Background: an optimization exercise with open tools, aiming at small area. Do not read the settings as production practice. Where RTL was checked, it was by simulation tests only, not by an equivalence proof against the original. Some runs may be left out. An edit can pass the tests and still lose a function that they never use. For runs 3 to 5, only the layout was checked, not whether the RTL still works. Power and IR-drop figures of this design are not reliable: the tool's default activity estimate is inflated in some of its runs.

Run 1, static IR drop:
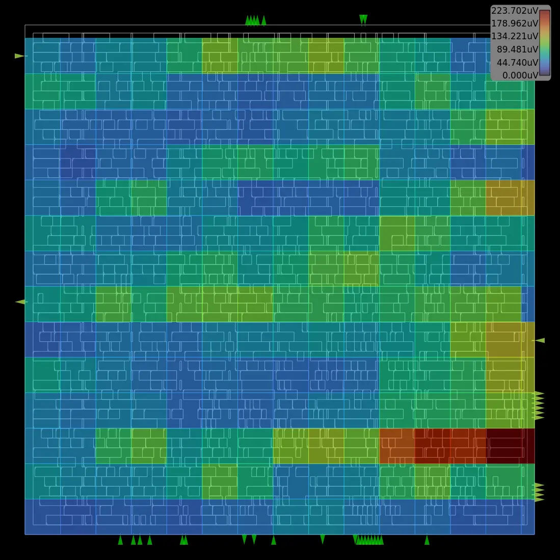
Run 1, gate-type map:
Scale bar: 50 um.
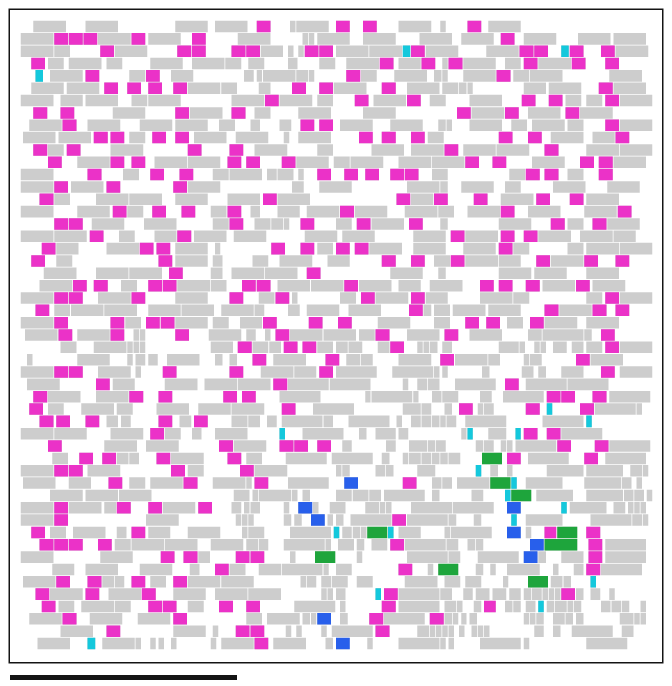
Run 1, cell classes on the final placement:
Scale bar: 50 um. Fill, decap, tap and diode cells in gray.
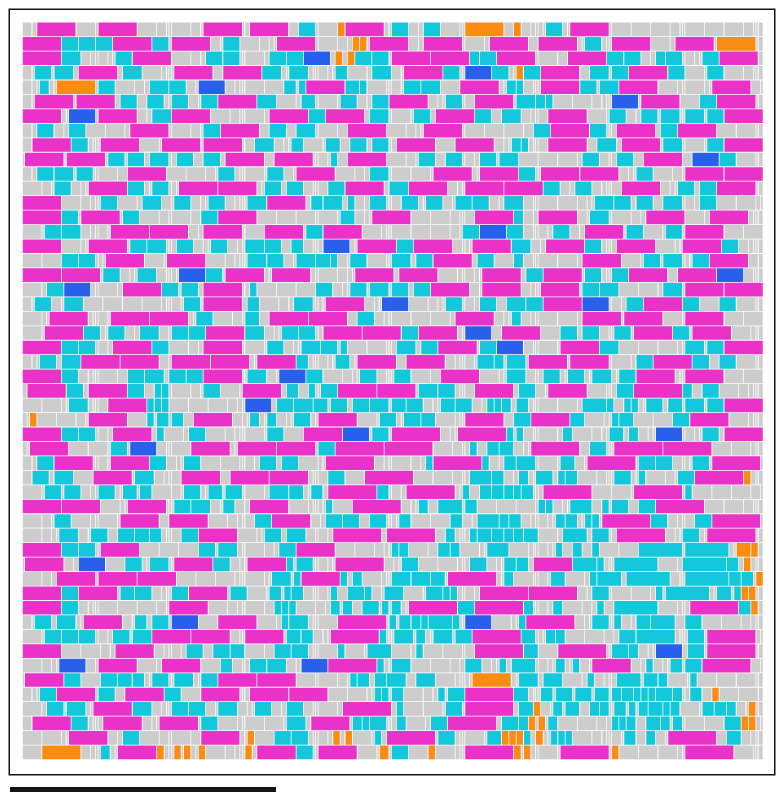
--- flow/run.sh ---
#!/bin/bash
# Own layout flow: the standard flow (standard.sh) with three changes:
#  - synthesis maps logic with an area-oriented ABC script (flow/abc_map.script)
#    in place of ORFS's speed script; registers are inferred and mapped exactly
#    as in the standard synthesis,
#  - ports are buffered with buf_1 cells,
#  - CTS inserts no dummy loads.
# Each run's full output goes to a log file in the work folder.
set -euo pipefail
W="$(pwd)"
rm -rf "$W/scripts_mod"
cp -r "$FLOW_HOME/scripts" "$W/scripts_mod"
cp "$W/flow/abc_map.script" "$W/scripts_mod/abc_speed.script"
export SCRIPTS_DIR="$W/scripts_mod"
export BUFFER_PORTS_ARGS="-buffer_cell sky130_fd_sc_hd__buf_1"
export CTS_ARGS="-sink_clustering_enable -repair_clock_nets -sink_clustering_size 15 -sink_clustering_max_diameter 60 -buf_list sky130_fd_sc_hd__clkbuf_8 -dont_use_dummy_load"
bash "$W/standard.sh" > "$W/flow_make.log" 2>&1
--- flow/abc_map.script ---
&get -n
&st
&syn2
&dch -f
&nf -R 1000
&st
&syn2
&dch -f
&nf -R 1000
&put
--- standard.sh ---
#!/bin/bash
# synth_recipe.tcl (not shown) runs the flow's synth.tcl, then flattens the netlist and writes it again
# the make line also repeats each setting of config.mk as NAME=value (left out here)
make -C /OpenROAD-flow-scripts/flow DESIGN_CONFIG=/design/flow/config.mk WORK_HOME=/design/flow/orfs CLKGATE_MAP_FILE= SYNTH_SCRIPT=/design/flow/synth_recipe.tcl "${@:-finish}"
--- config.mk ---
export PLATFORM = sky130hd
export DESIGN_NAME = top
export DESIGN_NICKNAME = top
export VERILOG_FILES = /design/flow/design.v
export SDC_FILE = /design/flow/constraint.sdc
export NUM_CORES = 4
export LEC_CHECK = 0
export CAP_MARGIN = 20
export CORE_MARGIN = 2
export CORE_UTILIZATION = 60
export CTS_BUF_LIST = sky130_fd_sc_hd__clkbuf_8
export CTS_CLUSTER_DIAMETER = 60
export CTS_CLUSTER_SIZE = 15
export GPL_TIMING_DRIVEN = 0
export SLEW_MARGIN = 20
export SYNTH_HIERARCHICAL = 1
--- constraint.sdc ---
create_clock -name core_clock -period 6.0 [get_ports {clk}]
set_input_delay 1.2000 -clock core_clock [delete_from_list [all_inputs] [get_ports {clk}]]
set_output_delay 1.2000 -clock core_clock [all_outputs]
set_load 0.01 [all_outputs]
--- design.v ---
module top(clk, reset_n, M0_req, M0_address, M0_wr, M0_dout, M0_grant, M_din, timer_interrupt, fifo_cnt, fifo_flag);
	input			clk;
	input			reset_n;
	input			M0_req;
	input	[7:0]	M0_address;
	input			M0_wr;
	input	[7:0]	M0_dout;
	output			M0_grant;
	output	[7:0]	M_din;
	output			timer_interrupt;
	output	[3:0]	fifo_cnt;
	output	[5:0]	fifo_flag;
	localparam MS_IDLE = 3'b000;	 
	localparam MS_IREQ = 3'b110;	 
	localparam MS_REQ  = 3'b001;	 
	localparam MS_REQG = 3'b111;	 
	localparam MS_GRA  = 3'b010;
	localparam MS_DEL  = 3'b011;
	localparam MS_CNT  = 3'b100;
	localparam C_NONE  = 3'b000;
	localparam C_READ  = 3'b001;
	localparam C_EMPTY = 3'b011;
	localparam C_RERR  = 3'b010;
	localparam C_WRITE = 3'b101;
	localparam C_FULL  = 3'b111;
	localparam C_WERR  = 3'b110;
	reg		[2:0]	ms;
	reg		[1:0]	cs;		 
	reg		[7:0]	cv;		 
	reg		[7:0]	lv;		 
	reg		[7:0]	la;		 
	reg				con;	 
	reg		[2:0]	cat;	 
	reg		[1:0]	fr;		 
	reg		[2:0]	rsrc;	 
	reg		[15:0]	cnt_all;	 
	reg		[255:0]	mq;			 
	genvar gi, gk, gb;
	wire			m1_own = ms[1] & (ms[0] | ~ms[2]);
	assign			M0_grant = ~m1_own;
	wire			gra = (ms == MS_GRA);
	wire	[7:0]	addr = m1_own ? ({8{gra}} & la) : M0_address;
	wire			wr = ~m1_own & M0_wr;
	wire	[7:0]	din = M0_dout;
	wire			hi1 = (addr[7:4] == 4'h1);
	wire	[3:0]	fdec;
	assign fdec[0] = hi1 & (addr[3:0] == 4'h1);
	assign fdec[1] = hi1 & (addr[3:0] == 4'h2);
	assign fdec[2] = hi1 & (addr[3:0] == 4'h3);
	assign fdec[3] = hi1 & (addr[3:0] == 4'h4);
	wire			fhit = |fdec;
	wire	[1:0]	f = addr[1:0] - 2'd1;
	wire	[3:0]	c;
	generate
		for (gb = 0; gb < 4; gb = gb + 1)
		begin : g_csel
			mx4 u(.s(addr[1:0]), .d0(cnt_all[12 + gb]), .d1(cnt_all[gb]), .d2(cnt_all[4 + gb]), .d3(cnt_all[8 + gb]), .y(c[gb]));
		end
	endgenerate
	wire			c_empty = ~(c[3] | c[2] | c[1] | c[0]);
	wire			c_is7 = c[2] & c[1] & c[0];
	wire			c_is1 = c[0] & ~(c[2] | c[1]);
	wire			do_w = wr & ~c[3];
	wire			do_r = ~wr & ~c_empty;
	wire	[3:0]	c_new = do_w ? (c + 4'h1) : (c - 4'h1);
	wire	[15:0]	cnt_nx;
	generate
		for (gi = 0; gi < 4; gi = gi + 1)
		begin : g_fifo
			wire	en_c = fdec[gi] & (do_w | do_r);
			for (gb = 0; gb < 4; gb = gb + 1)
			begin : g_c
				ao22 u(.a1(en_c), .a2(c_new[gb]), .b1(~en_c), .b2(cnt_all[gi*4 + gb]), .y(cnt_nx[gi*4 + gb]));
			end
		end
	endgenerate
	always @(posedge clk or negedge reset_n)
	begin
		if (!reset_n)
			cnt_all <= 16'h0;
		else
			cnt_all <= cnt_nx;
	end
	wire	[255:0]	mnext;
	generate
		for (gi = 0; gi < 4; gi = gi + 1)
		begin : g_wf
			wire	we = fdec[gi] & do_w;
			wire	wen = ~we;
			for (gk = 0; gk < 8; gk = gk + 1)
			begin : g_slot
				for (gb = 0; gb < 8; gb = gb + 1)
				begin : g_bit
					wire	d;
					if (gk == 0)
						assign d = din[gb];
					else
						assign d = mq[(gi*8 + gk - 1)*8 + gb];
					ao22 u_hold(.a1(we), .a2(d), .b1(wen), .b2(mq[(gi*8 + gk)*8 + gb]), .y(mnext[(gi*8 + gk)*8 + gb]));
				end
			end
		end
	endgenerate
	always @(posedge clk)
		mq <= mnext;
	wire	[2:0]	p = (fr == f) ? cat : C_NONE;
	reg		[2:0]	ncat;
	always @*
	begin
		if (!fhit)
			ncat = C_NONE;
		else if (wr)
		begin
			if (p[2] & p[1])
				ncat = C_WERR;
			else if (p == C_WRITE)
				ncat = c_is7 ? C_FULL : C_WRITE;
			else if (p != C_NONE)
				ncat = C_WRITE;
			else
				ncat = c_is7 ? C_FULL : c[3] ? C_WERR : C_WRITE;
		end
		else
		begin
			if (~p[2] & p[1])
				ncat = C_RERR;
			else if (p == C_READ)
				ncat = c_is1 ? C_EMPTY : C_READ;
			else if (p != C_NONE)
				ncat = C_READ;
			else
				ncat = c_is1 ? C_EMPTY : c_empty ? C_RERR : C_READ;
		end
	end
	wire			trd = ~wr & (addr[7:3] == 5'b00100) & (addr[2:0] != 3'd0) & (addr[2:0] != 3'd7);
	wire	[2:0]	nrsrc = (fhit & do_r) ? 3'd7 : trd ? addr[2:0] : 3'd0;
	always @(posedge clk or negedge reset_n)
	begin
		if (!reset_n)
		begin
			cat <= C_NONE;
			rsrc <= 3'd0;
		end
		else
		begin
			cat <= ncat;
			rsrc <= nrsrc;
		end
	end
	always @(posedge clk)
		fr <= f;
	wire			twr = wr & (addr[7:4] == 4'h2);
	wire			start = twr & (addr[3:0] == 4'h0) & (din == 8'h01) & (ms == MS_IDLE) & (cs == 2'b00);
	wire			clr = twr & (addr[3:0] == 4'h1) & (din == 8'h00);
	always @(posedge clk or negedge reset_n)
	begin
		if (!reset_n)
			ms <= MS_IDLE;
		else
			case (ms)
			MS_IDLE:	ms <= start ? MS_IREQ : MS_IDLE;
			MS_IREQ:	ms <= MS_REQ;
			MS_REQ:		ms <= M0_req ? MS_REQ : MS_REQG;
			MS_REQG:	ms <= MS_GRA;
			MS_GRA:		ms <= MS_DEL;
			MS_DEL:		ms <= MS_CNT;
			default:	ms <= MS_IDLE;
			endcase
	end
	wire	[2:0]	msd = (ms[2] & ms[1]) ? {2'b00, ms[0]} : ms;
	wire	[1:0]	csd = {cs[1], cs[0] & ~cs[1]};
	wire			cv_zero = (cv == 8'h00);
	wire			load = ((cs == 2'b00) & (ms == MS_CNT) & (lv != 8'h00)) | ((cs == 2'b11) & con);
	wire	[7:0]	cv_dec = cv - {7'h00, ~cv_zero};
	always @(posedge clk or negedge reset_n)
	begin
		if (!reset_n)
		begin
			cs <= 2'b00;
			cv <= 8'h00;
		end
		else
		begin
			cv <= load ? lv : cv_dec;
			case (cs)
			2'b00:		cs <= load ? 2'b01 : 2'b00;
			2'b01:		cs <= cv_zero ? 2'b10 : 2'b01;
			2'b10:		cs <= clr ? 2'b11 : 2'b10;
			default:	cs <= con ? 2'b01 : 2'b00;
			endcase
		end
	end
	wire			en_con = twr & (addr[3:0] == 4'h2) & (din[7:1] == 7'h00);
	wire			en_la = twr & (addr[3:0] == 4'h3);
	wire			en_lv = (ms == MS_DEL);
	wire			con_nx;
	wire	[7:0]	la_nx;
	wire	[7:0]	lv_nx;
	ao22 u_con(.a1(en_con), .a2(din[0]), .b1(~en_con), .b2(con), .y(con_nx));
	generate
		for (gb = 0; gb < 8; gb = gb + 1)
		begin : g_tr
			ao22 u_la(.a1(en_la), .a2(din[gb]), .b1(~en_la), .b2(la[gb]), .y(la_nx[gb]));
			ao22 u_lv(.a1(en_lv), .a2(M_din[gb]), .b1(~en_lv), .b2(lv[gb]), .y(lv_nx[gb]));
		end
	endgenerate
	always @(posedge clk or negedge reset_n)
	begin
		if (!reset_n)
		begin
			con <= 1'b0;
			la <= 8'h00;
			lv <= 8'h00;
		end
		else
		begin
			con <= con_nx;
			la <= la_nx;
			lv <= lv_nx;
		end
	end
	assign timer_interrupt = cs[1];
	wire	[3:0]	frdec = 4'b0001 << fr;
	wire			rv = (rsrc == 3'd7);
	wire	[31:0]	rsel;
	generate
		for (gi = 0; gi < 4; gi = gi + 1)
		begin : g_rsel
			wire	[7:0]	hdec = 8'h01 << cnt_all[gi*4 +: 3];
			for (gk = 0; gk < 8; gk = gk + 1)
			begin : g_k
				assign rsel[gi*8 + gk] = rv & frdec[gi] & hdec[gk];
			end
		end
	endgenerate
	wire	[7:0]	rs = 8'h01 << rsrc;
	wire	[7:0]	xsrc;		 
	assign xsrc[0] = ~((rs[1] & cs[1]) | (rs[2] & con) | (rs[6] & csd[0]));
	assign xsrc[1] = ~(rs[6] & csd[1]);
	assign xsrc[2] = ~(rs[6] & msd[0]);
	assign xsrc[3] = ~(rs[6] & msd[1]);
	assign xsrc[4] = ~(rs[6] & msd[2]);
	assign xsrc[7:5] = 3'b111;
	generate
		for (gb = 0; gb < 8; gb = gb + 1)
		begin : g_rbit
			wire	[31:0]	col;
			for (gk = 0; gk < 32; gk = gk + 1)
			begin : g_col
				assign col[gk] = mq[gk*8 + gb];
			end
			wire	[12:0]	t;
			for (gk = 0; gk < 10; gk = gk + 1)
			begin : g_t
				ao222n u(.a1(col[3*gk]), .a2(rsel[3*gk]), .b1(col[3*gk+1]), .b2(rsel[3*gk+1]), .c1(col[3*gk+2]), .c2(rsel[3*gk+2]), .y(t[gk]));
			end
			ao22n u10(.a1(col[30]), .a2(rsel[30]), .b1(col[31]), .b2(rsel[31]), .y(t[10]));
			ao222n u11(.a1(la[gb]), .a2(rs[3]), .b1(lv[gb]), .b2(rs[4]), .c1(cv[gb]), .c2(rs[5]), .y(t[11]));
			assign t[12] = xsrc[gb];
			nand13 u_or(.a(t), .y(M_din[gb]));
		end
	endgenerate
	wire			fvalid = (cat != C_NONE);
	wire	[3:0]	rc;
	generate
		for (gb = 0; gb < 4; gb = gb + 1)
		begin : g_rc
			wire	m;
			mx4 u(.s(fr), .d0(cnt_all[gb]), .d1(cnt_all[4 + gb]), .d2(cnt_all[8 + gb]), .d3(cnt_all[12 + gb]), .y(m));
			assign rc[gb] = fvalid & m;
		end
	endgenerate
	assign fifo_cnt = rc;
	assign fifo_flag[5] = rc[3];
	assign fifo_flag[4] = fvalid & ~(rc[3] | rc[2] | rc[1] | rc[0]);
	assign fifo_flag[3] = cat[2] & cat[0];
	assign fifo_flag[2] = cat[2] & cat[1] & ~cat[0];
	assign fifo_flag[1] = ~cat[2] & cat[0];
	assign fifo_flag[0] = ~cat[2] & cat[1] & ~cat[0];
endmodule
module ao22(a1, a2, b1, b2, y);
	input	a1, a2, b1, b2;
	output	y;
	assign y = (a1 & a2) | (b1 & b2);
endmodule
module ao222n(a1, a2, b1, b2, c1, c2, y);
	input	a1, a2, b1, b2, c1, c2;
	output	y;
	assign y = ~((a1 & a2) | (b1 & b2) | (c1 & c2));
endmodule
module ao22n(a1, a2, b1, b2, y);
	input	a1, a2, b1, b2;
	output	y;
	assign y = ~((a1 & a2) | (b1 & b2));
endmodule
module nand13(a, y);
	input	[12:0]	a;
	output	y;
	assign y = ~&a;
endmodule
module mx4(s, d0, d1, d2, d3, y);
	input	[1:0]	s;
	input	d0, d1, d2, d3;
	output	y;
	assign y = s[1] ? (s[0] ? d3 : d2) : (s[0] ? d1 : d0);
endmodule
==> impl_metrics.json, run 1 <==
{
  "result_of_the_run": "complete, no violations",
  "dpl_worst_slack_ns": 0.9164,
  "number_of_enable_flip_flop_cells_after_synthesis": 0,
  "worst_pin_slew_ns": 1.132,
  "ioPinCount": 40,
  "final_max_tran_viols": 0,
  "post-synth-top-area-cell": "sky130_fd_sc_hd__dfxtp_1",
  "drt-vias-per-instance": 6.882,
  "antenna_cells": 0,
  "ys_ff_latch": 310,
  "share_of_the_clock_period_used_by_the_worst_path_pct": 82.12,
  "post_cts.resized_instances": 0,
  "num-fill-cells": 1570,
  "cts_sinks": 310,
  "timing.hold.worst_path_depth": 1,
  "grt_pass1_wl_um": 46580,
  "yosys-top-cells-count": "sky130_fd_sc_hd__a22o_1 (291), sky130_fd_sc_hd__dfxtp_1 (258), sky130_fd_sc_hd__a222oi_1 (88)",
  "syn2layout_area_growth_pct": 8.555,
  "cts_hold_repair.buffers": 0,
  "buffer_ports.inserted": 39,
  "skew_ns": 0.06874,
  "sequential_area_um2": 6466,
  "reg2reg_setup_slack_ns": 1.07,
  "timing.critical_path.from_type": "flip-flop",
  "die_area_um2": 20660,
  "timing.final.crit_period_ns": 4.927,
  "clkLatencyLatePin_ns": 0.59,
  "maximum_number_of_pins_on_one_net_before_global_route_repair": 66,
  "fin_worst_hold_slack_ns": 0.4653,
  "min_delay_worst_endpoint": "mq[35]$_DFF_P_",
  "crit_fanout": 65,
  "fin_nets": 1085,
  "cts.reportedPaths.clkPinSlew_ns": 0.09,
  "timing_hold_violations_final": 0,
  "timing.slew.headroom_pct": 24.36,
  "synthDistinctLibCells": 40,
  "postSynth.asyncResetShare_pct": 16.77,
  "vias": 9078,
  "detail_route.first_pass.iterations": 6,
  "cts-root-to-sink-buffers": 3,
  "remaining_drc_errors": 0,
  "worst_ep_arrival_time_ns": 5.39,
  "worstHoldPathType": "flip-flop to flip-flop",
  "count_of_h_tree_levels_built_during_cts": 1,
  "clock-root-buffer": "sky130_fd_sc_hd__clkbuf_8",
  "multi_input_area_um2": 5229,
  "ff2ff_path_depth": 11,
  "cp_data_required_time_ns": 6.47,
  "setup_tns_final_ns": 0,
  "dominantRegCellSynth": "sky130_fd_sc_hd__dfxtp_1",
  "cts_tree": "built",
  "initial_core_util_pct": 60.58,
  "gp_congestion": 0.8872,
  "floorplan.die.height_um": 143.7,
  "drive_above_1_share_pct": 5.123,
  "ant_nets": 0,
  "finish.cell_count_without_fillers": 1319,
  "initial_antenna_violation_count": 0,
  "synth.cell_area_um2": 11710,
  "worstSetupPathType": "flip-flop to flip-flop",
  "post_cts.repair.setup_buffers": 0,
  "worstSetupEndpointType": "flip-flop",
  "via_count_of_the_first_global_routing_pass": 8088,
  "synthesis.yosys.warnings": 7,
  "synthDominantCellAreaShare_pct": 44.09,
  "yosysSeqAreaShare_pct": 55.20,
  "cts_inserted_buffers": 26,
  "dp_hpwl_um": 20500,
  "post_drt_wl_per_cell_um": 23.13,
  "hold_path_startpoint": "mq[27]$_DFF_P_",
  "fp.dieW_um": 143.7,
  "drt_iter0_markers": 1169,
  "ys_top_cells_by_area": "sky130_fd_sc_hd__dfxtp_1 (44%), sky130_fd_sc_hd__a22o_1 (22%), sky130_fd_sc_hd__dfrtp_1 (11%), sky130_fd_sc_hd__a222oi_1 (7.5%), sky130_fd_sc_hd__mux4_2 (1.5%)",
  "synthesis.area_per_instance_um2": 11.93,
  "timing.fmax_mhz": 203.0,
  "critical_path.reg2reg.endpoint": "mq[27]$_DFF_P_",
  "synthesis.instances": 982,
  "totalWireLength_um": 30500,
  "maxCapViolations": 0,
  "r2r_start": "ms[2]$_DFF_PN0_",
  "rsz_0062_raised_after_global_routing": "no",
  "setup_slack_ns": 1.073,
  "grt_usage_pct": 29.19,
  "setup-violations-final": 0,
  "cell_with_the_most_instances_after_synthesis": "sky130_fd_sc_hd__a22o_1",
  "grt_remaining_overflow": 0,
  "post-place-cells": 1293
}
## Picture notes: 'static IR drop'

## Picture notes: 'gate-type map'
Key: green = fa/ha/maj cells [cells 9, most used ha_1, where lower right]; cyan = inv cells [cells 19, most used clkinv_1]; blue = xor and xnor cells [cells 9, most used xnor2_1, where bottom center]; magenta = non-inverting ao/oa cells [cells 293, most used a22o_1, where spread over the die]

## Picture notes: 'cell classes on the final placement'
Key: magenta = sequential cells [cells 310]; cyan = combinational and other logic [cells 673]; orange = remaining buffers and delay cells [cells 45]; blue = clock drivers [cells 26]
area of all placed cells without fillers: 12720 um^2
number of rows created at floorplan: 51
register share of the cell area: 50.85%
core footprint: 19330 um^2

## run 1: flip-flops by register name (all words and copies together), names as in the netlist
name	cells
mq	256
cnt_all	16
cv	8
la	8
lv	8
cat	3
ms	3
rsrc	3
cs	2
fr	2
con	1
## run 1: layout make-up
cell class	count	share of cell area, %
inverter	19	0.6002
clock buffer	26	2.814
multi-input combinational	654	41.12
timing repair buffer	44	1.948
tap	265	2.608
sequential	310	50.85
buffer	1	0.05904
## run 1: Yosys stat by module (local to each module, per instance)
module / copies in the design / cells
nand13: 8 / 5
ao22n: 8 / 1
top: 1 / 549
ao222n: 88 / 1
mx4: 8 / 1
ao22: 289 / 1
## run 1: layout by cell type, fill, tap and decap left out, drive strengths merged, types with 4 or more instances in the layout
cell type  instances
nand2             41
a31oi              4
a21oi             15
clkbuf            26
o21ai             13
a22o             291
a22oi             14
or2                4
nand2b            11
nand4             18
nor3              14
or4                9
mux4               8
and3b              6
ha                 8
nor4               6
dfrtp             52
nor3b             10
nor2              38
nor2b              8
nand3b             4
clkinv            19
xnor2              7
nand3             15
a222oi            88
buf               45
dfxtp            258
## run 1: how the worst max path moves through the flow
stage / from / endpoint / slack (ns) / cells after the start
floorplan: M0_address[0] / mq[192]$_DFF_P_ / 0.17 / 7
global placement: M0_address[0] / mq[4]$_DFF_P_ / -1.72 / 9
detailed placement: M0_address[0] / mq[114]$_DFF_P_ / 0.92 / 10
CTS: fr[0]$_DFF_P_ / M_din[6] / 1.04 / 8
global route: ms[2]$_DFF_PN0_ / mq[114]$_DFF_P_ / 0.69 / 11
finish: ms[2]$_DFF_PN0_ / mq[27]$_DFF_P_ / 1.07 / 11
## run 1: cell families (layout without fill, tap and decap cells)
| group | Yosys count | in the layout | share of synthesized area (%) |
|---|---|---|---|
| AO/OA/AOI/OAI | 430 | 430 | 31.91 |
| flip-flops | 310 | 310 | 55.20 |
| AND/OR/NAND/NOR | 193 | 193 | 8.780 |
| buffers and inverters | 20 | 90 | 0.6730 |
| multiplexers | 10 | 10 | 1.709 |
| adder cells (fa/ha/maj) | 9 | 9 | 1.025 |
| XOR/XNOR | 9 | 9 | 0.6730 |
| other | 1 | 3 | 0.03201 |
## run 1: metal layers
metal  global-route usage, %  vias up  part of all wire, %
met5                       0        -                    0
met4                   10.01        0                  3.4
met3                   4.265       58                  6.1
met2                   41.63      269                   42
met1                   45.09     4466                   48
li1                        -     4285                    -
## run 1: through the flow
step	instance area [um^2]	utilization, %
floorplan	11720	-
global placement	12200	63.09
detailed placement	12340	63.84
CTS	12700	65.69
global route	12720	65.77
finish	12720	65.77
## run 1: worst max-delay path, stage by stage, from the launching register on
cell and delay (ns):
sky130_fd_sc_hd__dfrtp_1 0.42, sky130_fd_sc_hd__nor2b_1 0.26, sky130_fd_sc_hd__a21oi_1 0.24, sky130_fd_sc_hd__a22oi_1 0.57, sky130_fd_sc_hd__clkinv_1 0.41, sky130_fd_sc_hd__mux4_2 0.59
sky130_fd_sc_hd__or2_0 0.37, sky130_fd_sc_hd__nor2_1 0.55, sky130_fd_sc_hd__nand2_4 0.52, sky130_fd_sc_hd__clkinv_2 0.34, sky130_fd_sc_hd__buf_12 0.28, sky130_fd_sc_hd__a22o_1 0.19
Run 1, clock network drawn from the DEF:
Scale bar: 50 um.
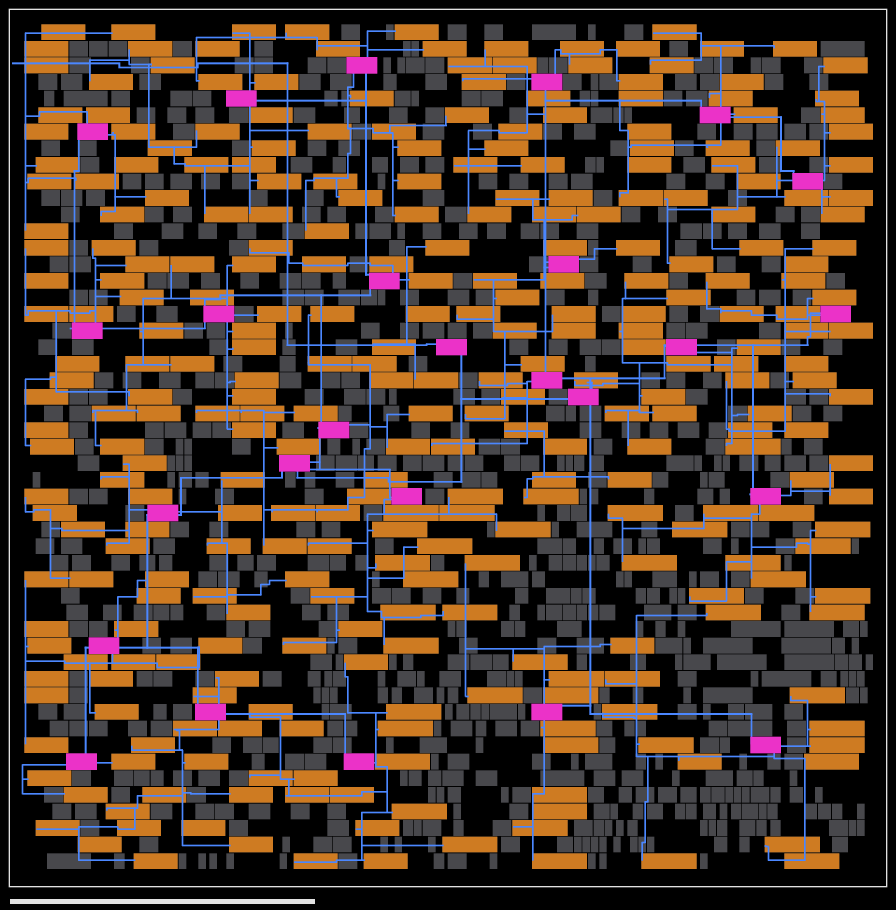

## Run 2: what changed since run 1
==> run.sh (new file) <==
#!/bin/bash
# synth_recipe.tcl (not shown) runs the flow's synth.tcl, then flattens the netlist and writes it again
# the make line also repeats each setting of config.mk as NAME=value (left out here)
make -C /OpenROAD-flow-scripts/flow DESIGN_CONFIG=/design/flow/config.mk WORK_HOME=/design/flow/orfs CLKGATE_MAP_FILE= SYNTH_SCRIPT=/design/flow/synth_recipe.tcl finish
removed: flow/run.sh
removed: flow/abc_map.script
removed: standard.sh
Run 2, clock network drawn from the DEF:
Scale bar: 50 um.
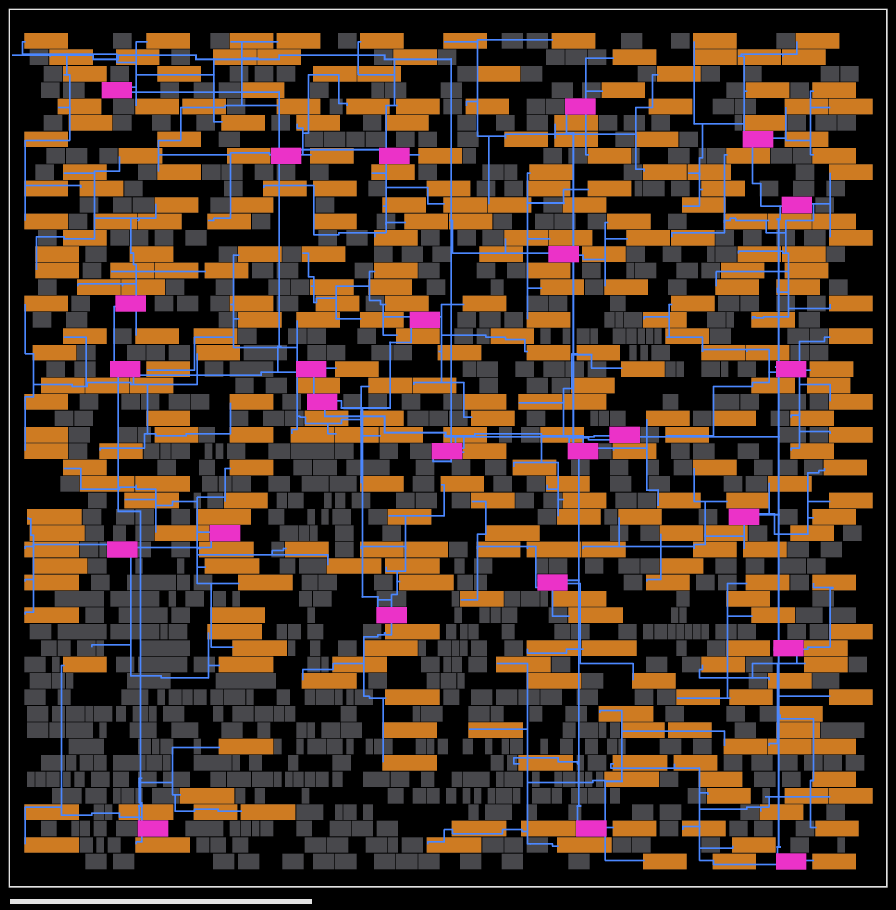
Key: blue = clock wires [length 3210 um]; orange = flip-flops [count 310]; magenta = clock drivers [count 25]
There are 26 routed clock nets. Position of the flops: spread over the die.
worst clock skew: 0.02341 ns

Run 2, wire density map:
The die is cut into 29 by 29 equal tiles; white is low, dark blue is high, scaled to the fullest tile. Values are wire area over tile area, all layers added.
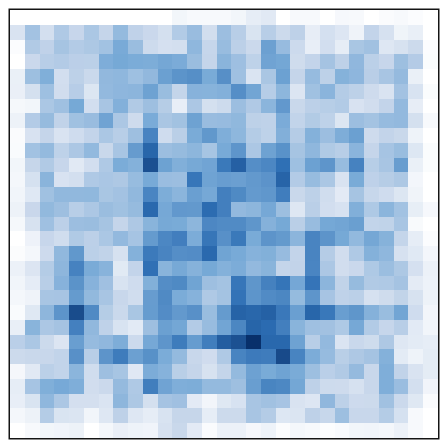
21% of the tiles are over half the peak. The densest ninth of the die: center. The mean over all tiles is 0.25. The emptiest ninth of the die: upper right. 4.0% of the tiles are nearly empty.
vias after detailed routing: 9617
total routed wirelength: 32110 um
Total GRT Usage: 29.61%

Run 2, gate-type map:
Scale bar: 50 um.
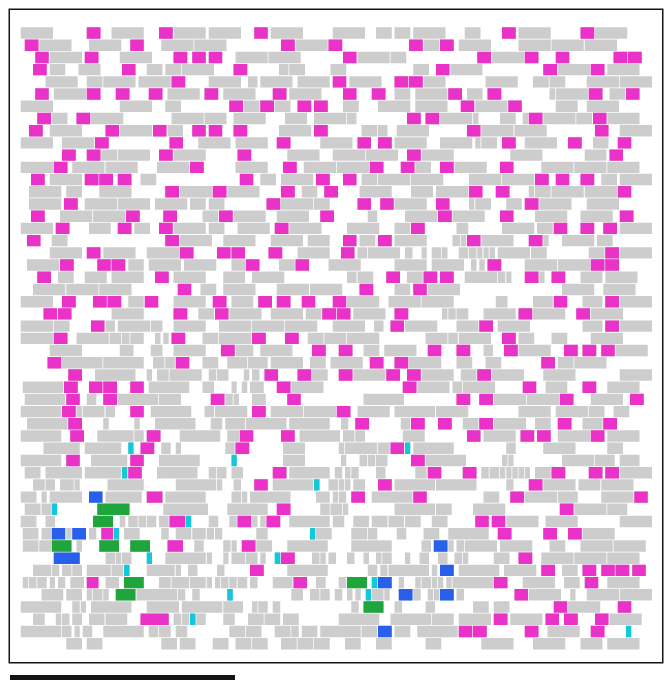
Key: blue = xor and xnor cells [cells 10, most used xnor2_1]; cyan = inv cells [cells 17, most used inv_1]; magenta = non-inverting ao/oa cells [cells 299, most used a22o_1, where spread over the die]; green = fa/ha/maj cells [cells 9, most used ha_1, where lower left]

Run 2, the worst timing path:
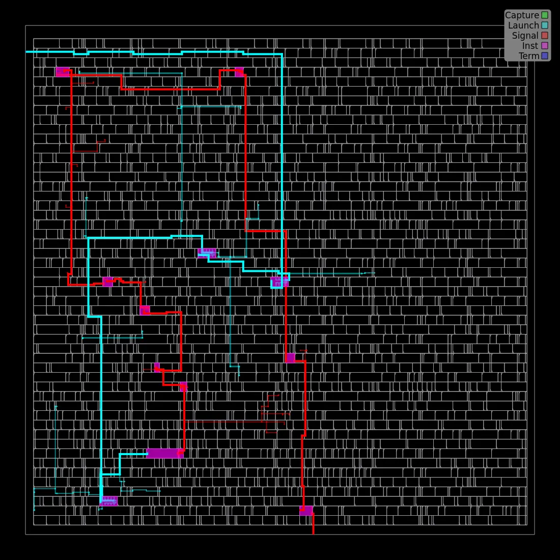
minimum period implied by the final worst setup slack: 5.343 ns
worst path setup slack after routing: 0.6572 ns
final core utilization: 67.89%
Setup TNS Final: 0 ns
count of non-filler cells in the finished layout: 1347

==> impl_metrics.json, run 2 <==
{
  "post_cts.resized_instances": 0,
  "synthDominantCellAreaShare_pct": 43.18,
  "layout_top_registers": "mq x256, cnt_all x16",
  "grt_remaining_overflow": 0,
  "setup-violations-final": 0,
  "max_reg_flops": 256,
  "maximum_number_of_pins_on_one_net_before_global_route_repair": 66,
  "via_count_of_the_first_global_routing_pass": 8333,
  "ioPinCount": 40,
  "final_common_cell": "sky130_fd_sc_hd__a22o_1",
  "ant_nets": 0,
  "postSynth.asyncResetShare_pct": 16.77,
  "die_area_um2": 21080,
  "crit_chain": "clkbuf_1, nand3_1, nor2_1, nand3b_1, nor3b_1, a222oi_1, nand4_1, or4_1, clkdlybuf4s50_1",
  "fp.dieW_um": 145.2,
  "antenna_cells": 0,
  "drt-vias-per-instance": 7.140,
  "result_of_the_run": "complete, no violations",
  "buffer_ports.inserted": 39,
  "post_cts.repair.setup_buffers": 0,
  "synth.cell_area_um2": 11960,
  "fin_nets": 1106,
  "remaining_drc_errors": 0,
  "detail_route.first_pass.iterations": 10,
  "syn2layout_area_growth_pct": 10.82,
  "timing.critical_path.to": "M_din[1]",
  "worstSetupPathType": "flip-flop to primary output",
  "worst_pin_slew_ns": 1.111,
  "cpMaxStageDelayCell": "sky130_fd_sc_hd__nor3b_1",
  "critical_path.reg2reg.endpoint": "mq[121]$_DFF_P_",
  "cp_data_required_time_ns": 4.80,
  "cell_with_the_most_instances_after_synthesis": "sky130_fd_sc_hd__a22o_1",
  "ff2ff_path_depth": 9,
  "synthDistinctLibCells": 58,
  "dpl_worst_slack_ns": 1.321,
  "mostFrequentLayoutCells": "sky130_fd_sc_hd__a22o_1 (291), sky130_fd_sc_hd__dfxtp_1 (258), sky130_fd_sc_hd__a222oi_1 (88)",
  "yosys-top-cells-count": "sky130_fd_sc_hd__a22o_1 (291), sky130_fd_sc_hd__dfxtp_1 (258), sky130_fd_sc_hd__a222oi_1 (88)",
  "cts_sinks": 310,
  "worst_ep_arrival_time_ns": 4.14,
  "cts.reportedPaths.clkPinSlew_ns": 0.09,
  "yosysSeqAreaShare_pct": 54.05,
  "cts_tree": "built",
  "post-synth-top-area-cell": "sky130_fd_sc_hd__dfxtp_1",
  "cts_hold_repair.buffers": 0,
  "ys_ff_latch": 310,
  "initial_antenna_violation_count": 0,
  "synthesis.yosys.warnings": 7,
  "final_max_tran_viols": 0,
  "maxCapViolations": 0,
  "timing_hold_violations_final": 0,
  "timing.critical_path.from_type": "flip-flop",
  "top_register": "mq",
  "timing.critical_path.slowest_cell_delay_ns": 0.92,
  "cp.buffers_inverters": 2,
  "fin_worst_hold_slack_ns": 0.4784,
  "rows": 51,
  "clock-root-buffer": "sky130_fd_sc_hd__clkbuf_8",
  "crit_fanout": 8,
  "reg2reg_setup_slack_ns": 2.33,
  "floorplan.die.height_um": 145.2,
  "crit_family": "simple AND/OR/NAND/NOR gates",
  "cts_inserted_buffers": 25,
  "gp_congestion": 0.9018,
  "worstSetupEndpointType": "primary output",
  "dp_hpwl_um": 21810,
  "num-fill-cells": 1541,
  "dominantRegCellSynth": "sky130_fd_sc_hd__dfxtp_1",
  "worst_setup_path_startpoint": "rsrc[2]$_DFF_PN0_",
  "grt_pass1_wl_um": 50390,
  "count_of_cell_instances_traversed_by_the_critical_path": 9,
  "timing.fmax_mhz": 187.2,
  "ys_top_cells_by_area": "sky130_fd_sc_hd__dfxtp_1 (43%), sky130_fd_sc_hd__a22o_1 (21%), sky130_fd_sc_hd__dfrtp_1 (11%), sky130_fd_sc_hd__a222oi_1 (7.4%), sky130_fd_sc_hd__mux4_2 (1.5%)",
  "rsz_0062_raised_after_global_routing": "no",
  "r2r_start": "ms[2]$_DFF_PN0_",
  "drt_iter0_markers": 1292,
  "synthesis.instances": 1003,
  "floorplan.core_area_um2": 19530,
  "share_of_the_clock_period_used_by_the_worst_path_pct": 89.05,
  "synthesis.area_per_instance_um2": 11.93,
  "drive_above_1_share_pct": 6.839,
  "number_of_enable_flip_flop_cells_after_synthesis": 0,
  "clkLatencyLatePin_ns": 0.56,
  "initial_core_util_pct": 61.26,
  "worstHoldPathType": "flip-flop to flip-flop",
  "timing.slew.headroom_pct": 25.33,
  "post_drt_wl_per_cell_um": 23.84,
  "cts-root-to-sink-buffers": 3,
  "count_of_h_tree_levels_built_during_cts": 1
}
## run 2: kinds of logic (layout without fill, tap and decap cells)
family	count (synthesis)	after routing	share of synthesized area, %
compound gates	424	424	31.61
flops	310	310	54.05
simple gates	211	211	9.696
buf+inv	26	103	0.9727
mux	12	12	1.841
xor+xnor	10	10	0.7950
fa+ha+maj	9	9	1.004
other cells	1	3	0.03135
## run 2: modules after synthesis (local to each module, per instance)
module  flops+latches  copies in the design  area [um^2]  cells inside
top               310                     1         8040           570
ao22n               0                     8        12.51             1
mx4                 0                     8        22.52             1
ao222n              0                    88        10.01             1
ao22                0                   289        8.758             1
nand13              0                     8        28.78             5
## run 2: area by class of cell
cell class	instances	area [um^2]	share of cell area (%)
clock buffers	26	357.8	2.699
flip-flops and latches	310	6466	48.78
inverters	17	63.81	0.4814
well taps	265	331.6	2.501
clock inverters	6	35.03	0.2643
plain buffers	9	52.55	0.3964
multi-input cells	669	5434	40.99
repair buffers	45	515.5	3.889
## run 2: per-stage QoR
stage          cells  area [um^2]  TNS (ns)
2_1_floorplan   1005        11970         0
3_3_place_gp    1309        12690    -84.82
3_5_place_dp    1315        12850         0
4_1_cts         1347        13250         0
5_1_grt         1347        13260         0
6_report        1347        13260         0
## run 2: layer usage
metal	GRT usage [%]	up-vias	share of wire (%)
met4	5.980	0	2.3
met5	0	-	0
li1	-	4367	-
met1	47.78	4797	47
met2	42.89	406	44
met3	3.176	47	7.3
## run 2: worst min-delay path by stage
stage,from,to,slack [ns],depth (start not counted)
floorplan,mq[120]$_DFF_P_,mq[120]$_DFF_P_,0.44,1
global placement,mq[125]$_DFF_P_,mq[125]$_DFF_P_,0.45,1
detailed placement,mq[186]$_DFF_P_,mq[186]$_DFF_P_,0.46,1
CTS,mq[57]$_DFF_P_,mq[57]$_DFF_P_,0.48,1
global route,mq[120]$_DFF_P_,mq[120]$_DFF_P_,0.49,1
finish,mq[58]$_DFF_P_,mq[58]$_DFF_P_,0.48,1
Run 2, cell classes on the final placement:
Scale bar: 50 um. Fill, decap, tap and diode cells in gray.
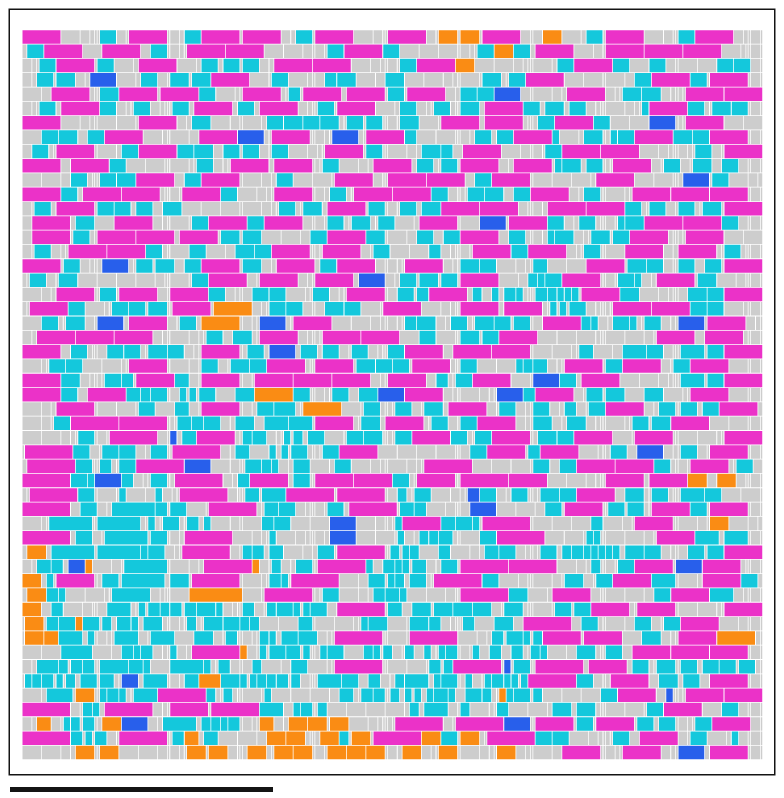

## Run 3: what changed since run 2
--- a/design.v
+++ b/design.v
@@ -34,6 +34,7 @@
 	reg		[1:0]	fr;		 
 	reg		[2:0]	rsrc;	 
 	reg		[15:0]	cnt_all;	 
+	reg		[11:0]	hd_all;		 
 	reg		[255:0]	mq;			 
 	genvar gi, gk, gb;
 	wire			m1_own = ms[1] & (ms[0] | ~ms[2]);
@@ -51,11 +52,16 @@
 	wire			fhit = |fdec;
 	wire	[1:0]	f = addr[1:0] - 2'd1;
 	wire	[3:0]	c;
+	wire	[2:0]	h;
 	generate
 		for (gb = 0; gb < 4; gb = gb + 1)
 		begin : g_csel
 			mx4 u(.s(addr[1:0]), .d0(cnt_all[12 + gb]), .d1(cnt_all[gb]), .d2(cnt_all[4 + gb]), .d3(cnt_all[8 + gb]), .y(c[gb]));
 		end
+		for (gb = 0; gb < 3; gb = gb + 1)
+		begin : g_hsel
+			mx4 u(.s(addr[1:0]), .d0(hd_all[9 + gb]), .d1(hd_all[gb]), .d2(hd_all[3 + gb]), .d3(hd_all[6 + gb]), .y(h[gb]));
+		end
 	endgenerate
 	wire			c_empty = ~(c[3] | c[2] | c[1] | c[0]);
 	wire			c_is7 = c[2] & c[1] & c[0];
@@ -63,41 +69,55 @@
 	wire			do_w = wr & ~c[3];
 	wire			do_r = ~wr & ~c_empty;
 	wire	[3:0]	c_new = do_w ? (c + 4'h1) : (c - 4'h1);
+	wire	[2:0]	h_inc = h + 3'h1;
 	wire	[15:0]	cnt_nx;
+	wire	[11:0]	hd_nx;
 	generate
 		for (gi = 0; gi < 4; gi = gi + 1)
 		begin : g_fifo
 			wire	en_c = fdec[gi] & (do_w | do_r);
+			wire	en_h = fdec[gi] & do_r;
 			for (gb = 0; gb < 4; gb = gb + 1)
 			begin : g_c
 				ao22 u(.a1(en_c), .a2(c_new[gb]), .b1(~en_c), .b2(cnt_all[gi*4 + gb]), .y(cnt_nx[gi*4 + gb]));
 			end
+			for (gb = 0; gb < 3; gb = gb + 1)
+			begin : g_h
+				ao22 u(.a1(en_h), .a2(h_inc[gb]), .b1(~en_h), .b2(hd_all[gi*3 + gb]), .y(hd_nx[gi*3 + gb]));
+			end
 		end
 	endgenerate
 	always @(posedge clk or negedge reset_n)
 	begin
 		if (!reset_n)
+		begin
 			cnt_all <= 16'h0;
+			hd_all <= 12'h0;
+		end
 		else
+		begin
 			cnt_all <= cnt_nx;
+			hd_all <= hd_nx;
+		end
 	end
+	wire	[2:0]	wslot = h + c[2:0] + 3'd1;
+	wire	[7:0]	wsdec = 8'h01 << wslot;
+	wire	[31:0]	we;
 	wire	[255:0]	mnext;
 	generate
 		for (gi = 0; gi < 4; gi = gi + 1)
 		begin : g_wf
-			wire	we = fdec[gi] & do_w;
-			wire	wen = ~we;
 			for (gk = 0; gk < 8; gk = gk + 1)
-			begin : g_slot
-				for (gb = 0; gb < 8; gb = gb + 1)
-				begin : g_bit
-					wire	d;
-					if (gk == 0)
-						assign d = din[gb];
-					else
-						assign d = mq[(gi*8 + gk - 1)*8 + gb];
-					ao22 u_hold(.a1(we), .a2(d), .b1(wen), .b2(mq[(gi*8 + gk)*8 + gb]), .y(mnext[(gi*8 + gk)*8 + gb]));
-				end
+			begin : g_we
+				assign we[gi*8 + gk] = fdec[gi] & do_w & wsdec[gk];
+			end
+		end
+		for (gk = 0; gk < 32; gk = gk + 1)
+		begin : g_slot
+			wire	wen = ~we[gk];
+			for (gb = 0; gb < 8; gb = gb + 1)
+			begin : g_bit
+				ao22 u_hold(.a1(we[gk]), .a2(din[gb]), .b1(wen), .b2(mq[gk*8 + gb]), .y(mnext[gk*8 + gb]));
 			end
 		end
 	endgenerate
@@ -226,7 +246,7 @@
 	generate
 		for (gi = 0; gi < 4; gi = gi + 1)
 		begin : g_rsel
-			wire	[7:0]	hdec = 8'h01 << cnt_all[gi*4 +: 3];
+			wire	[7:0]	hdec = 8'h01 << hd_all[gi*3 +: 3];
 			for (gk = 0; gk < 8; gk = gk + 1)
 			begin : g_k
 				assign rsel[gi*8 + gk] = rv & frdec[gi] & hdec[gk];
Run 3, cell classes on the final placement:
Scale bar: 50 um. Fill, decap, tap and diode cells in gray.
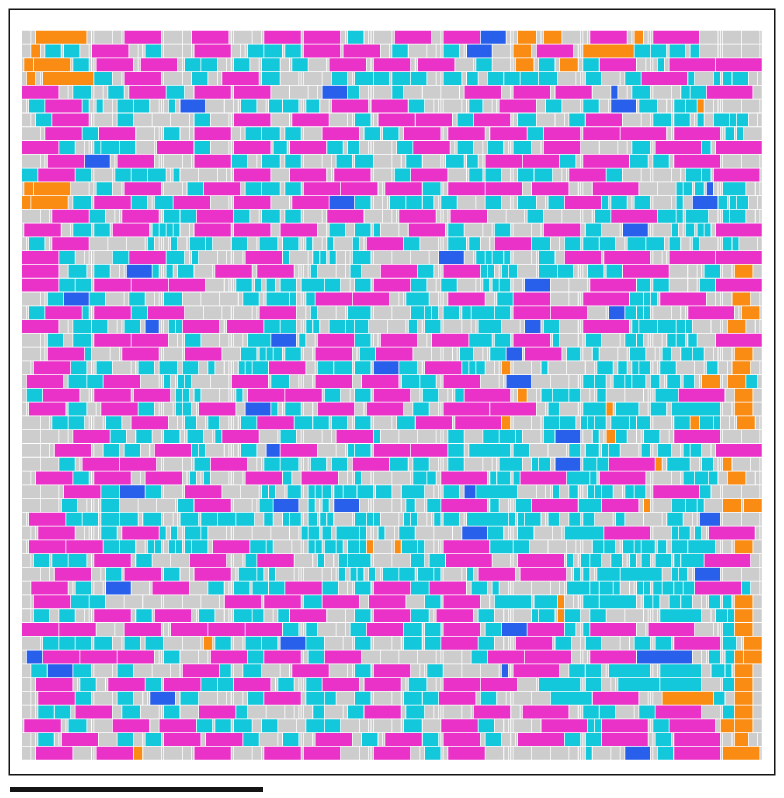
Key: blue = clock drivers and dummy loads [cells 42]; orange = remaining buffers and delay cells [cells 63]; cyan = combinational and other logic [cells 804]; magenta = sequential cells [cells 322]

Run 3, clock network drawn from the DEF:
Scale bar: 50 um.
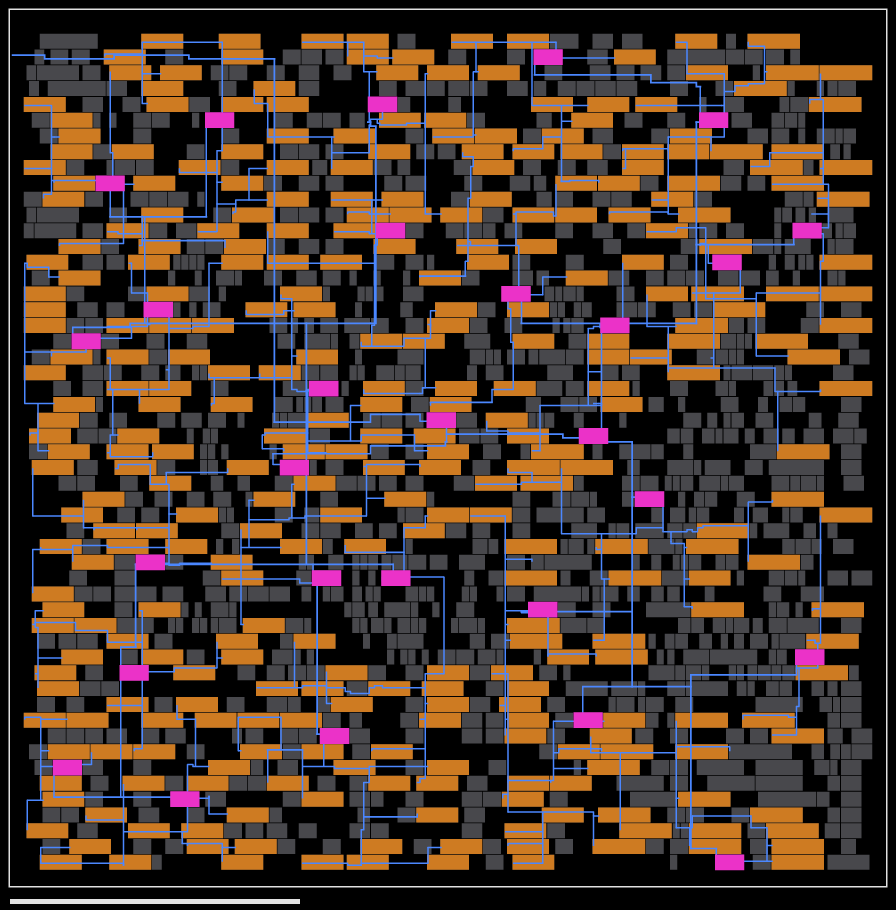
Key: magenta = clock drivers [count 28]; blue = clock wires [length 3440 um]; orange = flip-flops [count 322]
Position of the flops: spread over the die. There are 29 routed clock nets.

Run 3, wire density map:
The die is cut into 30 by 30 equal tiles; white is low, dark blue is high, scaled to the fullest tile. Values are wire area over tile area, all layers added.
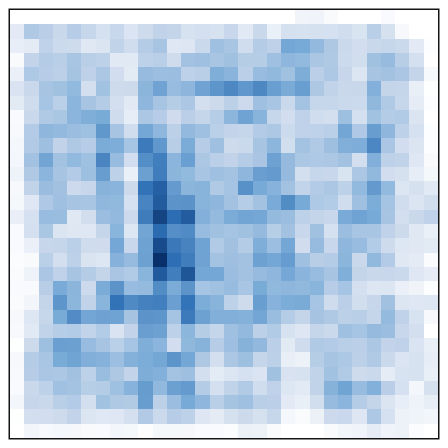
The fullest tile reaches 0.93. 5.3% of the tiles are nearly empty. The densest ninth of the die: center. 12% of the tiles are over half the peak. The mean over all tiles is 0.28.

Run 3, gate-type map:
Scale bar: 50 um.
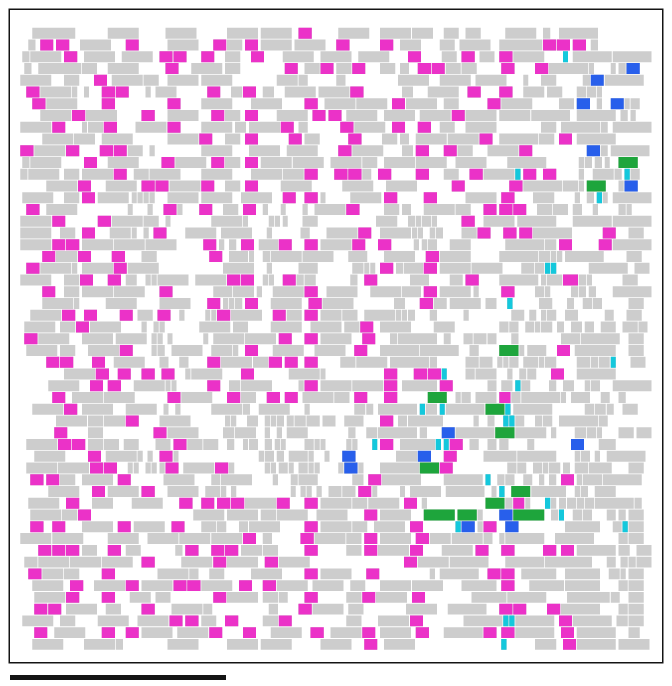
Key: green = fa/ha/maj cells [cells 12, most used ha_1]; blue = xor and xnor cells [cells 14, most used xnor2_1]; magenta = non-inverting ao/oa cells [cells 308, most used a22o_1, where spread over the die]; cyan = inv cells [cells 27, most used inv_1]
count of non-filler cells in the finished layout: 1506
commonest non-fill, non-tap cell in the layout: sky130_fd_sc_hd__a22o_1
multi-input combinational area share: 41.97%

==> impl_metrics.json, run 3 <==
{
  "result_of_the_run": "complete, no violations",
  "timing.final.crit_period_ns": 5.505,
  "reg2reg_setup_slack_ns": 1.00,
  "fin_nets": 1251,
  "critical_path.reg2reg.endpoint": "mq[219]$_DFF_P_",
  "synth.cell_area_um2": 12950,
  "timing.hold.worst_path_depth": 1,
  "clkLatencyLatePin_ns": 0.60,
  "timing.slew.headroom_pct": 21.29,
  "synth_adder_area_share_pct": 1.276,
  "ant_nets": 0,
  "top_register": "mq",
  "gp_congestion": 0.9247,
  "antenna_cells": 0,
  "detail_route.first_pass.iterations": 10,
  "drt_iter0_markers": 1288,
  "grt_usage_pct": 33.91,
  "synth_area_in_xor_xnor_pct": 0.9470,
  "initial_core_util_pct": 61.40,
  "timing_hold_violations_final": 0,
  "worst_setup_path_startpoint": "M0_address[0]",
  "count_of_h_tree_levels_built_during_cts": 1,
  "synthDistinctLibCells": 58,
  "rows": 53,
  "drive_above_1_share_pct": 7.799,
  "floorplan.core_area_um2": 21090,
  "buffer_ports.inserted": 39,
  "multi_input_area_um2": 6036,
  "via_count_of_the_first_global_routing_pass": 10026,
  "synth.area.mux_share_pct": 1.991,
  "synthesis.yosys.warnings": 7,
  "cts-root-to-sink-buffers": 3,
  "synth-compound-area-share_pct": 30.32,
  "cp_data_required_time_ns": 6.48,
  "skew_ns": 0.03133,
  "cts.reportedPaths.clkPinSlew_ns": 0.09,
  "dp_hpwl_um": 27320,
  "floorplan.die.height_um": 150.9,
  "num-fill-cells": 1653,
  "worstHoldPathType": "flip-flop to flip-flop",
  "synthDominantCellAreaShare_pct": 39.89,
  "post-place-cells": 1463,
  "maximum_number_of_pins_on_one_net_before_global_route_repair": 41,
  "post_drt_wl_per_cell_um": 25.82,
  "rsz_0062_raised_after_global_routing": "no",
  "synthesis.instances": 1139,
  "hold_path_startpoint": "mq[105]$_DFF_P_",
  "worst_pin_slew_ns": 1.178,
  "ys_top_cells_by_area": "sky130_fd_sc_hd__dfxtp_1 (40%), sky130_fd_sc_hd__a22o_1 (20%), sky130_fd_sc_hd__dfrtp_1 (12%), sky130_fd_sc_hd__a222oi_1 (6.8%), sky130_fd_sc_hd__nand2_1 (2.2%)",
  "synth_top_family_by_area": "compound AO/OA/AOI/OAI gates",
  "grt_pass1_wl_um": 59290,
  "vias": 10742,
  "cts_sinks": 322,
  "min_delay_worst_endpoint": "mq[105]$_DFF_P_",
  "totalWireLength_um": 38890,
  "worstSetupPathType": "primary input to flip-flop",
  "yosys-top-cells-count": "sky130_fd_sc_hd__a22o_1 (303), sky130_fd_sc_hd__dfxtp_1 (258), sky130_fd_sc_hd__a222oi_1 (88)",
  "mostFrequentLayoutCells": "sky130_fd_sc_hd__a22o_1 (303), sky130_fd_sc_hd__dfxtp_1 (258), sky130_fd_sc_hd__a222oi_1 (88)",
  "die_area_um2": 22770,
  "dominantRegCellSynth": "sky130_fd_sc_hd__dfxtp_1",
  "ioPinCount": 40,
  "drt-vias-per-instance": 7.133,
  "yosysSeqAreaShare_pct": 52.26,
  "cts_inserted_buffers": 28,
  "post_cts.repair.setup_buffers": 0,
  "grt_remaining_overflow": 0,
  "max_reg_flops": 256,
  "number_of_enable_flip_flop_cells_after_synthesis": 0,
  "fp.dieW_um": 150.9,
  "crit_fanout": 9,
  "cell_with_the_most_instances_after_synthesis": "sky130_fd_sc_hd__a22o_1",
  "worstSetupEndpointType": "flip-flop",
  "cts_hold_repair.buffers": 0,
  "cts_tree": "built",
  "maxCapViolations": 0,
  "initial_antenna_violation_count": 1,
  "share_of_the_clock_period_used_by_the_worst_path_pct": 91.75,
  "sequential_area_um2": 6766,
  "post_cts.resized_instances": 0,
  "layout_top_registers": "mq x256, cnt_all x16, hd_all x12",
  "post-synth-top-area-cell": "sky130_fd_sc_hd__dfxtp_1",
  "worst_ep_arrival_time_ns": 5.98,
  "postSynth.asyncResetShare_pct": 19.88,
  "clock-root-buffer": "sky130_fd_sc_hd__clkbuf_8",
  "ff2ff_path_depth": 13,
  "syn2layout_area_growth_pct": 11.06,
  "synthesis.area_per_instance_um2": 11.37,
  "remaining_drc_errors": 0,
  "r2r_start": "ms[2]$_DFF_PN0_",
  "setup-violations-final": 0,
  "timing.critical_path.from_type": "primary input",
  "timing.fmax_mhz": 181.7,
  "setup_tns_final_ns": 0,
  "final_max_tran_viols": 0,
  "yosys.area_share.simple_pct": 11.87,
  "ys_ff_latch": 322
}
[run 3: worst max path at each step]
stage	slack, ns	to
after detailed placement	-0.01	mq[166]$_DFF_P_
after global placement	0.06	mq[220]$_DFF_P_
after CTS	0.55	M_din[3]
after global routing	0.26	mq[65]$_DFF_P_
final	0.50	mq[219]$_DFF_P_
after floorplan	1.52	mq[160]$_DFF_P_
[run 3: logic make-up after synthesis]
kind of cell / after synthesis
flops: 322
xor+xnor: 14
compound gates: 440
fa+ha+maj: 12
other cells: 1
buf+inv: 42
simple gates: 296
mux: 12
[run 3: worst max-delay path, stage by stage]
cell                              delay, ns
sky130_fd_sc_hd__clkdlybuf4s50_1       0.46
sky130_fd_sc_hd__and3b_1               0.22
sky130_fd_sc_hd__a221oi_4              0.35
sky130_fd_sc_hd__inv_1                 0.36
sky130_fd_sc_hd__mux4_2                0.53
sky130_fd_sc_hd__inv_1                 0.16
sky130_fd_sc_hd__ha_1                  0.25
sky130_fd_sc_hd__fa_1                  0.39
sky130_fd_sc_hd__xnor2_1               0.29
sky130_fd_sc_hd__xor2_1                0.26
sky130_fd_sc_hd__nor3_1                0.74
sky130_fd_sc_hd__nand2_1               0.44
sky130_fd_sc_hd__a22o_1                0.32
[run 3: metal layers]
layer,global-route usage [%],wire length [um],up-vias
met2,51.55,17180,522
met5,0,0,-
met1,49.23,17080,5291
met4,11.36,1458,0
met3,5.904,3174,86
li1,-,-,4843
[run 3: area by class of cell]
type / instances / area share, %
clock inverters: 12 / 0.7570
clock buffers: 30 / 2.871
well taps: 275 / 2.393
multi-input cells: 777 / 41.97
flip-flops and latches: 322 / 47.05
inverters: 27 / 0.7048
repair buffers: 48 / 3.776
plain buffers: 15 / 0.4699
[run 3: metrics by stage]
stage	util, %	worst slack, ns	cell area, um^2	hold WS [ns]
after floorplan	-	1.517	12950	0.4391
after global placement	64.92	0.05910	13690	0.4515
after detailed placement	65.69	-0.01454	13850	0.4535
after CTS	68.17	0.5481	14380	0.4763
after global routing	68.19	0.2624	14380	0.4893
final	68.19	0.4950	14380	0.4763
[run 3: Yosys stat by module (local to each module, per instance)]
module	cells inside	flip-flops and latches	cell area (um^2)
ao22n	1	0	12.51
ao22	1	0	8.758
top	691	322	8852
mx4	1	0	22.52
ao222n	1	0	10.01
nand13	5	0	28.78
Run 3, the worst timing path:
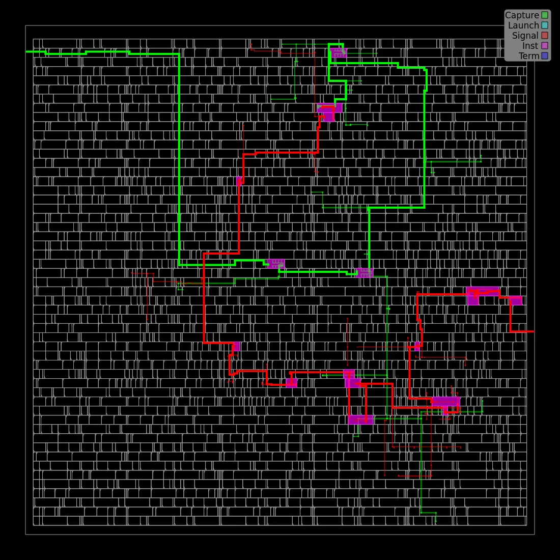

## Run 4: what changed since run 3
--- a/design.v
+++ b/design.v
@@ -34,7 +34,6 @@
 	reg		[1:0]	fr;		 
 	reg		[2:0]	rsrc;	 
 	reg		[15:0]	cnt_all;	 
-	reg		[11:0]	hd_all;		 
 	reg		[255:0]	mq;			 
 	genvar gi, gk, gb;
 	wire			m1_own = ms[1] & (ms[0] | ~ms[2]);
@@ -52,16 +51,11 @@
 	wire			fhit = |fdec;
 	wire	[1:0]	f = addr[1:0] - 2'd1;
 	wire	[3:0]	c;
-	wire	[2:0]	h;
 	generate
 		for (gb = 0; gb < 4; gb = gb + 1)
 		begin : g_csel
 			mx4 u(.s(addr[1:0]), .d0(cnt_all[12 + gb]), .d1(cnt_all[gb]), .d2(cnt_all[4 + gb]), .d3(cnt_all[8 + gb]), .y(c[gb]));
 		end
-		for (gb = 0; gb < 3; gb = gb + 1)
-		begin : g_hsel
-			mx4 u(.s(addr[1:0]), .d0(hd_all[9 + gb]), .d1(hd_all[gb]), .d2(hd_all[3 + gb]), .d3(hd_all[6 + gb]), .y(h[gb]));
-		end
 	endgenerate
 	wire			c_empty = ~(c[3] | c[2] | c[1] | c[0]);
 	wire			c_is7 = c[2] & c[1] & c[0];
@@ -69,55 +63,41 @@
 	wire			do_w = wr & ~c[3];
 	wire			do_r = ~wr & ~c_empty;
 	wire	[3:0]	c_new = do_w ? (c + 4'h1) : (c - 4'h1);
-	wire	[2:0]	h_inc = h + 3'h1;
 	wire	[15:0]	cnt_nx;
-	wire	[11:0]	hd_nx;
 	generate
 		for (gi = 0; gi < 4; gi = gi + 1)
 		begin : g_fifo
 			wire	en_c = fdec[gi] & (do_w | do_r);
-			wire	en_h = fdec[gi] & do_r;
 			for (gb = 0; gb < 4; gb = gb + 1)
 			begin : g_c
 				ao22 u(.a1(en_c), .a2(c_new[gb]), .b1(~en_c), .b2(cnt_all[gi*4 + gb]), .y(cnt_nx[gi*4 + gb]));
 			end
-			for (gb = 0; gb < 3; gb = gb + 1)
-			begin : g_h
-				ao22 u(.a1(en_h), .a2(h_inc[gb]), .b1(~en_h), .b2(hd_all[gi*3 + gb]), .y(hd_nx[gi*3 + gb]));
-			end
 		end
 	endgenerate
 	always @(posedge clk or negedge reset_n)
 	begin
 		if (!reset_n)
-		begin
 			cnt_all <= 16'h0;
-			hd_all <= 12'h0;
-		end
 		else
-		begin
 			cnt_all <= cnt_nx;
-			hd_all <= hd_nx;
-		end
 	end
-	wire	[2:0]	wslot = h + c[2:0] + 3'd1;
-	wire	[7:0]	wsdec = 8'h01 << wslot;
-	wire	[31:0]	we;
 	wire	[255:0]	mnext;
 	generate
 		for (gi = 0; gi < 4; gi = gi + 1)
 		begin : g_wf
+			wire	we = fdec[gi] & do_w;
+			wire	wen = ~we;
 			for (gk = 0; gk < 8; gk = gk + 1)
-			begin : g_we
-				assign we[gi*8 + gk] = fdec[gi] & do_w & wsdec[gk];
-			end
-		end
-		for (gk = 0; gk < 32; gk = gk + 1)
-		begin : g_slot
-			wire	wen = ~we[gk];
-			for (gb = 0; gb < 8; gb = gb + 1)
-			begin : g_bit
-				ao22 u_hold(.a1(we[gk]), .a2(din[gb]), .b1(wen), .b2(mq[gk*8 + gb]), .y(mnext[gk*8 + gb]));
+			begin : g_slot
+				for (gb = 0; gb < 8; gb = gb + 1)
+				begin : g_bit
+					wire	d;
+					if (gk == 0)
+						assign d = din[gb];
+					else
+						assign d = mq[(gi*8 + gk - 1)*8 + gb];
+					ao22 u_hold(.a1(we), .a2(d), .b1(wen), .b2(mq[(gi*8 + gk)*8 + gb]), .y(mnext[(gi*8 + gk)*8 + gb]));
+				end
 			end
 		end
 	endgenerate
@@ -242,14 +222,21 @@
 	assign timer_interrupt = cs[1];
 	wire	[3:0]	frdec = 4'b0001 << fr;
 	wire			rv = (rsrc == 3'd7);
+	wire	[3:0]	cl;
+	generate
+		for (gb = 0; gb < 4; gb = gb + 1)
+		begin : g_cl
+			mx4 u(.s(fr), .d0(cnt_all[gb]), .d1(cnt_all[4 + gb]), .d2(cnt_all[8 + gb]), .d3(cnt_all[12 + gb]), .y(cl[gb]));
+		end
+	endgenerate
+	wire	[7:0]	row = {8{rv}} & (8'h01 << cl[2:0]);
 	wire	[31:0]	rsel;
 	generate
 		for (gi = 0; gi < 4; gi = gi + 1)
 		begin : g_rsel
-			wire	[7:0]	hdec = 8'h01 << hd_all[gi*3 +: 3];
 			for (gk = 0; gk < 8; gk = gk + 1)
 			begin : g_k
-				assign rsel[gi*8 + gk] = rv & frdec[gi] & hdec[gk];
+				assign rsel[gi*8 + gk] = frdec[gi] & row[gk];
 			end
 		end
 	endgenerate
@@ -281,15 +268,7 @@
 		end
 	endgenerate
 	wire			fvalid = (cat != C_NONE);
-	wire	[3:0]	rc;
-	generate
-		for (gb = 0; gb < 4; gb = gb + 1)
-		begin : g_rc
-			wire	m;
-			mx4 u(.s(fr), .d0(cnt_all[gb]), .d1(cnt_all[4 + gb]), .d2(cnt_all[8 + gb]), .d3(cnt_all[12 + gb]), .y(m));
-			assign rc[gb] = fvalid & m;
-		end
-	endgenerate
+	wire	[3:0]	rc = {4{fvalid}} & cl;
 	assign fifo_cnt = rc;
 	assign fifo_flag[5] = rc[3];
 	assign fifo_flag[4] = fvalid & ~(rc[3] | rc[2] | rc[1] | rc[0]);
==> flow/run.sh (new file) <==
#!/bin/bash
# Own layout flow: the standard flow (standard.sh) with three changes:
#  - synthesis maps logic with an area-oriented ABC script (flow/abc_map.script)
#    in place of ORFS's speed script; registers are inferred and mapped exactly
#    as in the standard synthesis,
#  - ports are buffered with buf_1 cells,
#  - CTS inserts no dummy loads.
# Each run's full output goes to a log file in the work folder.
set -euo pipefail
W="$(pwd)"
rm -rf "$W/scripts_mod"
cp -r "$FLOW_HOME/scripts" "$W/scripts_mod"
cp "$W/flow/abc_map.script" "$W/scripts_mod/abc_speed.script"
export SCRIPTS_DIR="$W/scripts_mod"
export BUFFER_PORTS_ARGS="-buffer_cell sky130_fd_sc_hd__buf_1"
export CTS_ARGS="-sink_clustering_enable -repair_clock_nets -sink_clustering_size 18 -sink_clustering_max_diameter 60 -buf_list sky130_fd_sc_hd__clkbuf_8 -dont_use_dummy_load"
bash "$W/standard.sh" > "$W/flow_make.log" 2>&1
==> flow/abc_map.script (new file) <==
&get -n
&st
&syn2
&dch -f
&nf -R 1000
&st
&syn2
&dch -f
&nf -R 1000
&put
==> standard.sh (new file) <==
#!/bin/bash
# synth_recipe.tcl (not shown) runs the flow's synth.tcl, then flattens the netlist and writes it again
# the make line also repeats each setting of config.mk as NAME=value (left out here)
make -C /OpenROAD-flow-scripts/flow DESIGN_CONFIG=/design/flow/config.mk WORK_HOME=/design/flow/orfs CLKGATE_MAP_FILE= SYNTH_SCRIPT=/design/flow/synth_recipe.tcl "${@:-finish}"
--- a/config.mk
+++ b/config.mk
@@ -7,7 +7,7 @@
 export LEC_CHECK = 0
 export CAP_MARGIN = 20
 export CORE_MARGIN = 2
-export CORE_UTILIZATION = 60
+export CORE_UTILIZATION = 70
 export CTS_BUF_LIST = sky130_fd_sc_hd__clkbuf_8
 export CTS_CLUSTER_DIAMETER = 60
 export CTS_CLUSTER_SIZE = 15
removed: run.sh
Run 4, the worst timing path:
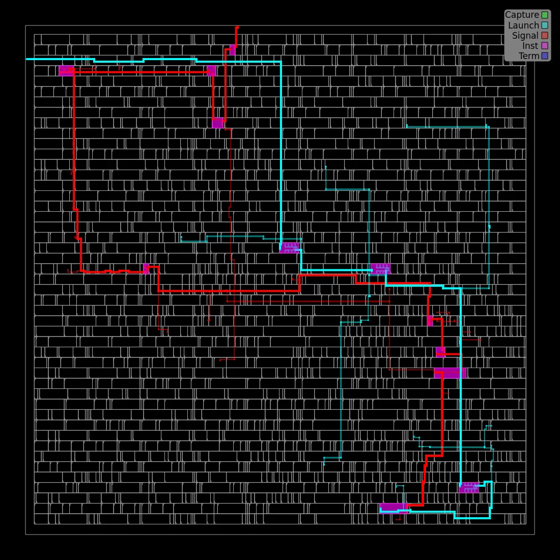
final core utilization: 76.41%
worst path setup slack after routing: 0.7370 ns
minimum period implied by the final worst setup slack: 5.263 ns

Run 4, clock network drawn from the DEF:
Scale bar: 50 um.
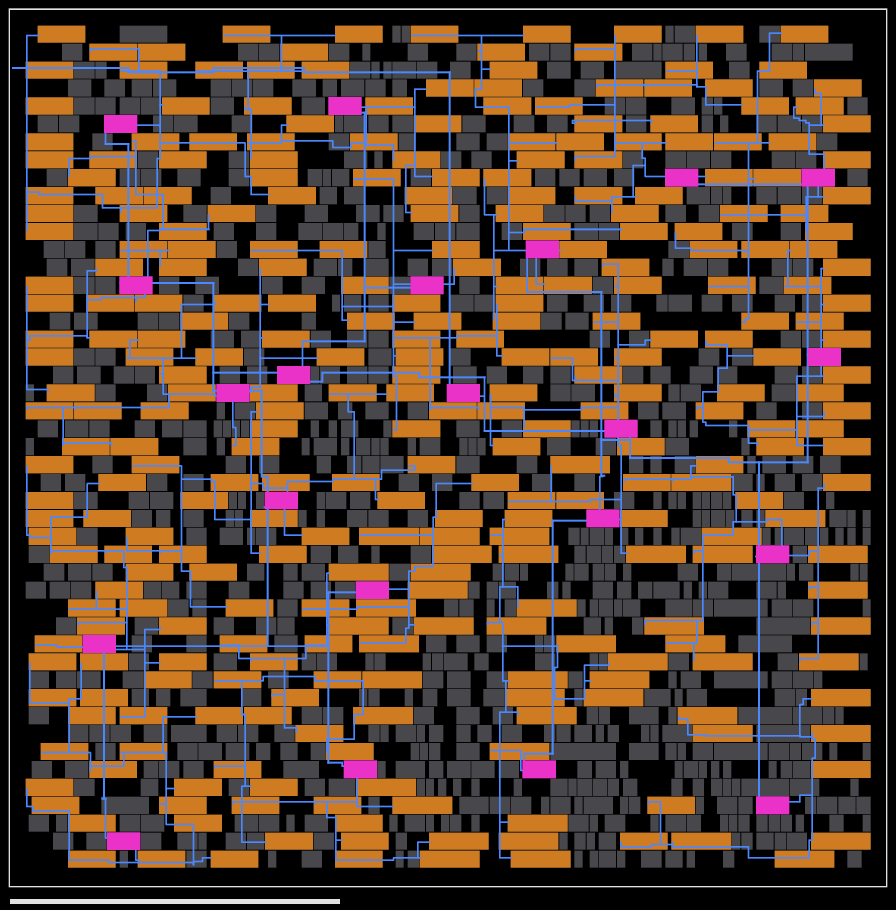
Key: magenta = clock drivers [count 21]; orange = flip-flops [count 310]; blue = clock wires [length 2960 um]
There are 22 routed clock nets. Position of the flops: spread over the die.

Run 4, static IR drop:
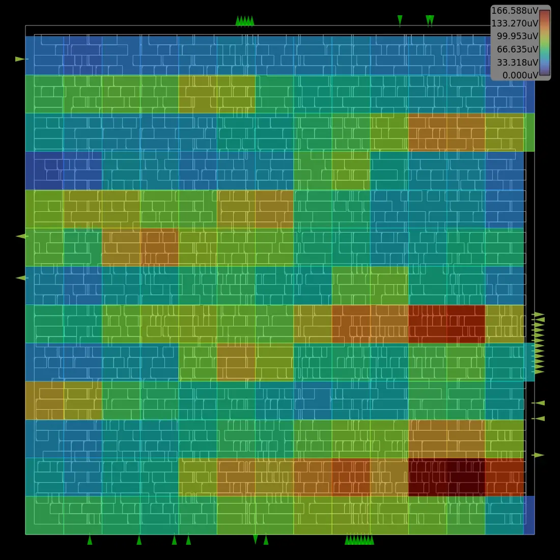

Run 4, wire density map:
The die is cut into 27 by 27 equal tiles; white is low, dark blue is high, scaled to the fullest tile. Values are wire area over tile area, all layers added.
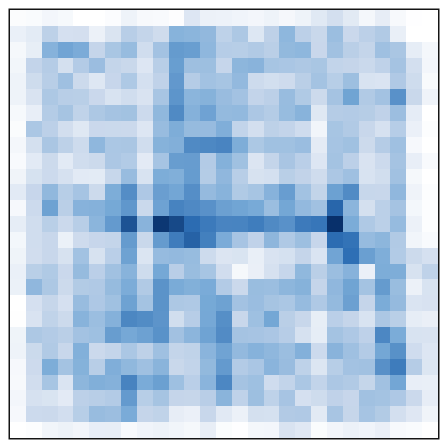
The densest ninth of the die: center. The mean over all tiles is 0.29. 13% of the tiles are over half the peak.
total routed wirelength: 30130 um
drt wl/cell: 23.57 um
Total GRT Usage: 33.62%
vias after detailed routing: 9302

==> impl_metrics.json, run 4 <==
{
  "result_of_the_run": "complete, no violations",
  "min_delay_worst_endpoint": "mq[63]$_DFF_P_",
  "cpMaxStageDelayCell": "sky130_fd_sc_hd__dfxtp_1",
  "ioPinCount": 40,
  "synthesis.yosys.warnings": 7,
  "critical_path.reg2reg.endpoint": "mq[34]$_DFF_P_",
  "skew_ns": 0.04241,
  "clock-root-buffer": "sky130_fd_sc_hd__clkbuf_8",
  "cts_tree": "built",
  "r2r_start": "ms[1]$_DFF_PN0_",
  "dp_hpwl_um": 20910,
  "drt-vias-per-instance": 7.279,
  "number_of_enable_flip_flop_cells_after_synthesis": 0,
  "remaining_drc_errors": 0,
  "postSynth.asyncResetShare_pct": 16.77,
  "ys_ff_latch": 310,
  "cts.reportedPaths.clkPinSlew_ns": 0.11,
  "timing.critical_path.from_type": "flip-flop",
  "post-place-cells": 1256,
  "initial_antenna_violation_count": 0,
  "maximum_number_of_pins_on_one_net_before_global_route_repair": 66,
  "timing_hold_violations_final": 0,
  "timing.slew.headroom_pct": 31.61,
  "dominantRegCellSynth": "sky130_fd_sc_hd__dfxtp_1",
  "layout_top_registers": "mq x256, cnt_all x16",
  "maxCapViolations": 0,
  "synthDominantCellAreaShare_pct": 44.42,
  "gp_congestion": 0.9278,
  "buffer_ports.inserted": 39,
  "worst_pin_slew_ns": 1.026,
  "clkLatencyLatePin_ns": 0.55,
  "timing.hold.worst_path_depth": 1,
  "via_count_of_the_first_global_routing_pass": 8564,
  "drt_iter0_markers": 1194,
  "share_of_the_clock_period_used_by_the_worst_path_pct": 87.72,
  "reg2reg_setup_slack_ns": 0.84,
  "cts_sinks": 310,
  "worstSetupEndpointType": "primary output",
  "ys_top_cells_by_area": "sky130_fd_sc_hd__dfxtp_1 (44%), sky130_fd_sc_hd__a22o_1 (22%), sky130_fd_sc_hd__dfrtp_1 (11%), sky130_fd_sc_hd__a222oi_1 (7.6%), sky130_fd_sc_hd__nor2_1 (1.9%)",
  "cp_data_required_time_ns": 4.80,
  "fp.dieW_um": 132.9,
  "num-fill-cells": 1135,
  "fin_nets": 1088,
  "grt_pass1_wl_um": 47270,
  "max_reg_flops": 256,
  "cts-root-to-sink-buffers": 3,
  "post_cts.repair.setup_buffers": 0,
  "grt_remaining_overflow": 0,
  "crit_family": "simple AND/OR/NAND/NOR gates",
  "hold_path_startpoint": "mq[63]$_DFF_P_",
  "floorplan.die.height_um": 132.9,
  "cts_inserted_buffers": 21,
  "crit_fanout": 9,
  "finish.cell_count_without_fillers": 1278,
  "multi_input_area_um2": 5097,
  "synth.cell_area_um2": 11630,
  "syn2layout_area_growth_pct": 7.823,
  "ant_nets": 0,
  "rsz_0062_raised_after_global_routing": "no",
  "sequential_area_um2": 6466,
  "yosys-top-cells-count": "sky130_fd_sc_hd__a22o_1 (293), sky130_fd_sc_hd__dfxtp_1 (258), sky130_fd_sc_hd__a222oi_1 (88)",
  "final_max_tran_viols": 0,
  "final_common_cell": "sky130_fd_sc_hd__a22o_1",
  "yosysSeqAreaShare_pct": 55.61,
  "ff2ff_path_depth": 13,
  "mostFrequentLayoutCells": "sky130_fd_sc_hd__a22o_1 (293), sky130_fd_sc_hd__dfxtp_1 (258), sky130_fd_sc_hd__a222oi_1 (88)",
  "initial_core_util_pct": 70.87,
  "placement.cell_area_um2": 12250,
  "cp.buffers_inverters": 1,
  "setup-violations-final": 0,
  "crit_chain": "mux4_2, nor2b_1, nand2_1, nor2_1, a222oi_1, nand4_1, or4_1, buf_1",
  "timing.fmax_mhz": 190.0,
  "worstHoldPathType": "flip-flop to flip-flop",
  "timing.critical_path.slowest_cell_delay_ns": 0.69,
  "floorplan.core_area_um2": 16410,
  "count_of_h_tree_levels_built_during_cts": 1,
  "stdcell_area_um2": 12540,
  "cell_with_the_most_instances_after_synthesis": "sky130_fd_sc_hd__a22o_1",
  "post-synth-top-area-cell": "sky130_fd_sc_hd__dfxtp_1",
  "cts_hold_repair.buffers": 0,
  "post_cts.resized_instances": 0,
  "drive_above_1_share_pct": 4.447,
  "top_register": "mq",
  "synthDistinctLibCells": 38,
  "rows": 47,
  "dpl_worst_slack_ns": 0.8063,
  "die_area_um2": 17660,
  "worstSetupPathType": "flip-flop to primary output",
  "detail_route.first_pass.iterations": 8,
  "setup_tns_final_ns": 0,
  "fin_worst_hold_slack_ns": 0.4840,
  "synthesis.area_per_instance_um2": 11.79,
  "worst_ep_arrival_time_ns": 4.06,
  "synthesis.instances": 986
}
-- run 4: cell count changes after synthesis, sizes merged, moves of 9 or more --
cell,previous run,this run
a21oi,6,16
a22o,303,293
clkinv,0,23
dfrtp,64,52
inv,27,0
nand2,78,47
nor3,16,6
nor3b,12,3
-- run 4: final cells by class --
type / instances / share of cell area (%)
sequential: 310 / 51.58
tap: 220 / 2.196
clock buffer: 21 / 2.305
antenna: 1 / 0.01996
timing repair buffer: 48 / 2.455
inverter: 23 / 0.7285
multi-input combinational: 654 / 40.66
buffer: 1 / 0.05988
-- run 4: per-layer routing --
metal / share of wire [%] / GRT usage [%] / wire [um] / vias to the layer above
met5: 0 / 0 / 0 / -
met4: 3.8 / 11.35 / 1135 / 0
met3: 10 / 7.280 / 3064 / 73
met2: 44 / 50.63 / 13200 / 459
met1: 42 / 48.52 / 12730 / 4511
li1: - / - / - / 4259
-- run 4: cell families (layout without fill, tap and decap cells) --
kind of cell             after synthesis  in the layout  share of synthesized area [%]
other                                  1              4                        0.03225
buffers and inverters                 24             93                         0.8071
flip-flops                           310            310                          55.61
multiplexers                           8              8                          1.550
AND/OR/NAND/NOR                      191            191                          7.931
adder cells (fa/ha/maj)                9              9                          1.033
XOR/XNOR                               9              9                         0.6779
AO/OA/AOI/OAI                        434            434                          32.36
-- run 4: Yosys stat by module (local to each module, per instance) --
module  flops+latches  times used  cell area, um^2
ao22                0         289            8.758
nand13              0           8            28.78
ao22n               0           8            7.507
mx4                 0           8            22.52
ao222n              0          88            10.01
top               310           1             7745
-- run 4: how the worst max path moves through the flow --
stage | start | endpoint | slack, ns | cells past startpoint
5_1_grt | ms[1]$_DFF_PN0_ | mq[38]$_DFF_P_ | 0.48 | 13
3_5_place_dp | M0_address[0] | mq[18]$_DFF_P_ | 0.81 | 11
6_report | fr[0]$_DFF_P_ | M_din[6] | 0.74 | 8
4_1_cts | fr[0]$_DFF_P_ | M_din[0] | 0.88 | 8
3_3_place_gp | M0_address[0] | mq[6]$_DFF_P_ | -1.50 | 10
2_1_floorplan | M0_address[0] | mq[192]$_DFF_P_ | 0.29 | 7
-- run 4: worst register-to-register path: cells and delay by family (launching register included) --
family	cells	cell delay (ns)
AND/OR/NAND/NOR	4	1.29
flip-flops	1	0.43
AO/OA/AOI/OAI	3	1.39
multiplexers	1	0.59
buffers and inverters	5	1.40
Run 4, cell classes on the final placement:
Scale bar: 50 um. Fill, decap, tap and diode cells in gray.
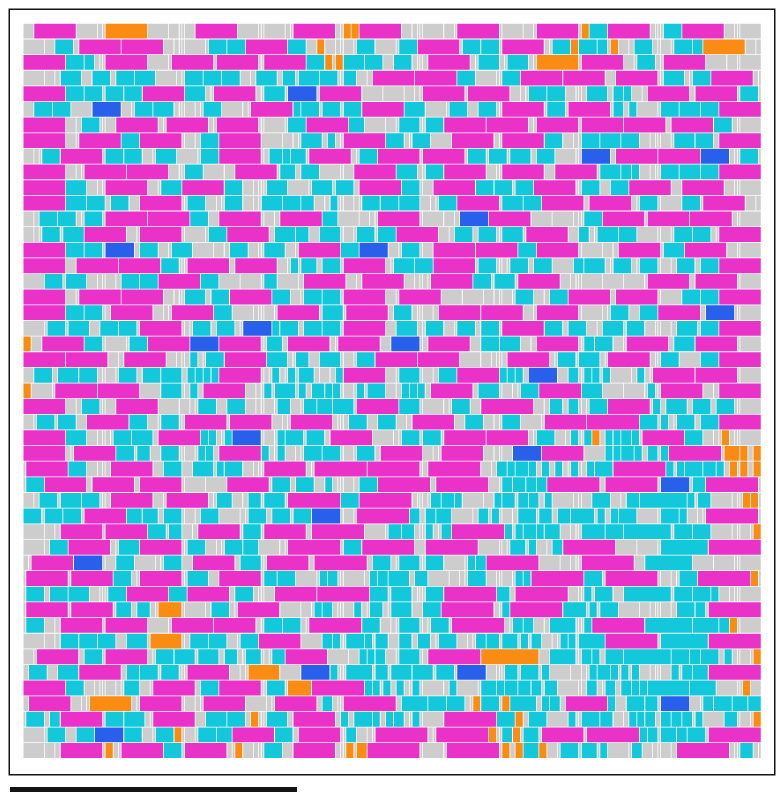

## Run 5: what changed since run 4
--- a/config.mk
+++ b/config.mk
@@ -7,7 +7,7 @@
 export LEC_CHECK = 0
 export CAP_MARGIN = 20
 export CORE_MARGIN = 2
-export CORE_UTILIZATION = 70
+export CORE_UTILIZATION = 80
 export CTS_BUF_LIST = sky130_fd_sc_hd__clkbuf_8
 export CTS_CLUSTER_DIAMETER = 60
 export CTS_CLUSTER_SIZE = 15
Run 5, cell classes on the final placement:
Scale bar: 20 um. Fill, decap, tap and diode cells in gray.
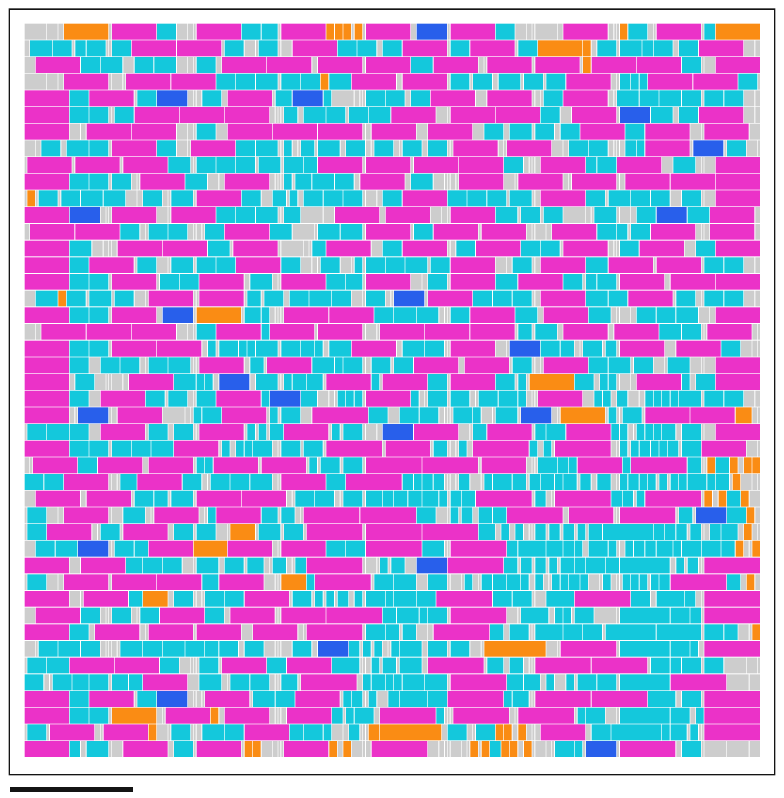
Key: orange = remaining buffers and delay cells [cells 53]; blue = clock drivers [cells 21]; cyan = combinational and other logic [cells 677]; magenta = sequential cells [cells 310]
area of all placed cells without fillers: 12560 um^2
number of rows created at floorplan: 44
final core utilization: 87.40%
register share of the cell area: 51.49%
core footprint: 14370 um^2

Run 5, wire density map:
The die is cut into 25 by 25 equal tiles; white is low, dark blue is high, scaled to the fullest tile. Values are wire area over tile area, all layers added.
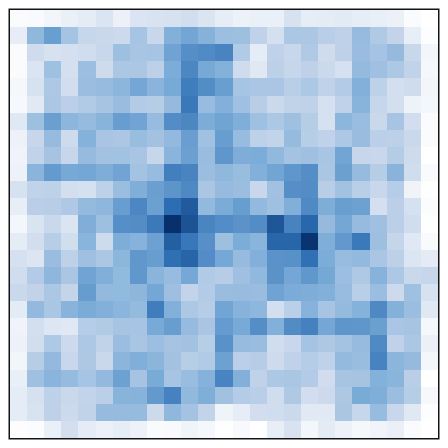
18% of the tiles are over half the peak. The mean over all tiles is 0.35. The densest ninth of the die: center.
drt wl/cell: 25.30 um
Total GRT Usage: 39.53%
total routed wirelength: 31490 um
vias after detailed routing: 9787

Run 5, static IR drop:
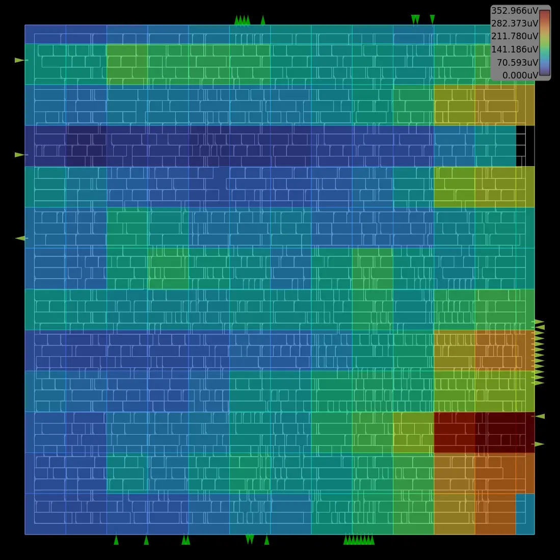

Run 5, clock network drawn from the DEF:
Scale bar: 20 um.
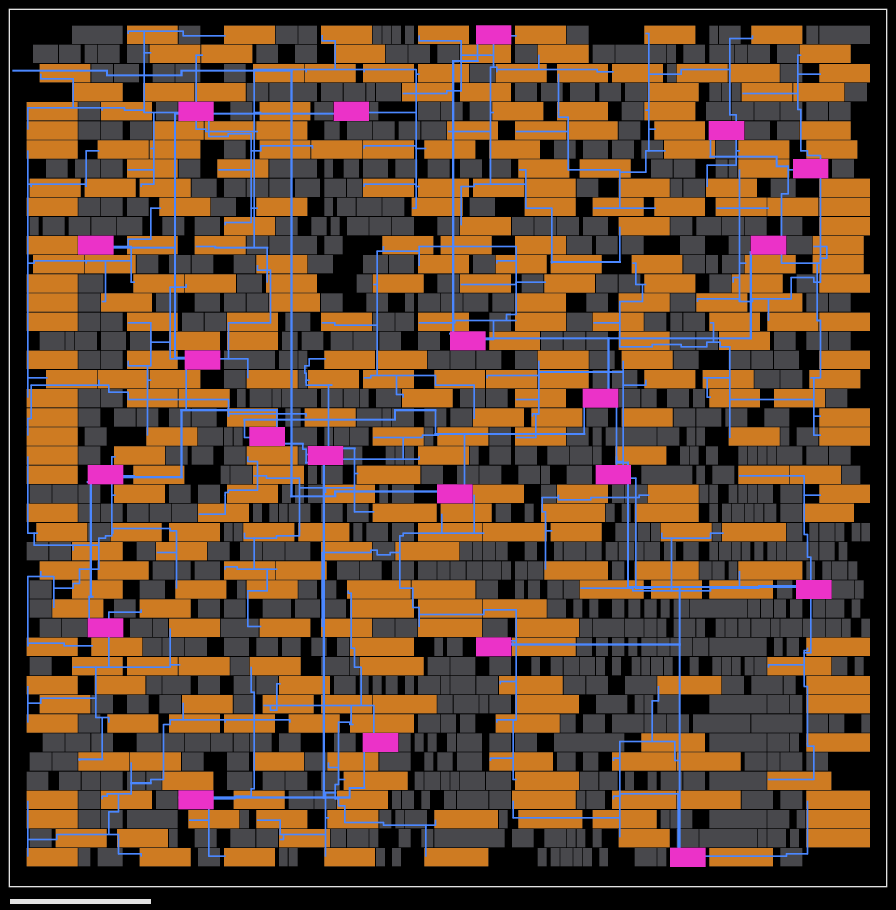
Key: orange = flip-flops [count 310]; blue = clock wires [length 2750 um]; magenta = clock drivers [count 21]
There are 22 routed clock nets.

==> impl_metrics.json, run 5 <==
{
  "synthesis.instances": 986,
  "worst_ep_arrival_time_ns": 4.18,
  "yosys-top-cells-count": "sky130_fd_sc_hd__a22o_1 (293), sky130_fd_sc_hd__dfxtp_1 (258), sky130_fd_sc_hd__a222oi_1 (88)",
  "timing.critical_path.from_type": "flip-flop",
  "timing_hold_violations_final": 0,
  "mostFrequentLayoutCells": "sky130_fd_sc_hd__a22o_1 (293), sky130_fd_sc_hd__dfxtp_1 (258), sky130_fd_sc_hd__a222oi_1 (88)",
  "grt_remaining_overflow": 0,
  "ioPinCount": 40,
  "number_of_enable_flip_flop_cells_after_synthesis": 0,
  "postSynth.asyncResetShare_pct": 16.77,
  "worst_pin_slew_ns": 1.095,
  "syn2layout_area_growth_pct": 8.006,
  "synthesis.area_per_instance_um2": 11.79,
  "cts_hold_repair.buffers": 0,
  "layout_top_registers": "mq x256, cnt_all x16",
  "ys_top_cells_by_area": "sky130_fd_sc_hd__dfxtp_1 (44%), sky130_fd_sc_hd__a22o_1 (22%), sky130_fd_sc_hd__dfrtp_1 (11%), sky130_fd_sc_hd__a222oi_1 (7.6%), sky130_fd_sc_hd__nor2_1 (1.9%)",
  "post_cts.resized_instances": 0,
  "cts_tree": "built",
  "floorplan.die.height_um": 124.6,
  "final_max_tran_viols": 0,
  "top_register": "mq",
  "worstHoldPathType": "flip-flop to flip-flop",
  "maxCapViolations": 0,
  "worstSetupPathType": "flip-flop to primary output",
  "num-fill-cells": 704,
  "clock-root-buffer": "sky130_fd_sc_hd__clkbuf_8",
  "synthDistinctLibCells": 38,
  "ant_nets": 0,
  "share_of_the_clock_period_used_by_the_worst_path_pct": 89.75,
  "yosysSeqAreaShare_pct": 55.61,
  "count_of_h_tree_levels_built_during_cts": 1,
  "fin_worst_hold_slack_ns": 0.4872,
  "timing.slew.headroom_pct": 27.00,
  "skew_ns": 0.03979,
  "rsz_0062_raised_after_global_routing": "no",
  "detail_route.first_pass.iterations": 10,
  "buffer_ports.inserted": 39,
  "post_cts.repair.setup_buffers": 0,
  "drt-vias-per-instance": 7.861,
  "placement.cell_area_um2": 12270,
  "setup-violations-final": 0,
  "hold_path_startpoint": "mq[252]$_DFF_P_",
  "maximum_number_of_pins_on_one_net_before_global_route_repair": 54,
  "remaining_drc_errors": 0,
  "synthDominantCellAreaShare_pct": 44.42,
  "synth.cell_area_um2": 11630,
  "clkLatencyLatePin_ns": 0.55,
  "drt_iter0_markers": 1519,
  "grt_pass1_wl_um": 49450,
  "setup_slack_ns": 0.6151,
  "initial_antenna_violation_count": 0,
  "max_reg_flops": 256,
  "fp.dieW_um": 124.6,
  "dominantRegCellSynth": "sky130_fd_sc_hd__dfxtp_1",
  "timing.fmax_mhz": 185.7,
  "r2r_start": "ms[1]$_DFF_PN0_",
  "final_common_cell": "sky130_fd_sc_hd__a22o_1",
  "gp_congestion": 0.9370,
  "dp_hpwl_um": 21450,
  "dpl_worst_slack_ns": 0.9009,
  "ys_ff_latch": 310,
  "drive_above_1_share_pct": 4.807,
  "worst_setup_path_startpoint": "fr[0]$_DFF_P_",
  "initial_core_util_pct": 80.92,
  "fin_nets": 1092,
  "cts.reportedPaths.clkPinSlew_ns": 0.08,
  "antenna_cells": 0,
  "cts-root-to-sink-buffers": 3,
  "worstSetupEndpointType": "primary output",
  "cts_inserted_buffers": 21,
  "timing.final.crit_period_ns": 5.385,
  "cell_with_the_most_instances_after_synthesis": "sky130_fd_sc_hd__a22o_1",
  "cp_data_required_time_ns": 4.80,
  "cts_sinks": 310,
  "synthesis.yosys.warnings": 7,
  "post-synth-top-area-cell": "sky130_fd_sc_hd__dfxtp_1",
  "crit_fanout": 9,
  "via_count_of_the_first_global_routing_pass": 9012,
  "result_of_the_run": "complete, no violations",
  "die_area_um2": 15520
}
-- run 5: per-stage QoR --
step	TNS (ns)	utilization, %	instances
5_1_grt	0	87.40	1245
4_1_cts	0	87.40	1245
3_5_place_dp	0	85.39	1224
2_1_floorplan	0	-	988
6_report	0	87.40	1245
3_3_place_gp	-330.01	83.59	1211
-- run 5: worst max-delay path: stages, from the launching register on --
cell and delay (ns):
sky130_fd_sc_hd__dfxtp_1 0.70, sky130_fd_sc_hd__mux4_2 0.68, sky130_fd_sc_hd__nor2b_1 0.19, sky130_fd_sc_hd__nand2_1 0.26
sky130_fd_sc_hd__nor2_1 0.24, sky130_fd_sc_hd__a222oi_1 0.61, sky130_fd_sc_hd__nand4_1 0.16, sky130_fd_sc_hd__or4_1 0.62
sky130_fd_sc_hd__buf_1 0.17
-- run 5: final cells by class --
cell class / instances / area, um^2 / share of cell area, %
buffer: 1 / 7.507 / 0.05978
clock buffer: 21 / 289.0 / 2.301
inverter: 23 / 91.34 / 0.7273
multi-input combinational: 654 / 5082 / 40.47
sequential: 310 / 6466 / 51.49
tap: 184 / 230.2 / 1.833
timing repair buffer: 52 / 391.6 / 3.118
-- run 5: kinds of logic after synthesis --
group / count (synthesis) / share of synthesized area, %
compound gates: 434 / 32.36
flops: 310 / 55.61
simple gates: 191 / 7.931
buf+inv: 24 / 0.8071
fa+ha+maj: 9 / 1.033
xor+xnor: 9 / 0.6779
mux: 8 / 1.550
other cells: 1 / 0.03225
-- run 5: modules after synthesis, one instance, submodules excluded --
module  flops+latches  cells  times used
nand13              0      5           8
ao222n              0      1          88
ao22n               0      1           8
ao22                0      1         289
mx4                 0      1           8
top               310    553           1
-- run 5: per-layer routing --
layer	GRT usage (%)	vias up	share of wire, %
li1	-	4278	-
met1	57.26	4719	40
met2	59.63	675	44
met3	7.517	115	11
met4	15.33	0	4.5
met5	0	-	0
-- run 5: worst paths after layout --
path / cells after the start / end / slack, ns
worst max-delay path: 8 / M_din[0] / 0.62
worst min-delay path: 1 / mq[252]$_DFF_P_ / 0.49
worst max register to register: 14 / mq[120]$_DFF_P_ / 0.73
worst min register to register: 1 / mq[252]$_DFF_P_ / 0.49
max in group asynchronous: 3 / cnt_all[10]$_DFF_PN0_ / 4.84
min in group asynchronous: 1 / lv[7]$_DFF_PN0_ / 0.55
Run 5, the worst timing path:
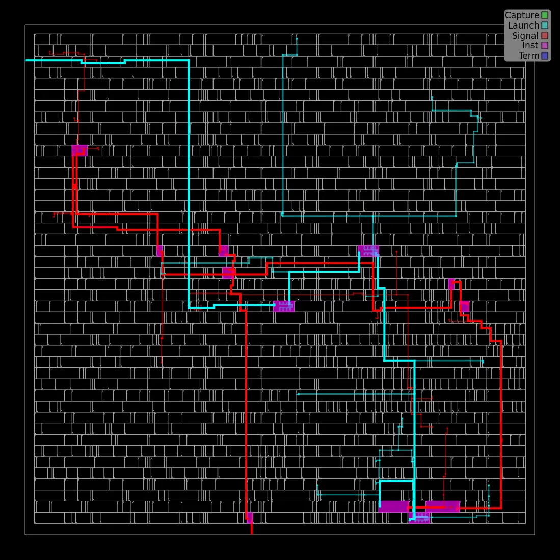

## Run 6: what changed since run 5
--- a/design.v
+++ b/design.v
@@ -241,13 +241,7 @@
 		end
 	endgenerate
 	wire	[7:0]	rs = 8'h01 << rsrc;
-	wire	[7:0]	xsrc;		 
-	assign xsrc[0] = ~((rs[1] & cs[1]) | (rs[2] & con) | (rs[6] & csd[0]));
-	assign xsrc[1] = ~(rs[6] & csd[1]);
-	assign xsrc[2] = ~(rs[6] & msd[0]);
-	assign xsrc[3] = ~(rs[6] & msd[1]);
-	assign xsrc[4] = ~(rs[6] & msd[2]);
-	assign xsrc[7:5] = 3'b111;
+	wire	[4:0]	xd = {msd, csd};
 	generate
 		for (gb = 0; gb < 8; gb = gb + 1)
 		begin : g_rbit
@@ -256,15 +250,29 @@
 			begin : g_col
 				assign col[gk] = mq[gk*8 + gb];
 			end
-			wire	[12:0]	t;
+			wire	[11:0]	t;
 			for (gk = 0; gk < 10; gk = gk + 1)
 			begin : g_t
 				ao222n u(.a1(col[3*gk]), .a2(rsel[3*gk]), .b1(col[3*gk+1]), .b2(rsel[3*gk+1]), .c1(col[3*gk+2]), .c2(rsel[3*gk+2]), .y(t[gk]));
 			end
-			ao22n u10(.a1(col[30]), .a2(rsel[30]), .b1(col[31]), .b2(rsel[31]), .y(t[10]));
 			ao222n u11(.a1(la[gb]), .a2(rs[3]), .b1(lv[gb]), .b2(rs[4]), .c1(cv[gb]), .c2(rs[5]), .y(t[11]));
-			assign t[12] = xsrc[gb];
-			nand13 u_or(.a(t), .y(M_din[gb]));
+			if (gb == 0)
+			begin : g_b0
+				wire	t12, t13;
+				ao222n u10(.a1(col[30]), .a2(rsel[30]), .b1(col[31]), .b2(rsel[31]), .c1(cs[1]), .c2(rs[1]), .y(t[10]));
+				ao22n u12(.a1(con), .a2(rs[2]), .b1(xd[0]), .b2(rs[6]), .y(t12));
+				nand13 u_or(.a({t12, t}), .y(M_din[gb]));
+			end
+			else if (gb < 5)
+			begin : g_b14
+				ao222n u10(.a1(col[30]), .a2(rsel[30]), .b1(col[31]), .b2(rsel[31]), .c1(xd[gb]), .c2(rs[6]), .y(t[10]));
+				nand12 u_or(.a(t), .y(M_din[gb]));
+			end
+			else
+			begin : g_b57
+				ao22n u10(.a1(col[30]), .a2(rsel[30]), .b1(col[31]), .b2(rsel[31]), .y(t[10]));
+				nand12 u_or(.a(t), .y(M_din[gb]));
+			end
 		end
 	endgenerate
 	wire			fvalid = (cat != C_NONE);
@@ -292,6 +300,11 @@
 	output	y;
 	assign y = ~((a1 & a2) | (b1 & b2));
 endmodule
+module nand12(a, y);
+	input	[11:0]	a;
+	output	y;
+	assign y = ~&a;
+endmodule
 module nand13(a, y);
 	input	[12:0]	a;
 	output	y;
--- a/config.mk
+++ b/config.mk
@@ -7,7 +7,7 @@
 export LEC_CHECK = 0
 export CAP_MARGIN = 20
 export CORE_MARGIN = 2
-export CORE_UTILIZATION = 80
+export CORE_UTILIZATION = 70
 export CTS_BUF_LIST = sky130_fd_sc_hd__clkbuf_8
 export CTS_CLUSTER_DIAMETER = 60
 export CTS_CLUSTER_SIZE = 15
Run 6, the worst timing path:
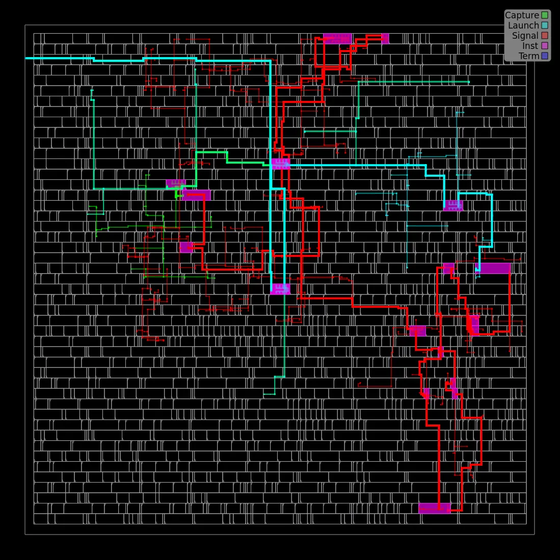
minimum period implied by the final worst setup slack: 5.276 ns
count of non-filler cells in the finished layout: 1257
worst path setup slack after routing: 0.7243 ns

Run 6, cell classes on the final placement:
Scale bar: 50 um. Fill, decap, tap and diode cells in gray.
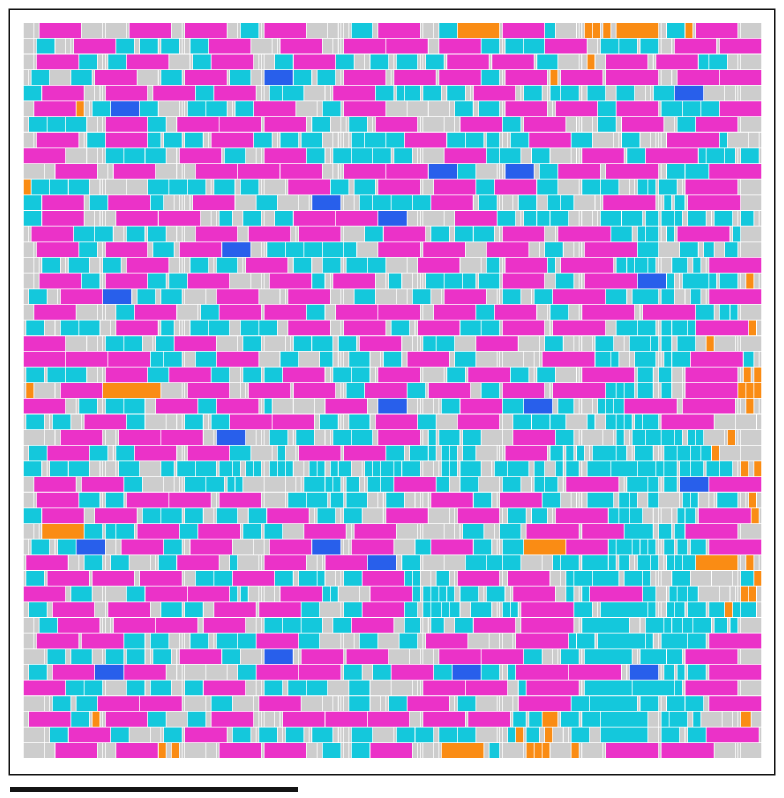
Key: cyan = combinational and other logic [cells 659]; magenta = sequential cells [cells 310]; blue = clock drivers [cells 21]; orange = remaining buffers and delay cells [cells 47]

==> impl_metrics.json, run 6 <==
{
  "cts_tree": "built",
  "clock-root-buffer": "sky130_fd_sc_hd__clkbuf_8",
  "timing.hold.worst_path_depth": 1,
  "dominantRegCellSynth": "sky130_fd_sc_hd__dfxtp_1",
  "skew_ns": 0.03705,
  "grt_usage_pct": 34.25,
  "initial_antenna_violation_count": 1,
  "syn2layout_area_growth_pct": 7.665,
  "floorplan.core_area_um2": 16410,
  "floorplan.die.height_um": 132.8,
  "synthesis.instances": 970,
  "cts-root-to-sink-buffers": 3,
  "post-synth-top-area-cell": "sky130_fd_sc_hd__dfxtp_1",
  "setup-violations-final": 0,
  "remaining_drc_errors": 0,
  "layout_top_registers": "mq x256, cnt_all x16",
  "rsz_0062_raised_after_global_routing": "no",
  "mostFrequentLayoutCells": "sky130_fd_sc_hd__a22o_1 (290), sky130_fd_sc_hd__dfxtp_1 (258), sky130_fd_sc_hd__a222oi_1 (93)",
  "critical_path.reg2reg.endpoint": "mq[25]$_DFF_P_",
  "sequential_area_um2": 6466,
  "worstSetupPathType": "flip-flop to flip-flop",
  "count_of_h_tree_levels_built_during_cts": 1,
  "worstSetupEndpointType": "flip-flop",
  "ant_nets": 0,
  "r2r_start": "ms[1]$_DFF_PN0_",
  "cp_data_required_time_ns": 6.49,
  "cts.reportedPaths.clkPinSlew_ns": 0.11,
  "timing.critical_path.from_type": "flip-flop",
  "worstHoldPathType": "flip-flop to flip-flop",
  "cts_sinks": 310,
  "clkLatencyLatePin_ns": 0.55,
  "post_cts.repair.setup_buffers": 0,
  "post_drt_wl_per_cell_um": 24.54,
  "reg2reg_setup_slack_ns": 0.72,
  "postSynth.asyncResetShare_pct": 16.77,
  "finalCoreUtilization_pct": 76.16,
  "share_of_the_clock_period_used_by_the_worst_path_pct": 87.93,
  "ff2ff_path_depth": 12,
  "gp_congestion": 0.9306,
  "die_area_um2": 17630,
  "buffer_ports.inserted": 39,
  "maximum_number_of_pins_on_one_net_before_global_route_repair": 66,
  "crit_fanout": 65,
  "detail_route.first_pass.iterations": 10,
  "rows": 47,
  "worst_pin_slew_ns": 0.8942,
  "synthesis.yosys.warnings": 7,
  "grt_remaining_overflow": 0,
  "cts_hold_repair.buffers": 0,
  "drt-vias-per-instance": 7.528,
  "ys_ff_latch": 310,
  "fp.dieW_um": 132.8,
  "initial_core_util_pct": 70.74,
  "ioPinCount": 40,
  "dp_hpwl_um": 21000,
  "post_cts.resized_instances": 0,
  "drt_iter0_markers": 1309,
  "maxCapViolations": 0,
  "vias": 9463,
  "final_max_tran_viols": 0,
  "top_register": "mq",
  "fin_nets": 1068,
  "timing.fmax_mhz": 189.5,
  "max_reg_flops": 256,
  "cts_inserted_buffers": 21,
  "synthDominantCellAreaShare_pct": 44.50,
  "placement.cell_area_um2": 12210,
  "timing.slew.headroom_pct": 40.16,
  "number_of_enable_flip_flop_cells_after_synthesis": 0,
  "num-fill-cells": 1100,
  "ys_top_cells_by_area": "sky130_fd_sc_hd__dfxtp_1 (45%), sky130_fd_sc_hd__a22o_1 (22%), sky130_fd_sc_hd__dfrtp_1 (11%), sky130_fd_sc_hd__a222oi_1 (8.0%), sky130_fd_sc_hd__nor2_1 (1.7%)",
  "synth.cell_area_um2": 11610,
  "timing_hold_violations_final": 0,
  "min_delay_worst_endpoint": "mq[190]$_DFF_P_",
  "drive_above_1_share_pct": 4.436,
  "hold_path_startpoint": "mq[190]$_DFF_P_",
  "grt_pass1_wl_um": 47960,
  "final_common_cell": "sky130_fd_sc_hd__a22o_1",
  "synthDistinctLibCells": 39,
  "yosysSeqAreaShare_pct": 55.71,
  "yosys-top-cells-count": "sky130_fd_sc_hd__a22o_1 (290), sky130_fd_sc_hd__dfxtp_1 (258), sky130_fd_sc_hd__a222oi_1 (93)",
  "stdcell_area_um2": 12500,
  "worst_ep_arrival_time_ns": 5.76,
  "via_count_of_the_first_global_routing_pass": 8389,
  "post-place-cells": 1236,
  "cell_with_the_most_instances_after_synthesis": "sky130_fd_sc_hd__a22o_1",
  "multi_input_area_um2": 5075,
  "totalWireLength_um": 30850,
  "result_of_the_run": "complete, no violations",
  "antenna_cells": 0,
  "synthesis.area_per_instance_um2": 11.97
}
Run 6, wire density map:
The die is cut into 27 by 27 equal tiles; white is low, dark blue is high, scaled to the fullest tile. Values are wire area over tile area, all layers added.
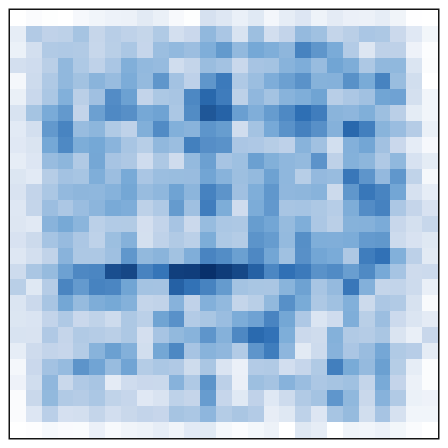
2.2% of the tiles are nearly empty. 21% of the tiles are over half the peak. The densest ninth of the die: center.

Run 6, gate-type map:
Scale bar: 50 um.
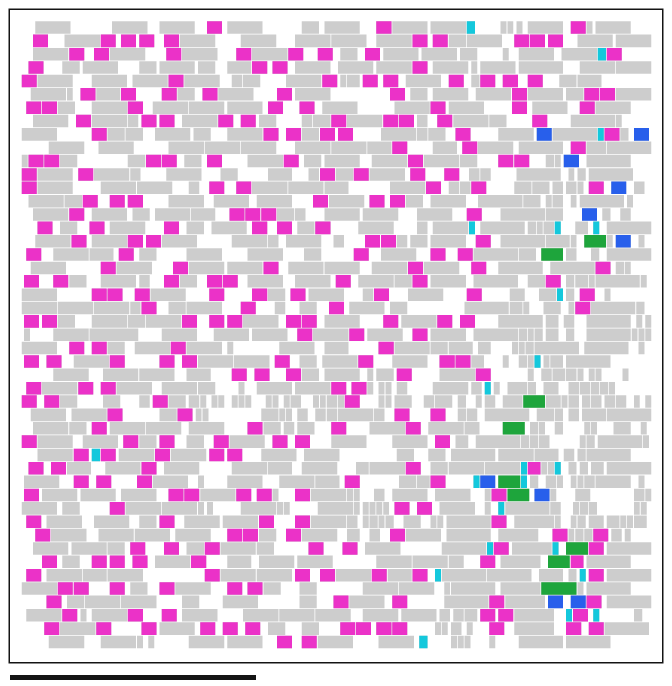
Key: magenta = non-inverting ao/oa cells [cells 292, most used a22o_1, where spread over the die]; blue = xor and xnor cells [cells 10]; cyan = inv cells [cells 22, most used clkinv_1]; green = fa/ha/maj cells [cells 9, most used ha_1]

-- run 6: worst max path at each step --
stage                                 end       startpoint  slack [ns]
after floorplan           mq[192]$_DFF_P_    M0_address[0]        0.30
after global placement     mq[10]$_DFF_P_    M0_address[0]       -1.50
after detailed placement   mq[25]$_DFF_P_    M0_address[0]        0.79
after CTS                        M_din[6]    fr[0]$_DFF_P_        0.85
after global routing       mq[25]$_DFF_P_  ms[1]$_DFF_PN0_        0.38
final                      mq[25]$_DFF_P_  ms[1]$_DFF_PN0_        0.72
-- run 6: Yosys stat by module (local to each module, per instance) --
module,cells inside,flip-flops and latches,copies in the design
top,543,310,1
nand13,5,0,1
nand12,4,0,7
mx4,1,0,8
ao222n,1,0,93
ao22,1,0,289
ao22n,1,0,4
-- run 6: layout make-up --
| type | count | area share [%] |
|---|---|---|
| multi-input cells | 637 | 40.61 |
| clock buffers | 21 | 2.313 |
| well taps | 220 | 2.203 |
| flip-flops and latches | 310 | 51.75 |
| inverters | 22 | 0.7009 |
| plain buffers | 1 | 0.06008 |
| repair buffers | 46 | 2.363 |
-- run 6: worst max-delay path, cell delays in order, from the launching register on --
cell,delay (ns)
sky130_fd_sc_hd__dfrtp_1,0.47
sky130_fd_sc_hd__nor2b_1,0.40
sky130_fd_sc_hd__a21oi_1,0.28
sky130_fd_sc_hd__a22oi_1,0.61
sky130_fd_sc_hd__clkinv_1,0.44
sky130_fd_sc_hd__mux4_2,0.60
sky130_fd_sc_hd__nor2_1,0.29
sky130_fd_sc_hd__clkinv_1,0.24
sky130_fd_sc_hd__nor2_1,0.43
sky130_fd_sc_hd__nand2_4,0.48
sky130_fd_sc_hd__clkinv_2,0.46
sky130_fd_sc_hd__buf_12,0.26
sky130_fd_sc_hd__a22o_1,0.19
-- run 6: kinds of logic (layout without fill, tap and decap cells) --
family | after synthesis | in the layout | share of synthesized area, %
AO/OA/AOI/OAI | 418 | 418 | 31.75
flip-flops | 310 | 310 | 55.71
AND/OR/NAND/NOR | 189 | 189 | 8.150
buffers and inverters | 23 | 90 | 0.7762
multiplexers | 11 | 11 | 1.822
XOR/XNOR | 10 | 10 | 0.7546
adder cells (fa/ha/maj) | 9 | 9 | 1.035
-- run 6: routing by layer --
layer,share of wire [%],track usage (%)
met1,42,50.49
met3,8.9,4.598
met2,46,53.66
met4,2.6,9.200
met5,0,0
-- run 6: stage by stage --
step	hold slack [ns]	TNS [ns]	setup WS, ns
final	0.4845	0	0.7243
after global routing	0.5024	0	0.3848
after floorplan	0.4391	0	0.3040
after CTS	0.4848	0	0.8488
after global placement	0.4528	-356.50	-1.499
after detailed placement	0.4576	0	0.7851
Run 6, clock network drawn from the DEF:
Scale bar: 50 um.
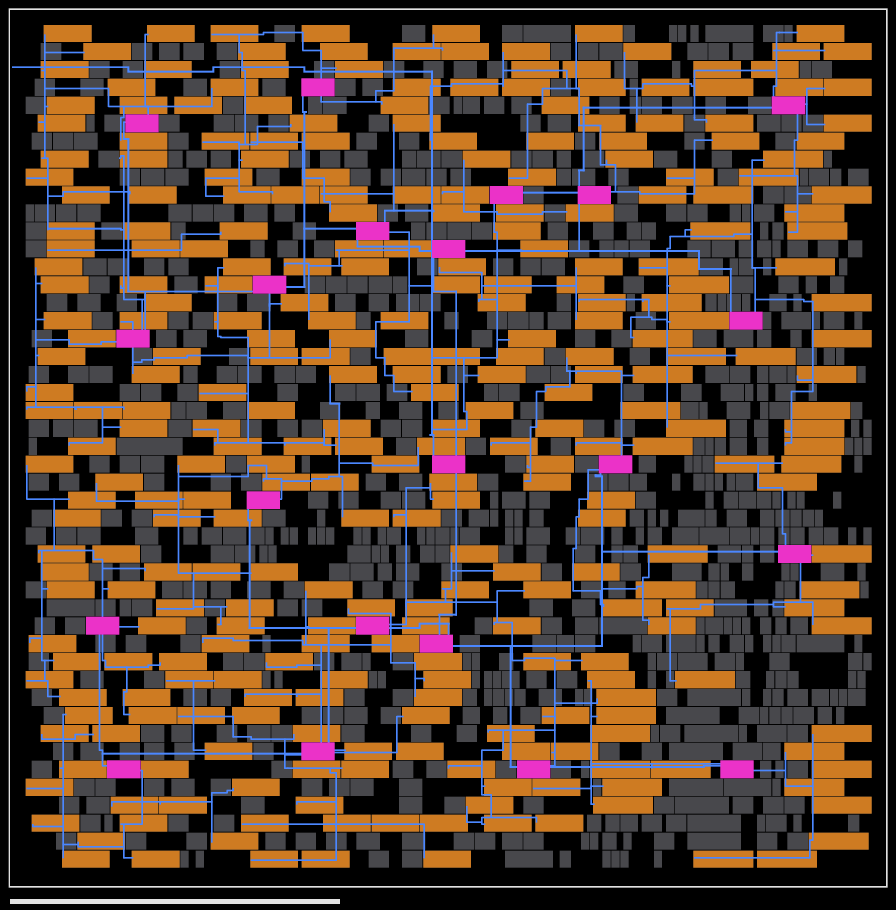

## Run 7: what changed since run 6
--- a/config.mk
+++ b/config.mk
@@ -7,7 +7,7 @@
 export LEC_CHECK = 0
 export CAP_MARGIN = 20
 export CORE_MARGIN = 2
-export CORE_UTILIZATION = 70
+export CORE_UTILIZATION = 65
 export CTS_BUF_LIST = sky130_fd_sc_hd__clkbuf_8
 export CTS_CLUSTER_DIAMETER = 60
 export CTS_CLUSTER_SIZE = 15
Run 7, clock network drawn from the DEF:
Scale bar: 50 um.
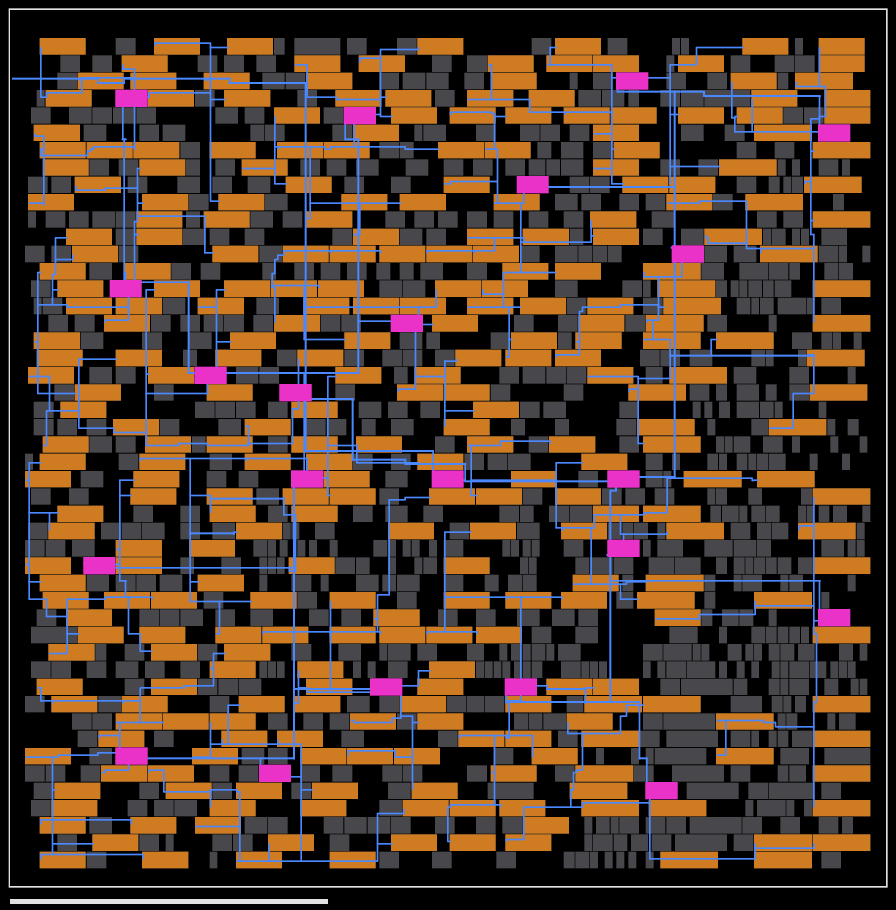
Key: magenta = clock drivers [count 21]; orange = flip-flops [count 310]; blue = clock wires [length 3000 um]
Position of the flops: spread over the die.

Run 7, static IR drop:
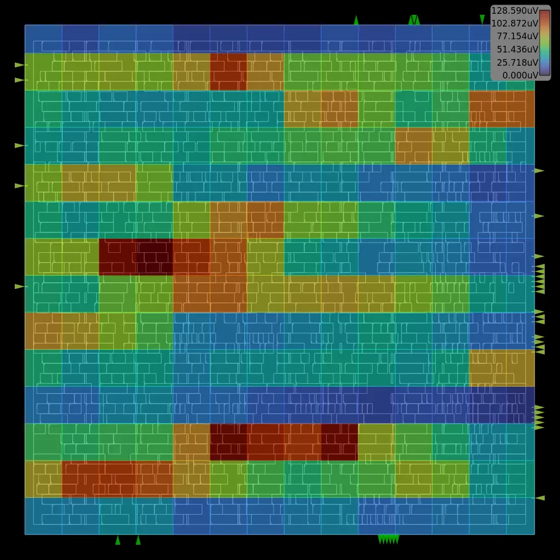

Run 7, cell classes on the final placement:
Scale bar: 50 um. Fill, decap, tap and diode cells in gray.
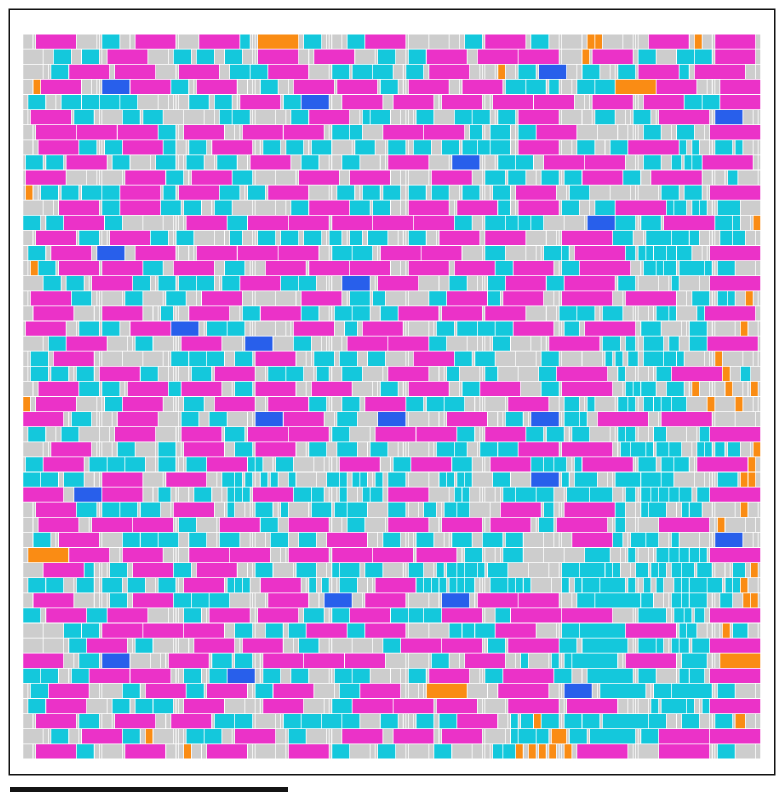
Key: cyan = combinational and other logic [cells 659]; blue = clock drivers [cells 21]; magenta = sequential cells [cells 310]; orange = remaining buffers and delay cells [cells 45]

Run 7, wire density map:
The die is cut into 28 by 28 equal tiles; white is low, dark blue is high, scaled to the fullest tile. Values are wire area over tile area, all layers added.
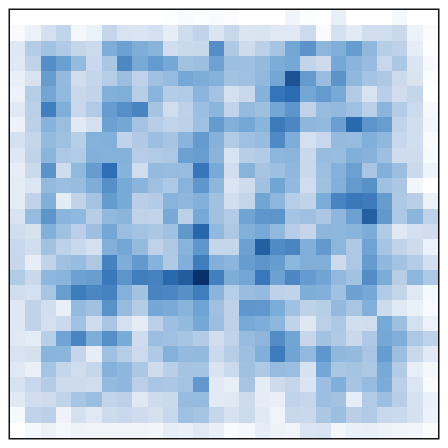
3.6% of the tiles are nearly empty. The fullest tile reaches 0.80. 18% of the tiles are over half the peak. The densest ninth of the die: center. The mean over all tiles is 0.27.

==> impl_metrics.json, run 7 <==
{
  "clock_buffer_count": 21,
  "grt_remaining_overflow": 0,
  "timing.critical_path.from_type": "flip-flop",
  "synth-compound-area-share_pct": 31.75,
  "result_of_the_run": "complete, no violations",
  "cp_data_required_time_ns": 6.48,
  "detail_route.first_pass.iterations": 9,
  "cp.buffers_inverters": 4,
  "dp_hpwl_um": 21490,
  "count_of_cell_instances_traversed_by_the_critical_path": 12,
  "worstSetupEndpointType": "flip-flop",
  "synth_top_family_by_area": "compound AO/OA/AOI/OAI gates",
  "synth_area_in_xor_xnor_pct": 0.7546,
  "ioPinCount": 40,
  "synth.area.mux_share_pct": 1.822
}
[run 7: cell counts after synthesis]
Identical to the previous run, type by type.
[run 7: modules after synthesis (local to each module, per instance)]
module  cells  times used  flops+latches  cell area, um^2
ao222n      1          93              0            10.01
nand12      4           7              0            25.02
mx4         1           8              0            22.52
ao22n       1           4              0            7.507
nand13      5           1              0            28.78
ao22        1         289              0            8.758
top       543           1            310             7730
[run 7: stage by stage]
step           worst slack [ns]
2_1_floorplan            0.3040
3_3_place_gp             -1.686
3_5_place_dp             0.6185
4_1_cts                  0.7746
5_1_grt                  0.3061
6_report                 0.6976

## Gallery

Static IR drop.
shot_01.png
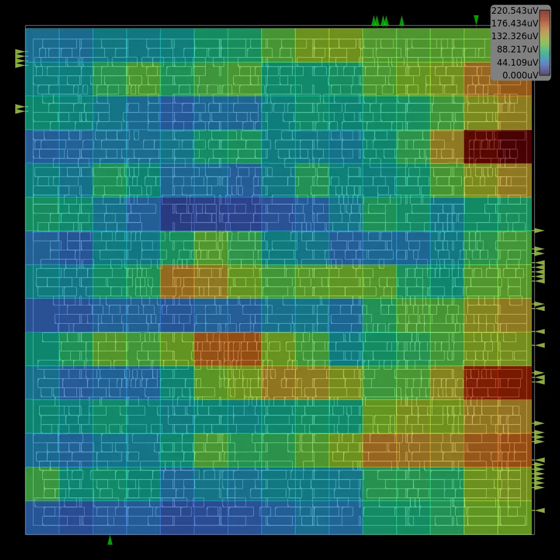
shot_02.png
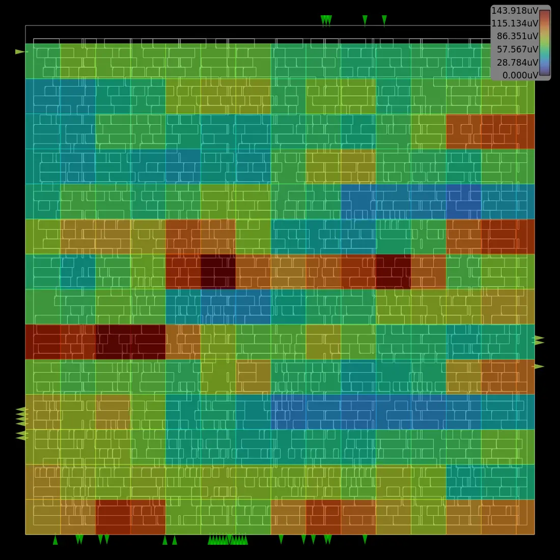
shot_03.png
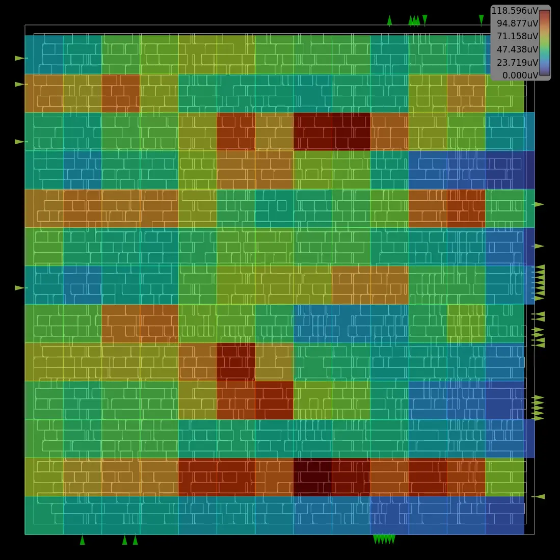
Run 3 is shot_01.png.
Run 2 is shot_02.png.
Run 6 is shot_03.png.


==> gallery <==
Gate-type map.
panel A
Scale bar: 20 um.
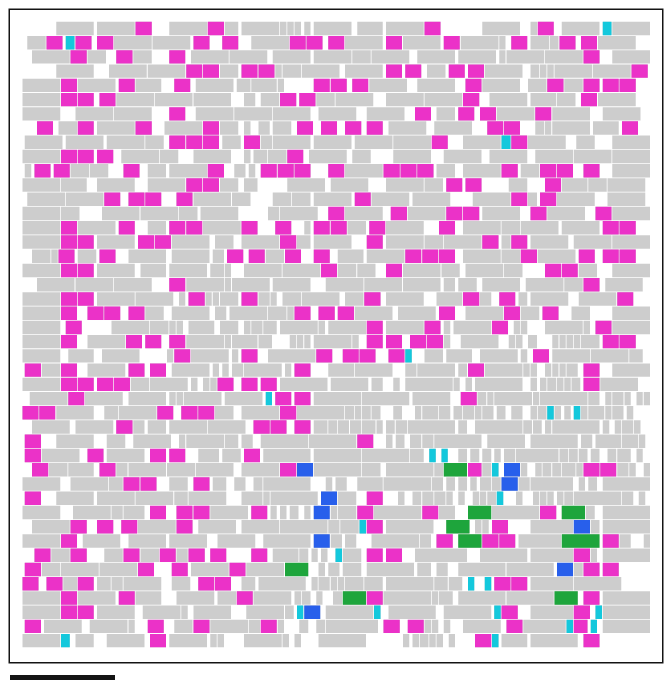
panel B
Scale bar: 50 um.
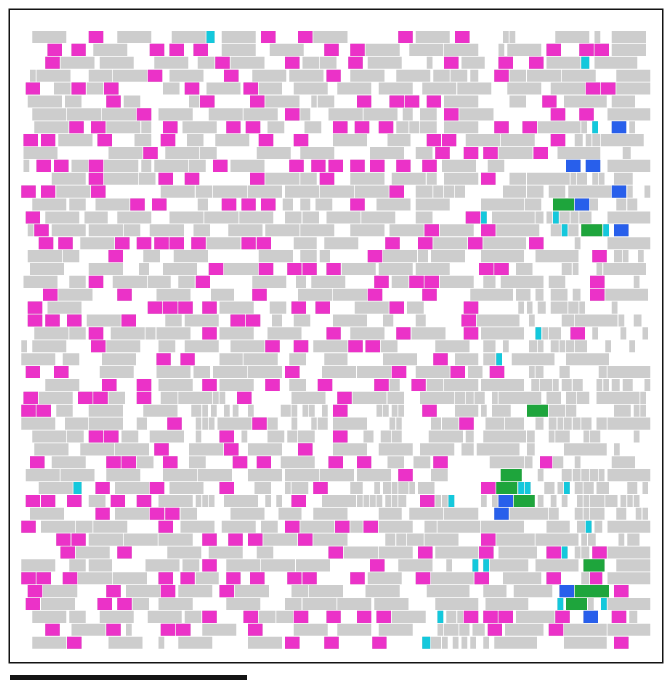
The one with the largest die is panel B.
panel B: run 7
panel A: run 5

port drivers added, routing unchanged:
In the flow no input, the clock included, has a driving cell. The finished layouts below were timed again as built, in two steps.
Step 1 sets driving cells, clkbuf_16 on the clock port and buf_2 on the other inputs (assumed; they add their load-dependent delay and slew).
Step 2 times the ports against the registers' clock, not the clock port: input delays grow and output delays shrink by t, the midpoint of the rising clock arrivals with the driver on.
Three values: no drivers, after step 1, after step 2; two values: the first two.
| run | shift t [ns] | setup WS [ns] | cell pins on the clock port's net |
|---|---|---|---|
| run 1 | 0.596 | 1.073 / 1.073 / 0.810 | 1 |
| run 2 | 0.600 | 0.657 / 0.610 / 1.210 | 1 |
| run 3 | 0.629 | 0.495 / 0.462 / -0.115 | 1 |
| run 4 | 0.577 | 0.737 / 0.698 / 0.744 | 1 |
| run 5 | 0.577 | 0.615 / 0.574 / 0.680 | 1 |
| run 6 | 0.568 | 0.724 / 0.724 / 0.666 | 1 |
| run 7 | 0.579 | 0.698 / 0.698 / 0.519 | 1 |
Met with ideal ports but missed after step 2: setup timing in run 3. For run 3, which loses most, drivers alone change the setup slack by -0.033 ns; drivers and shift together by -0.610 ns.
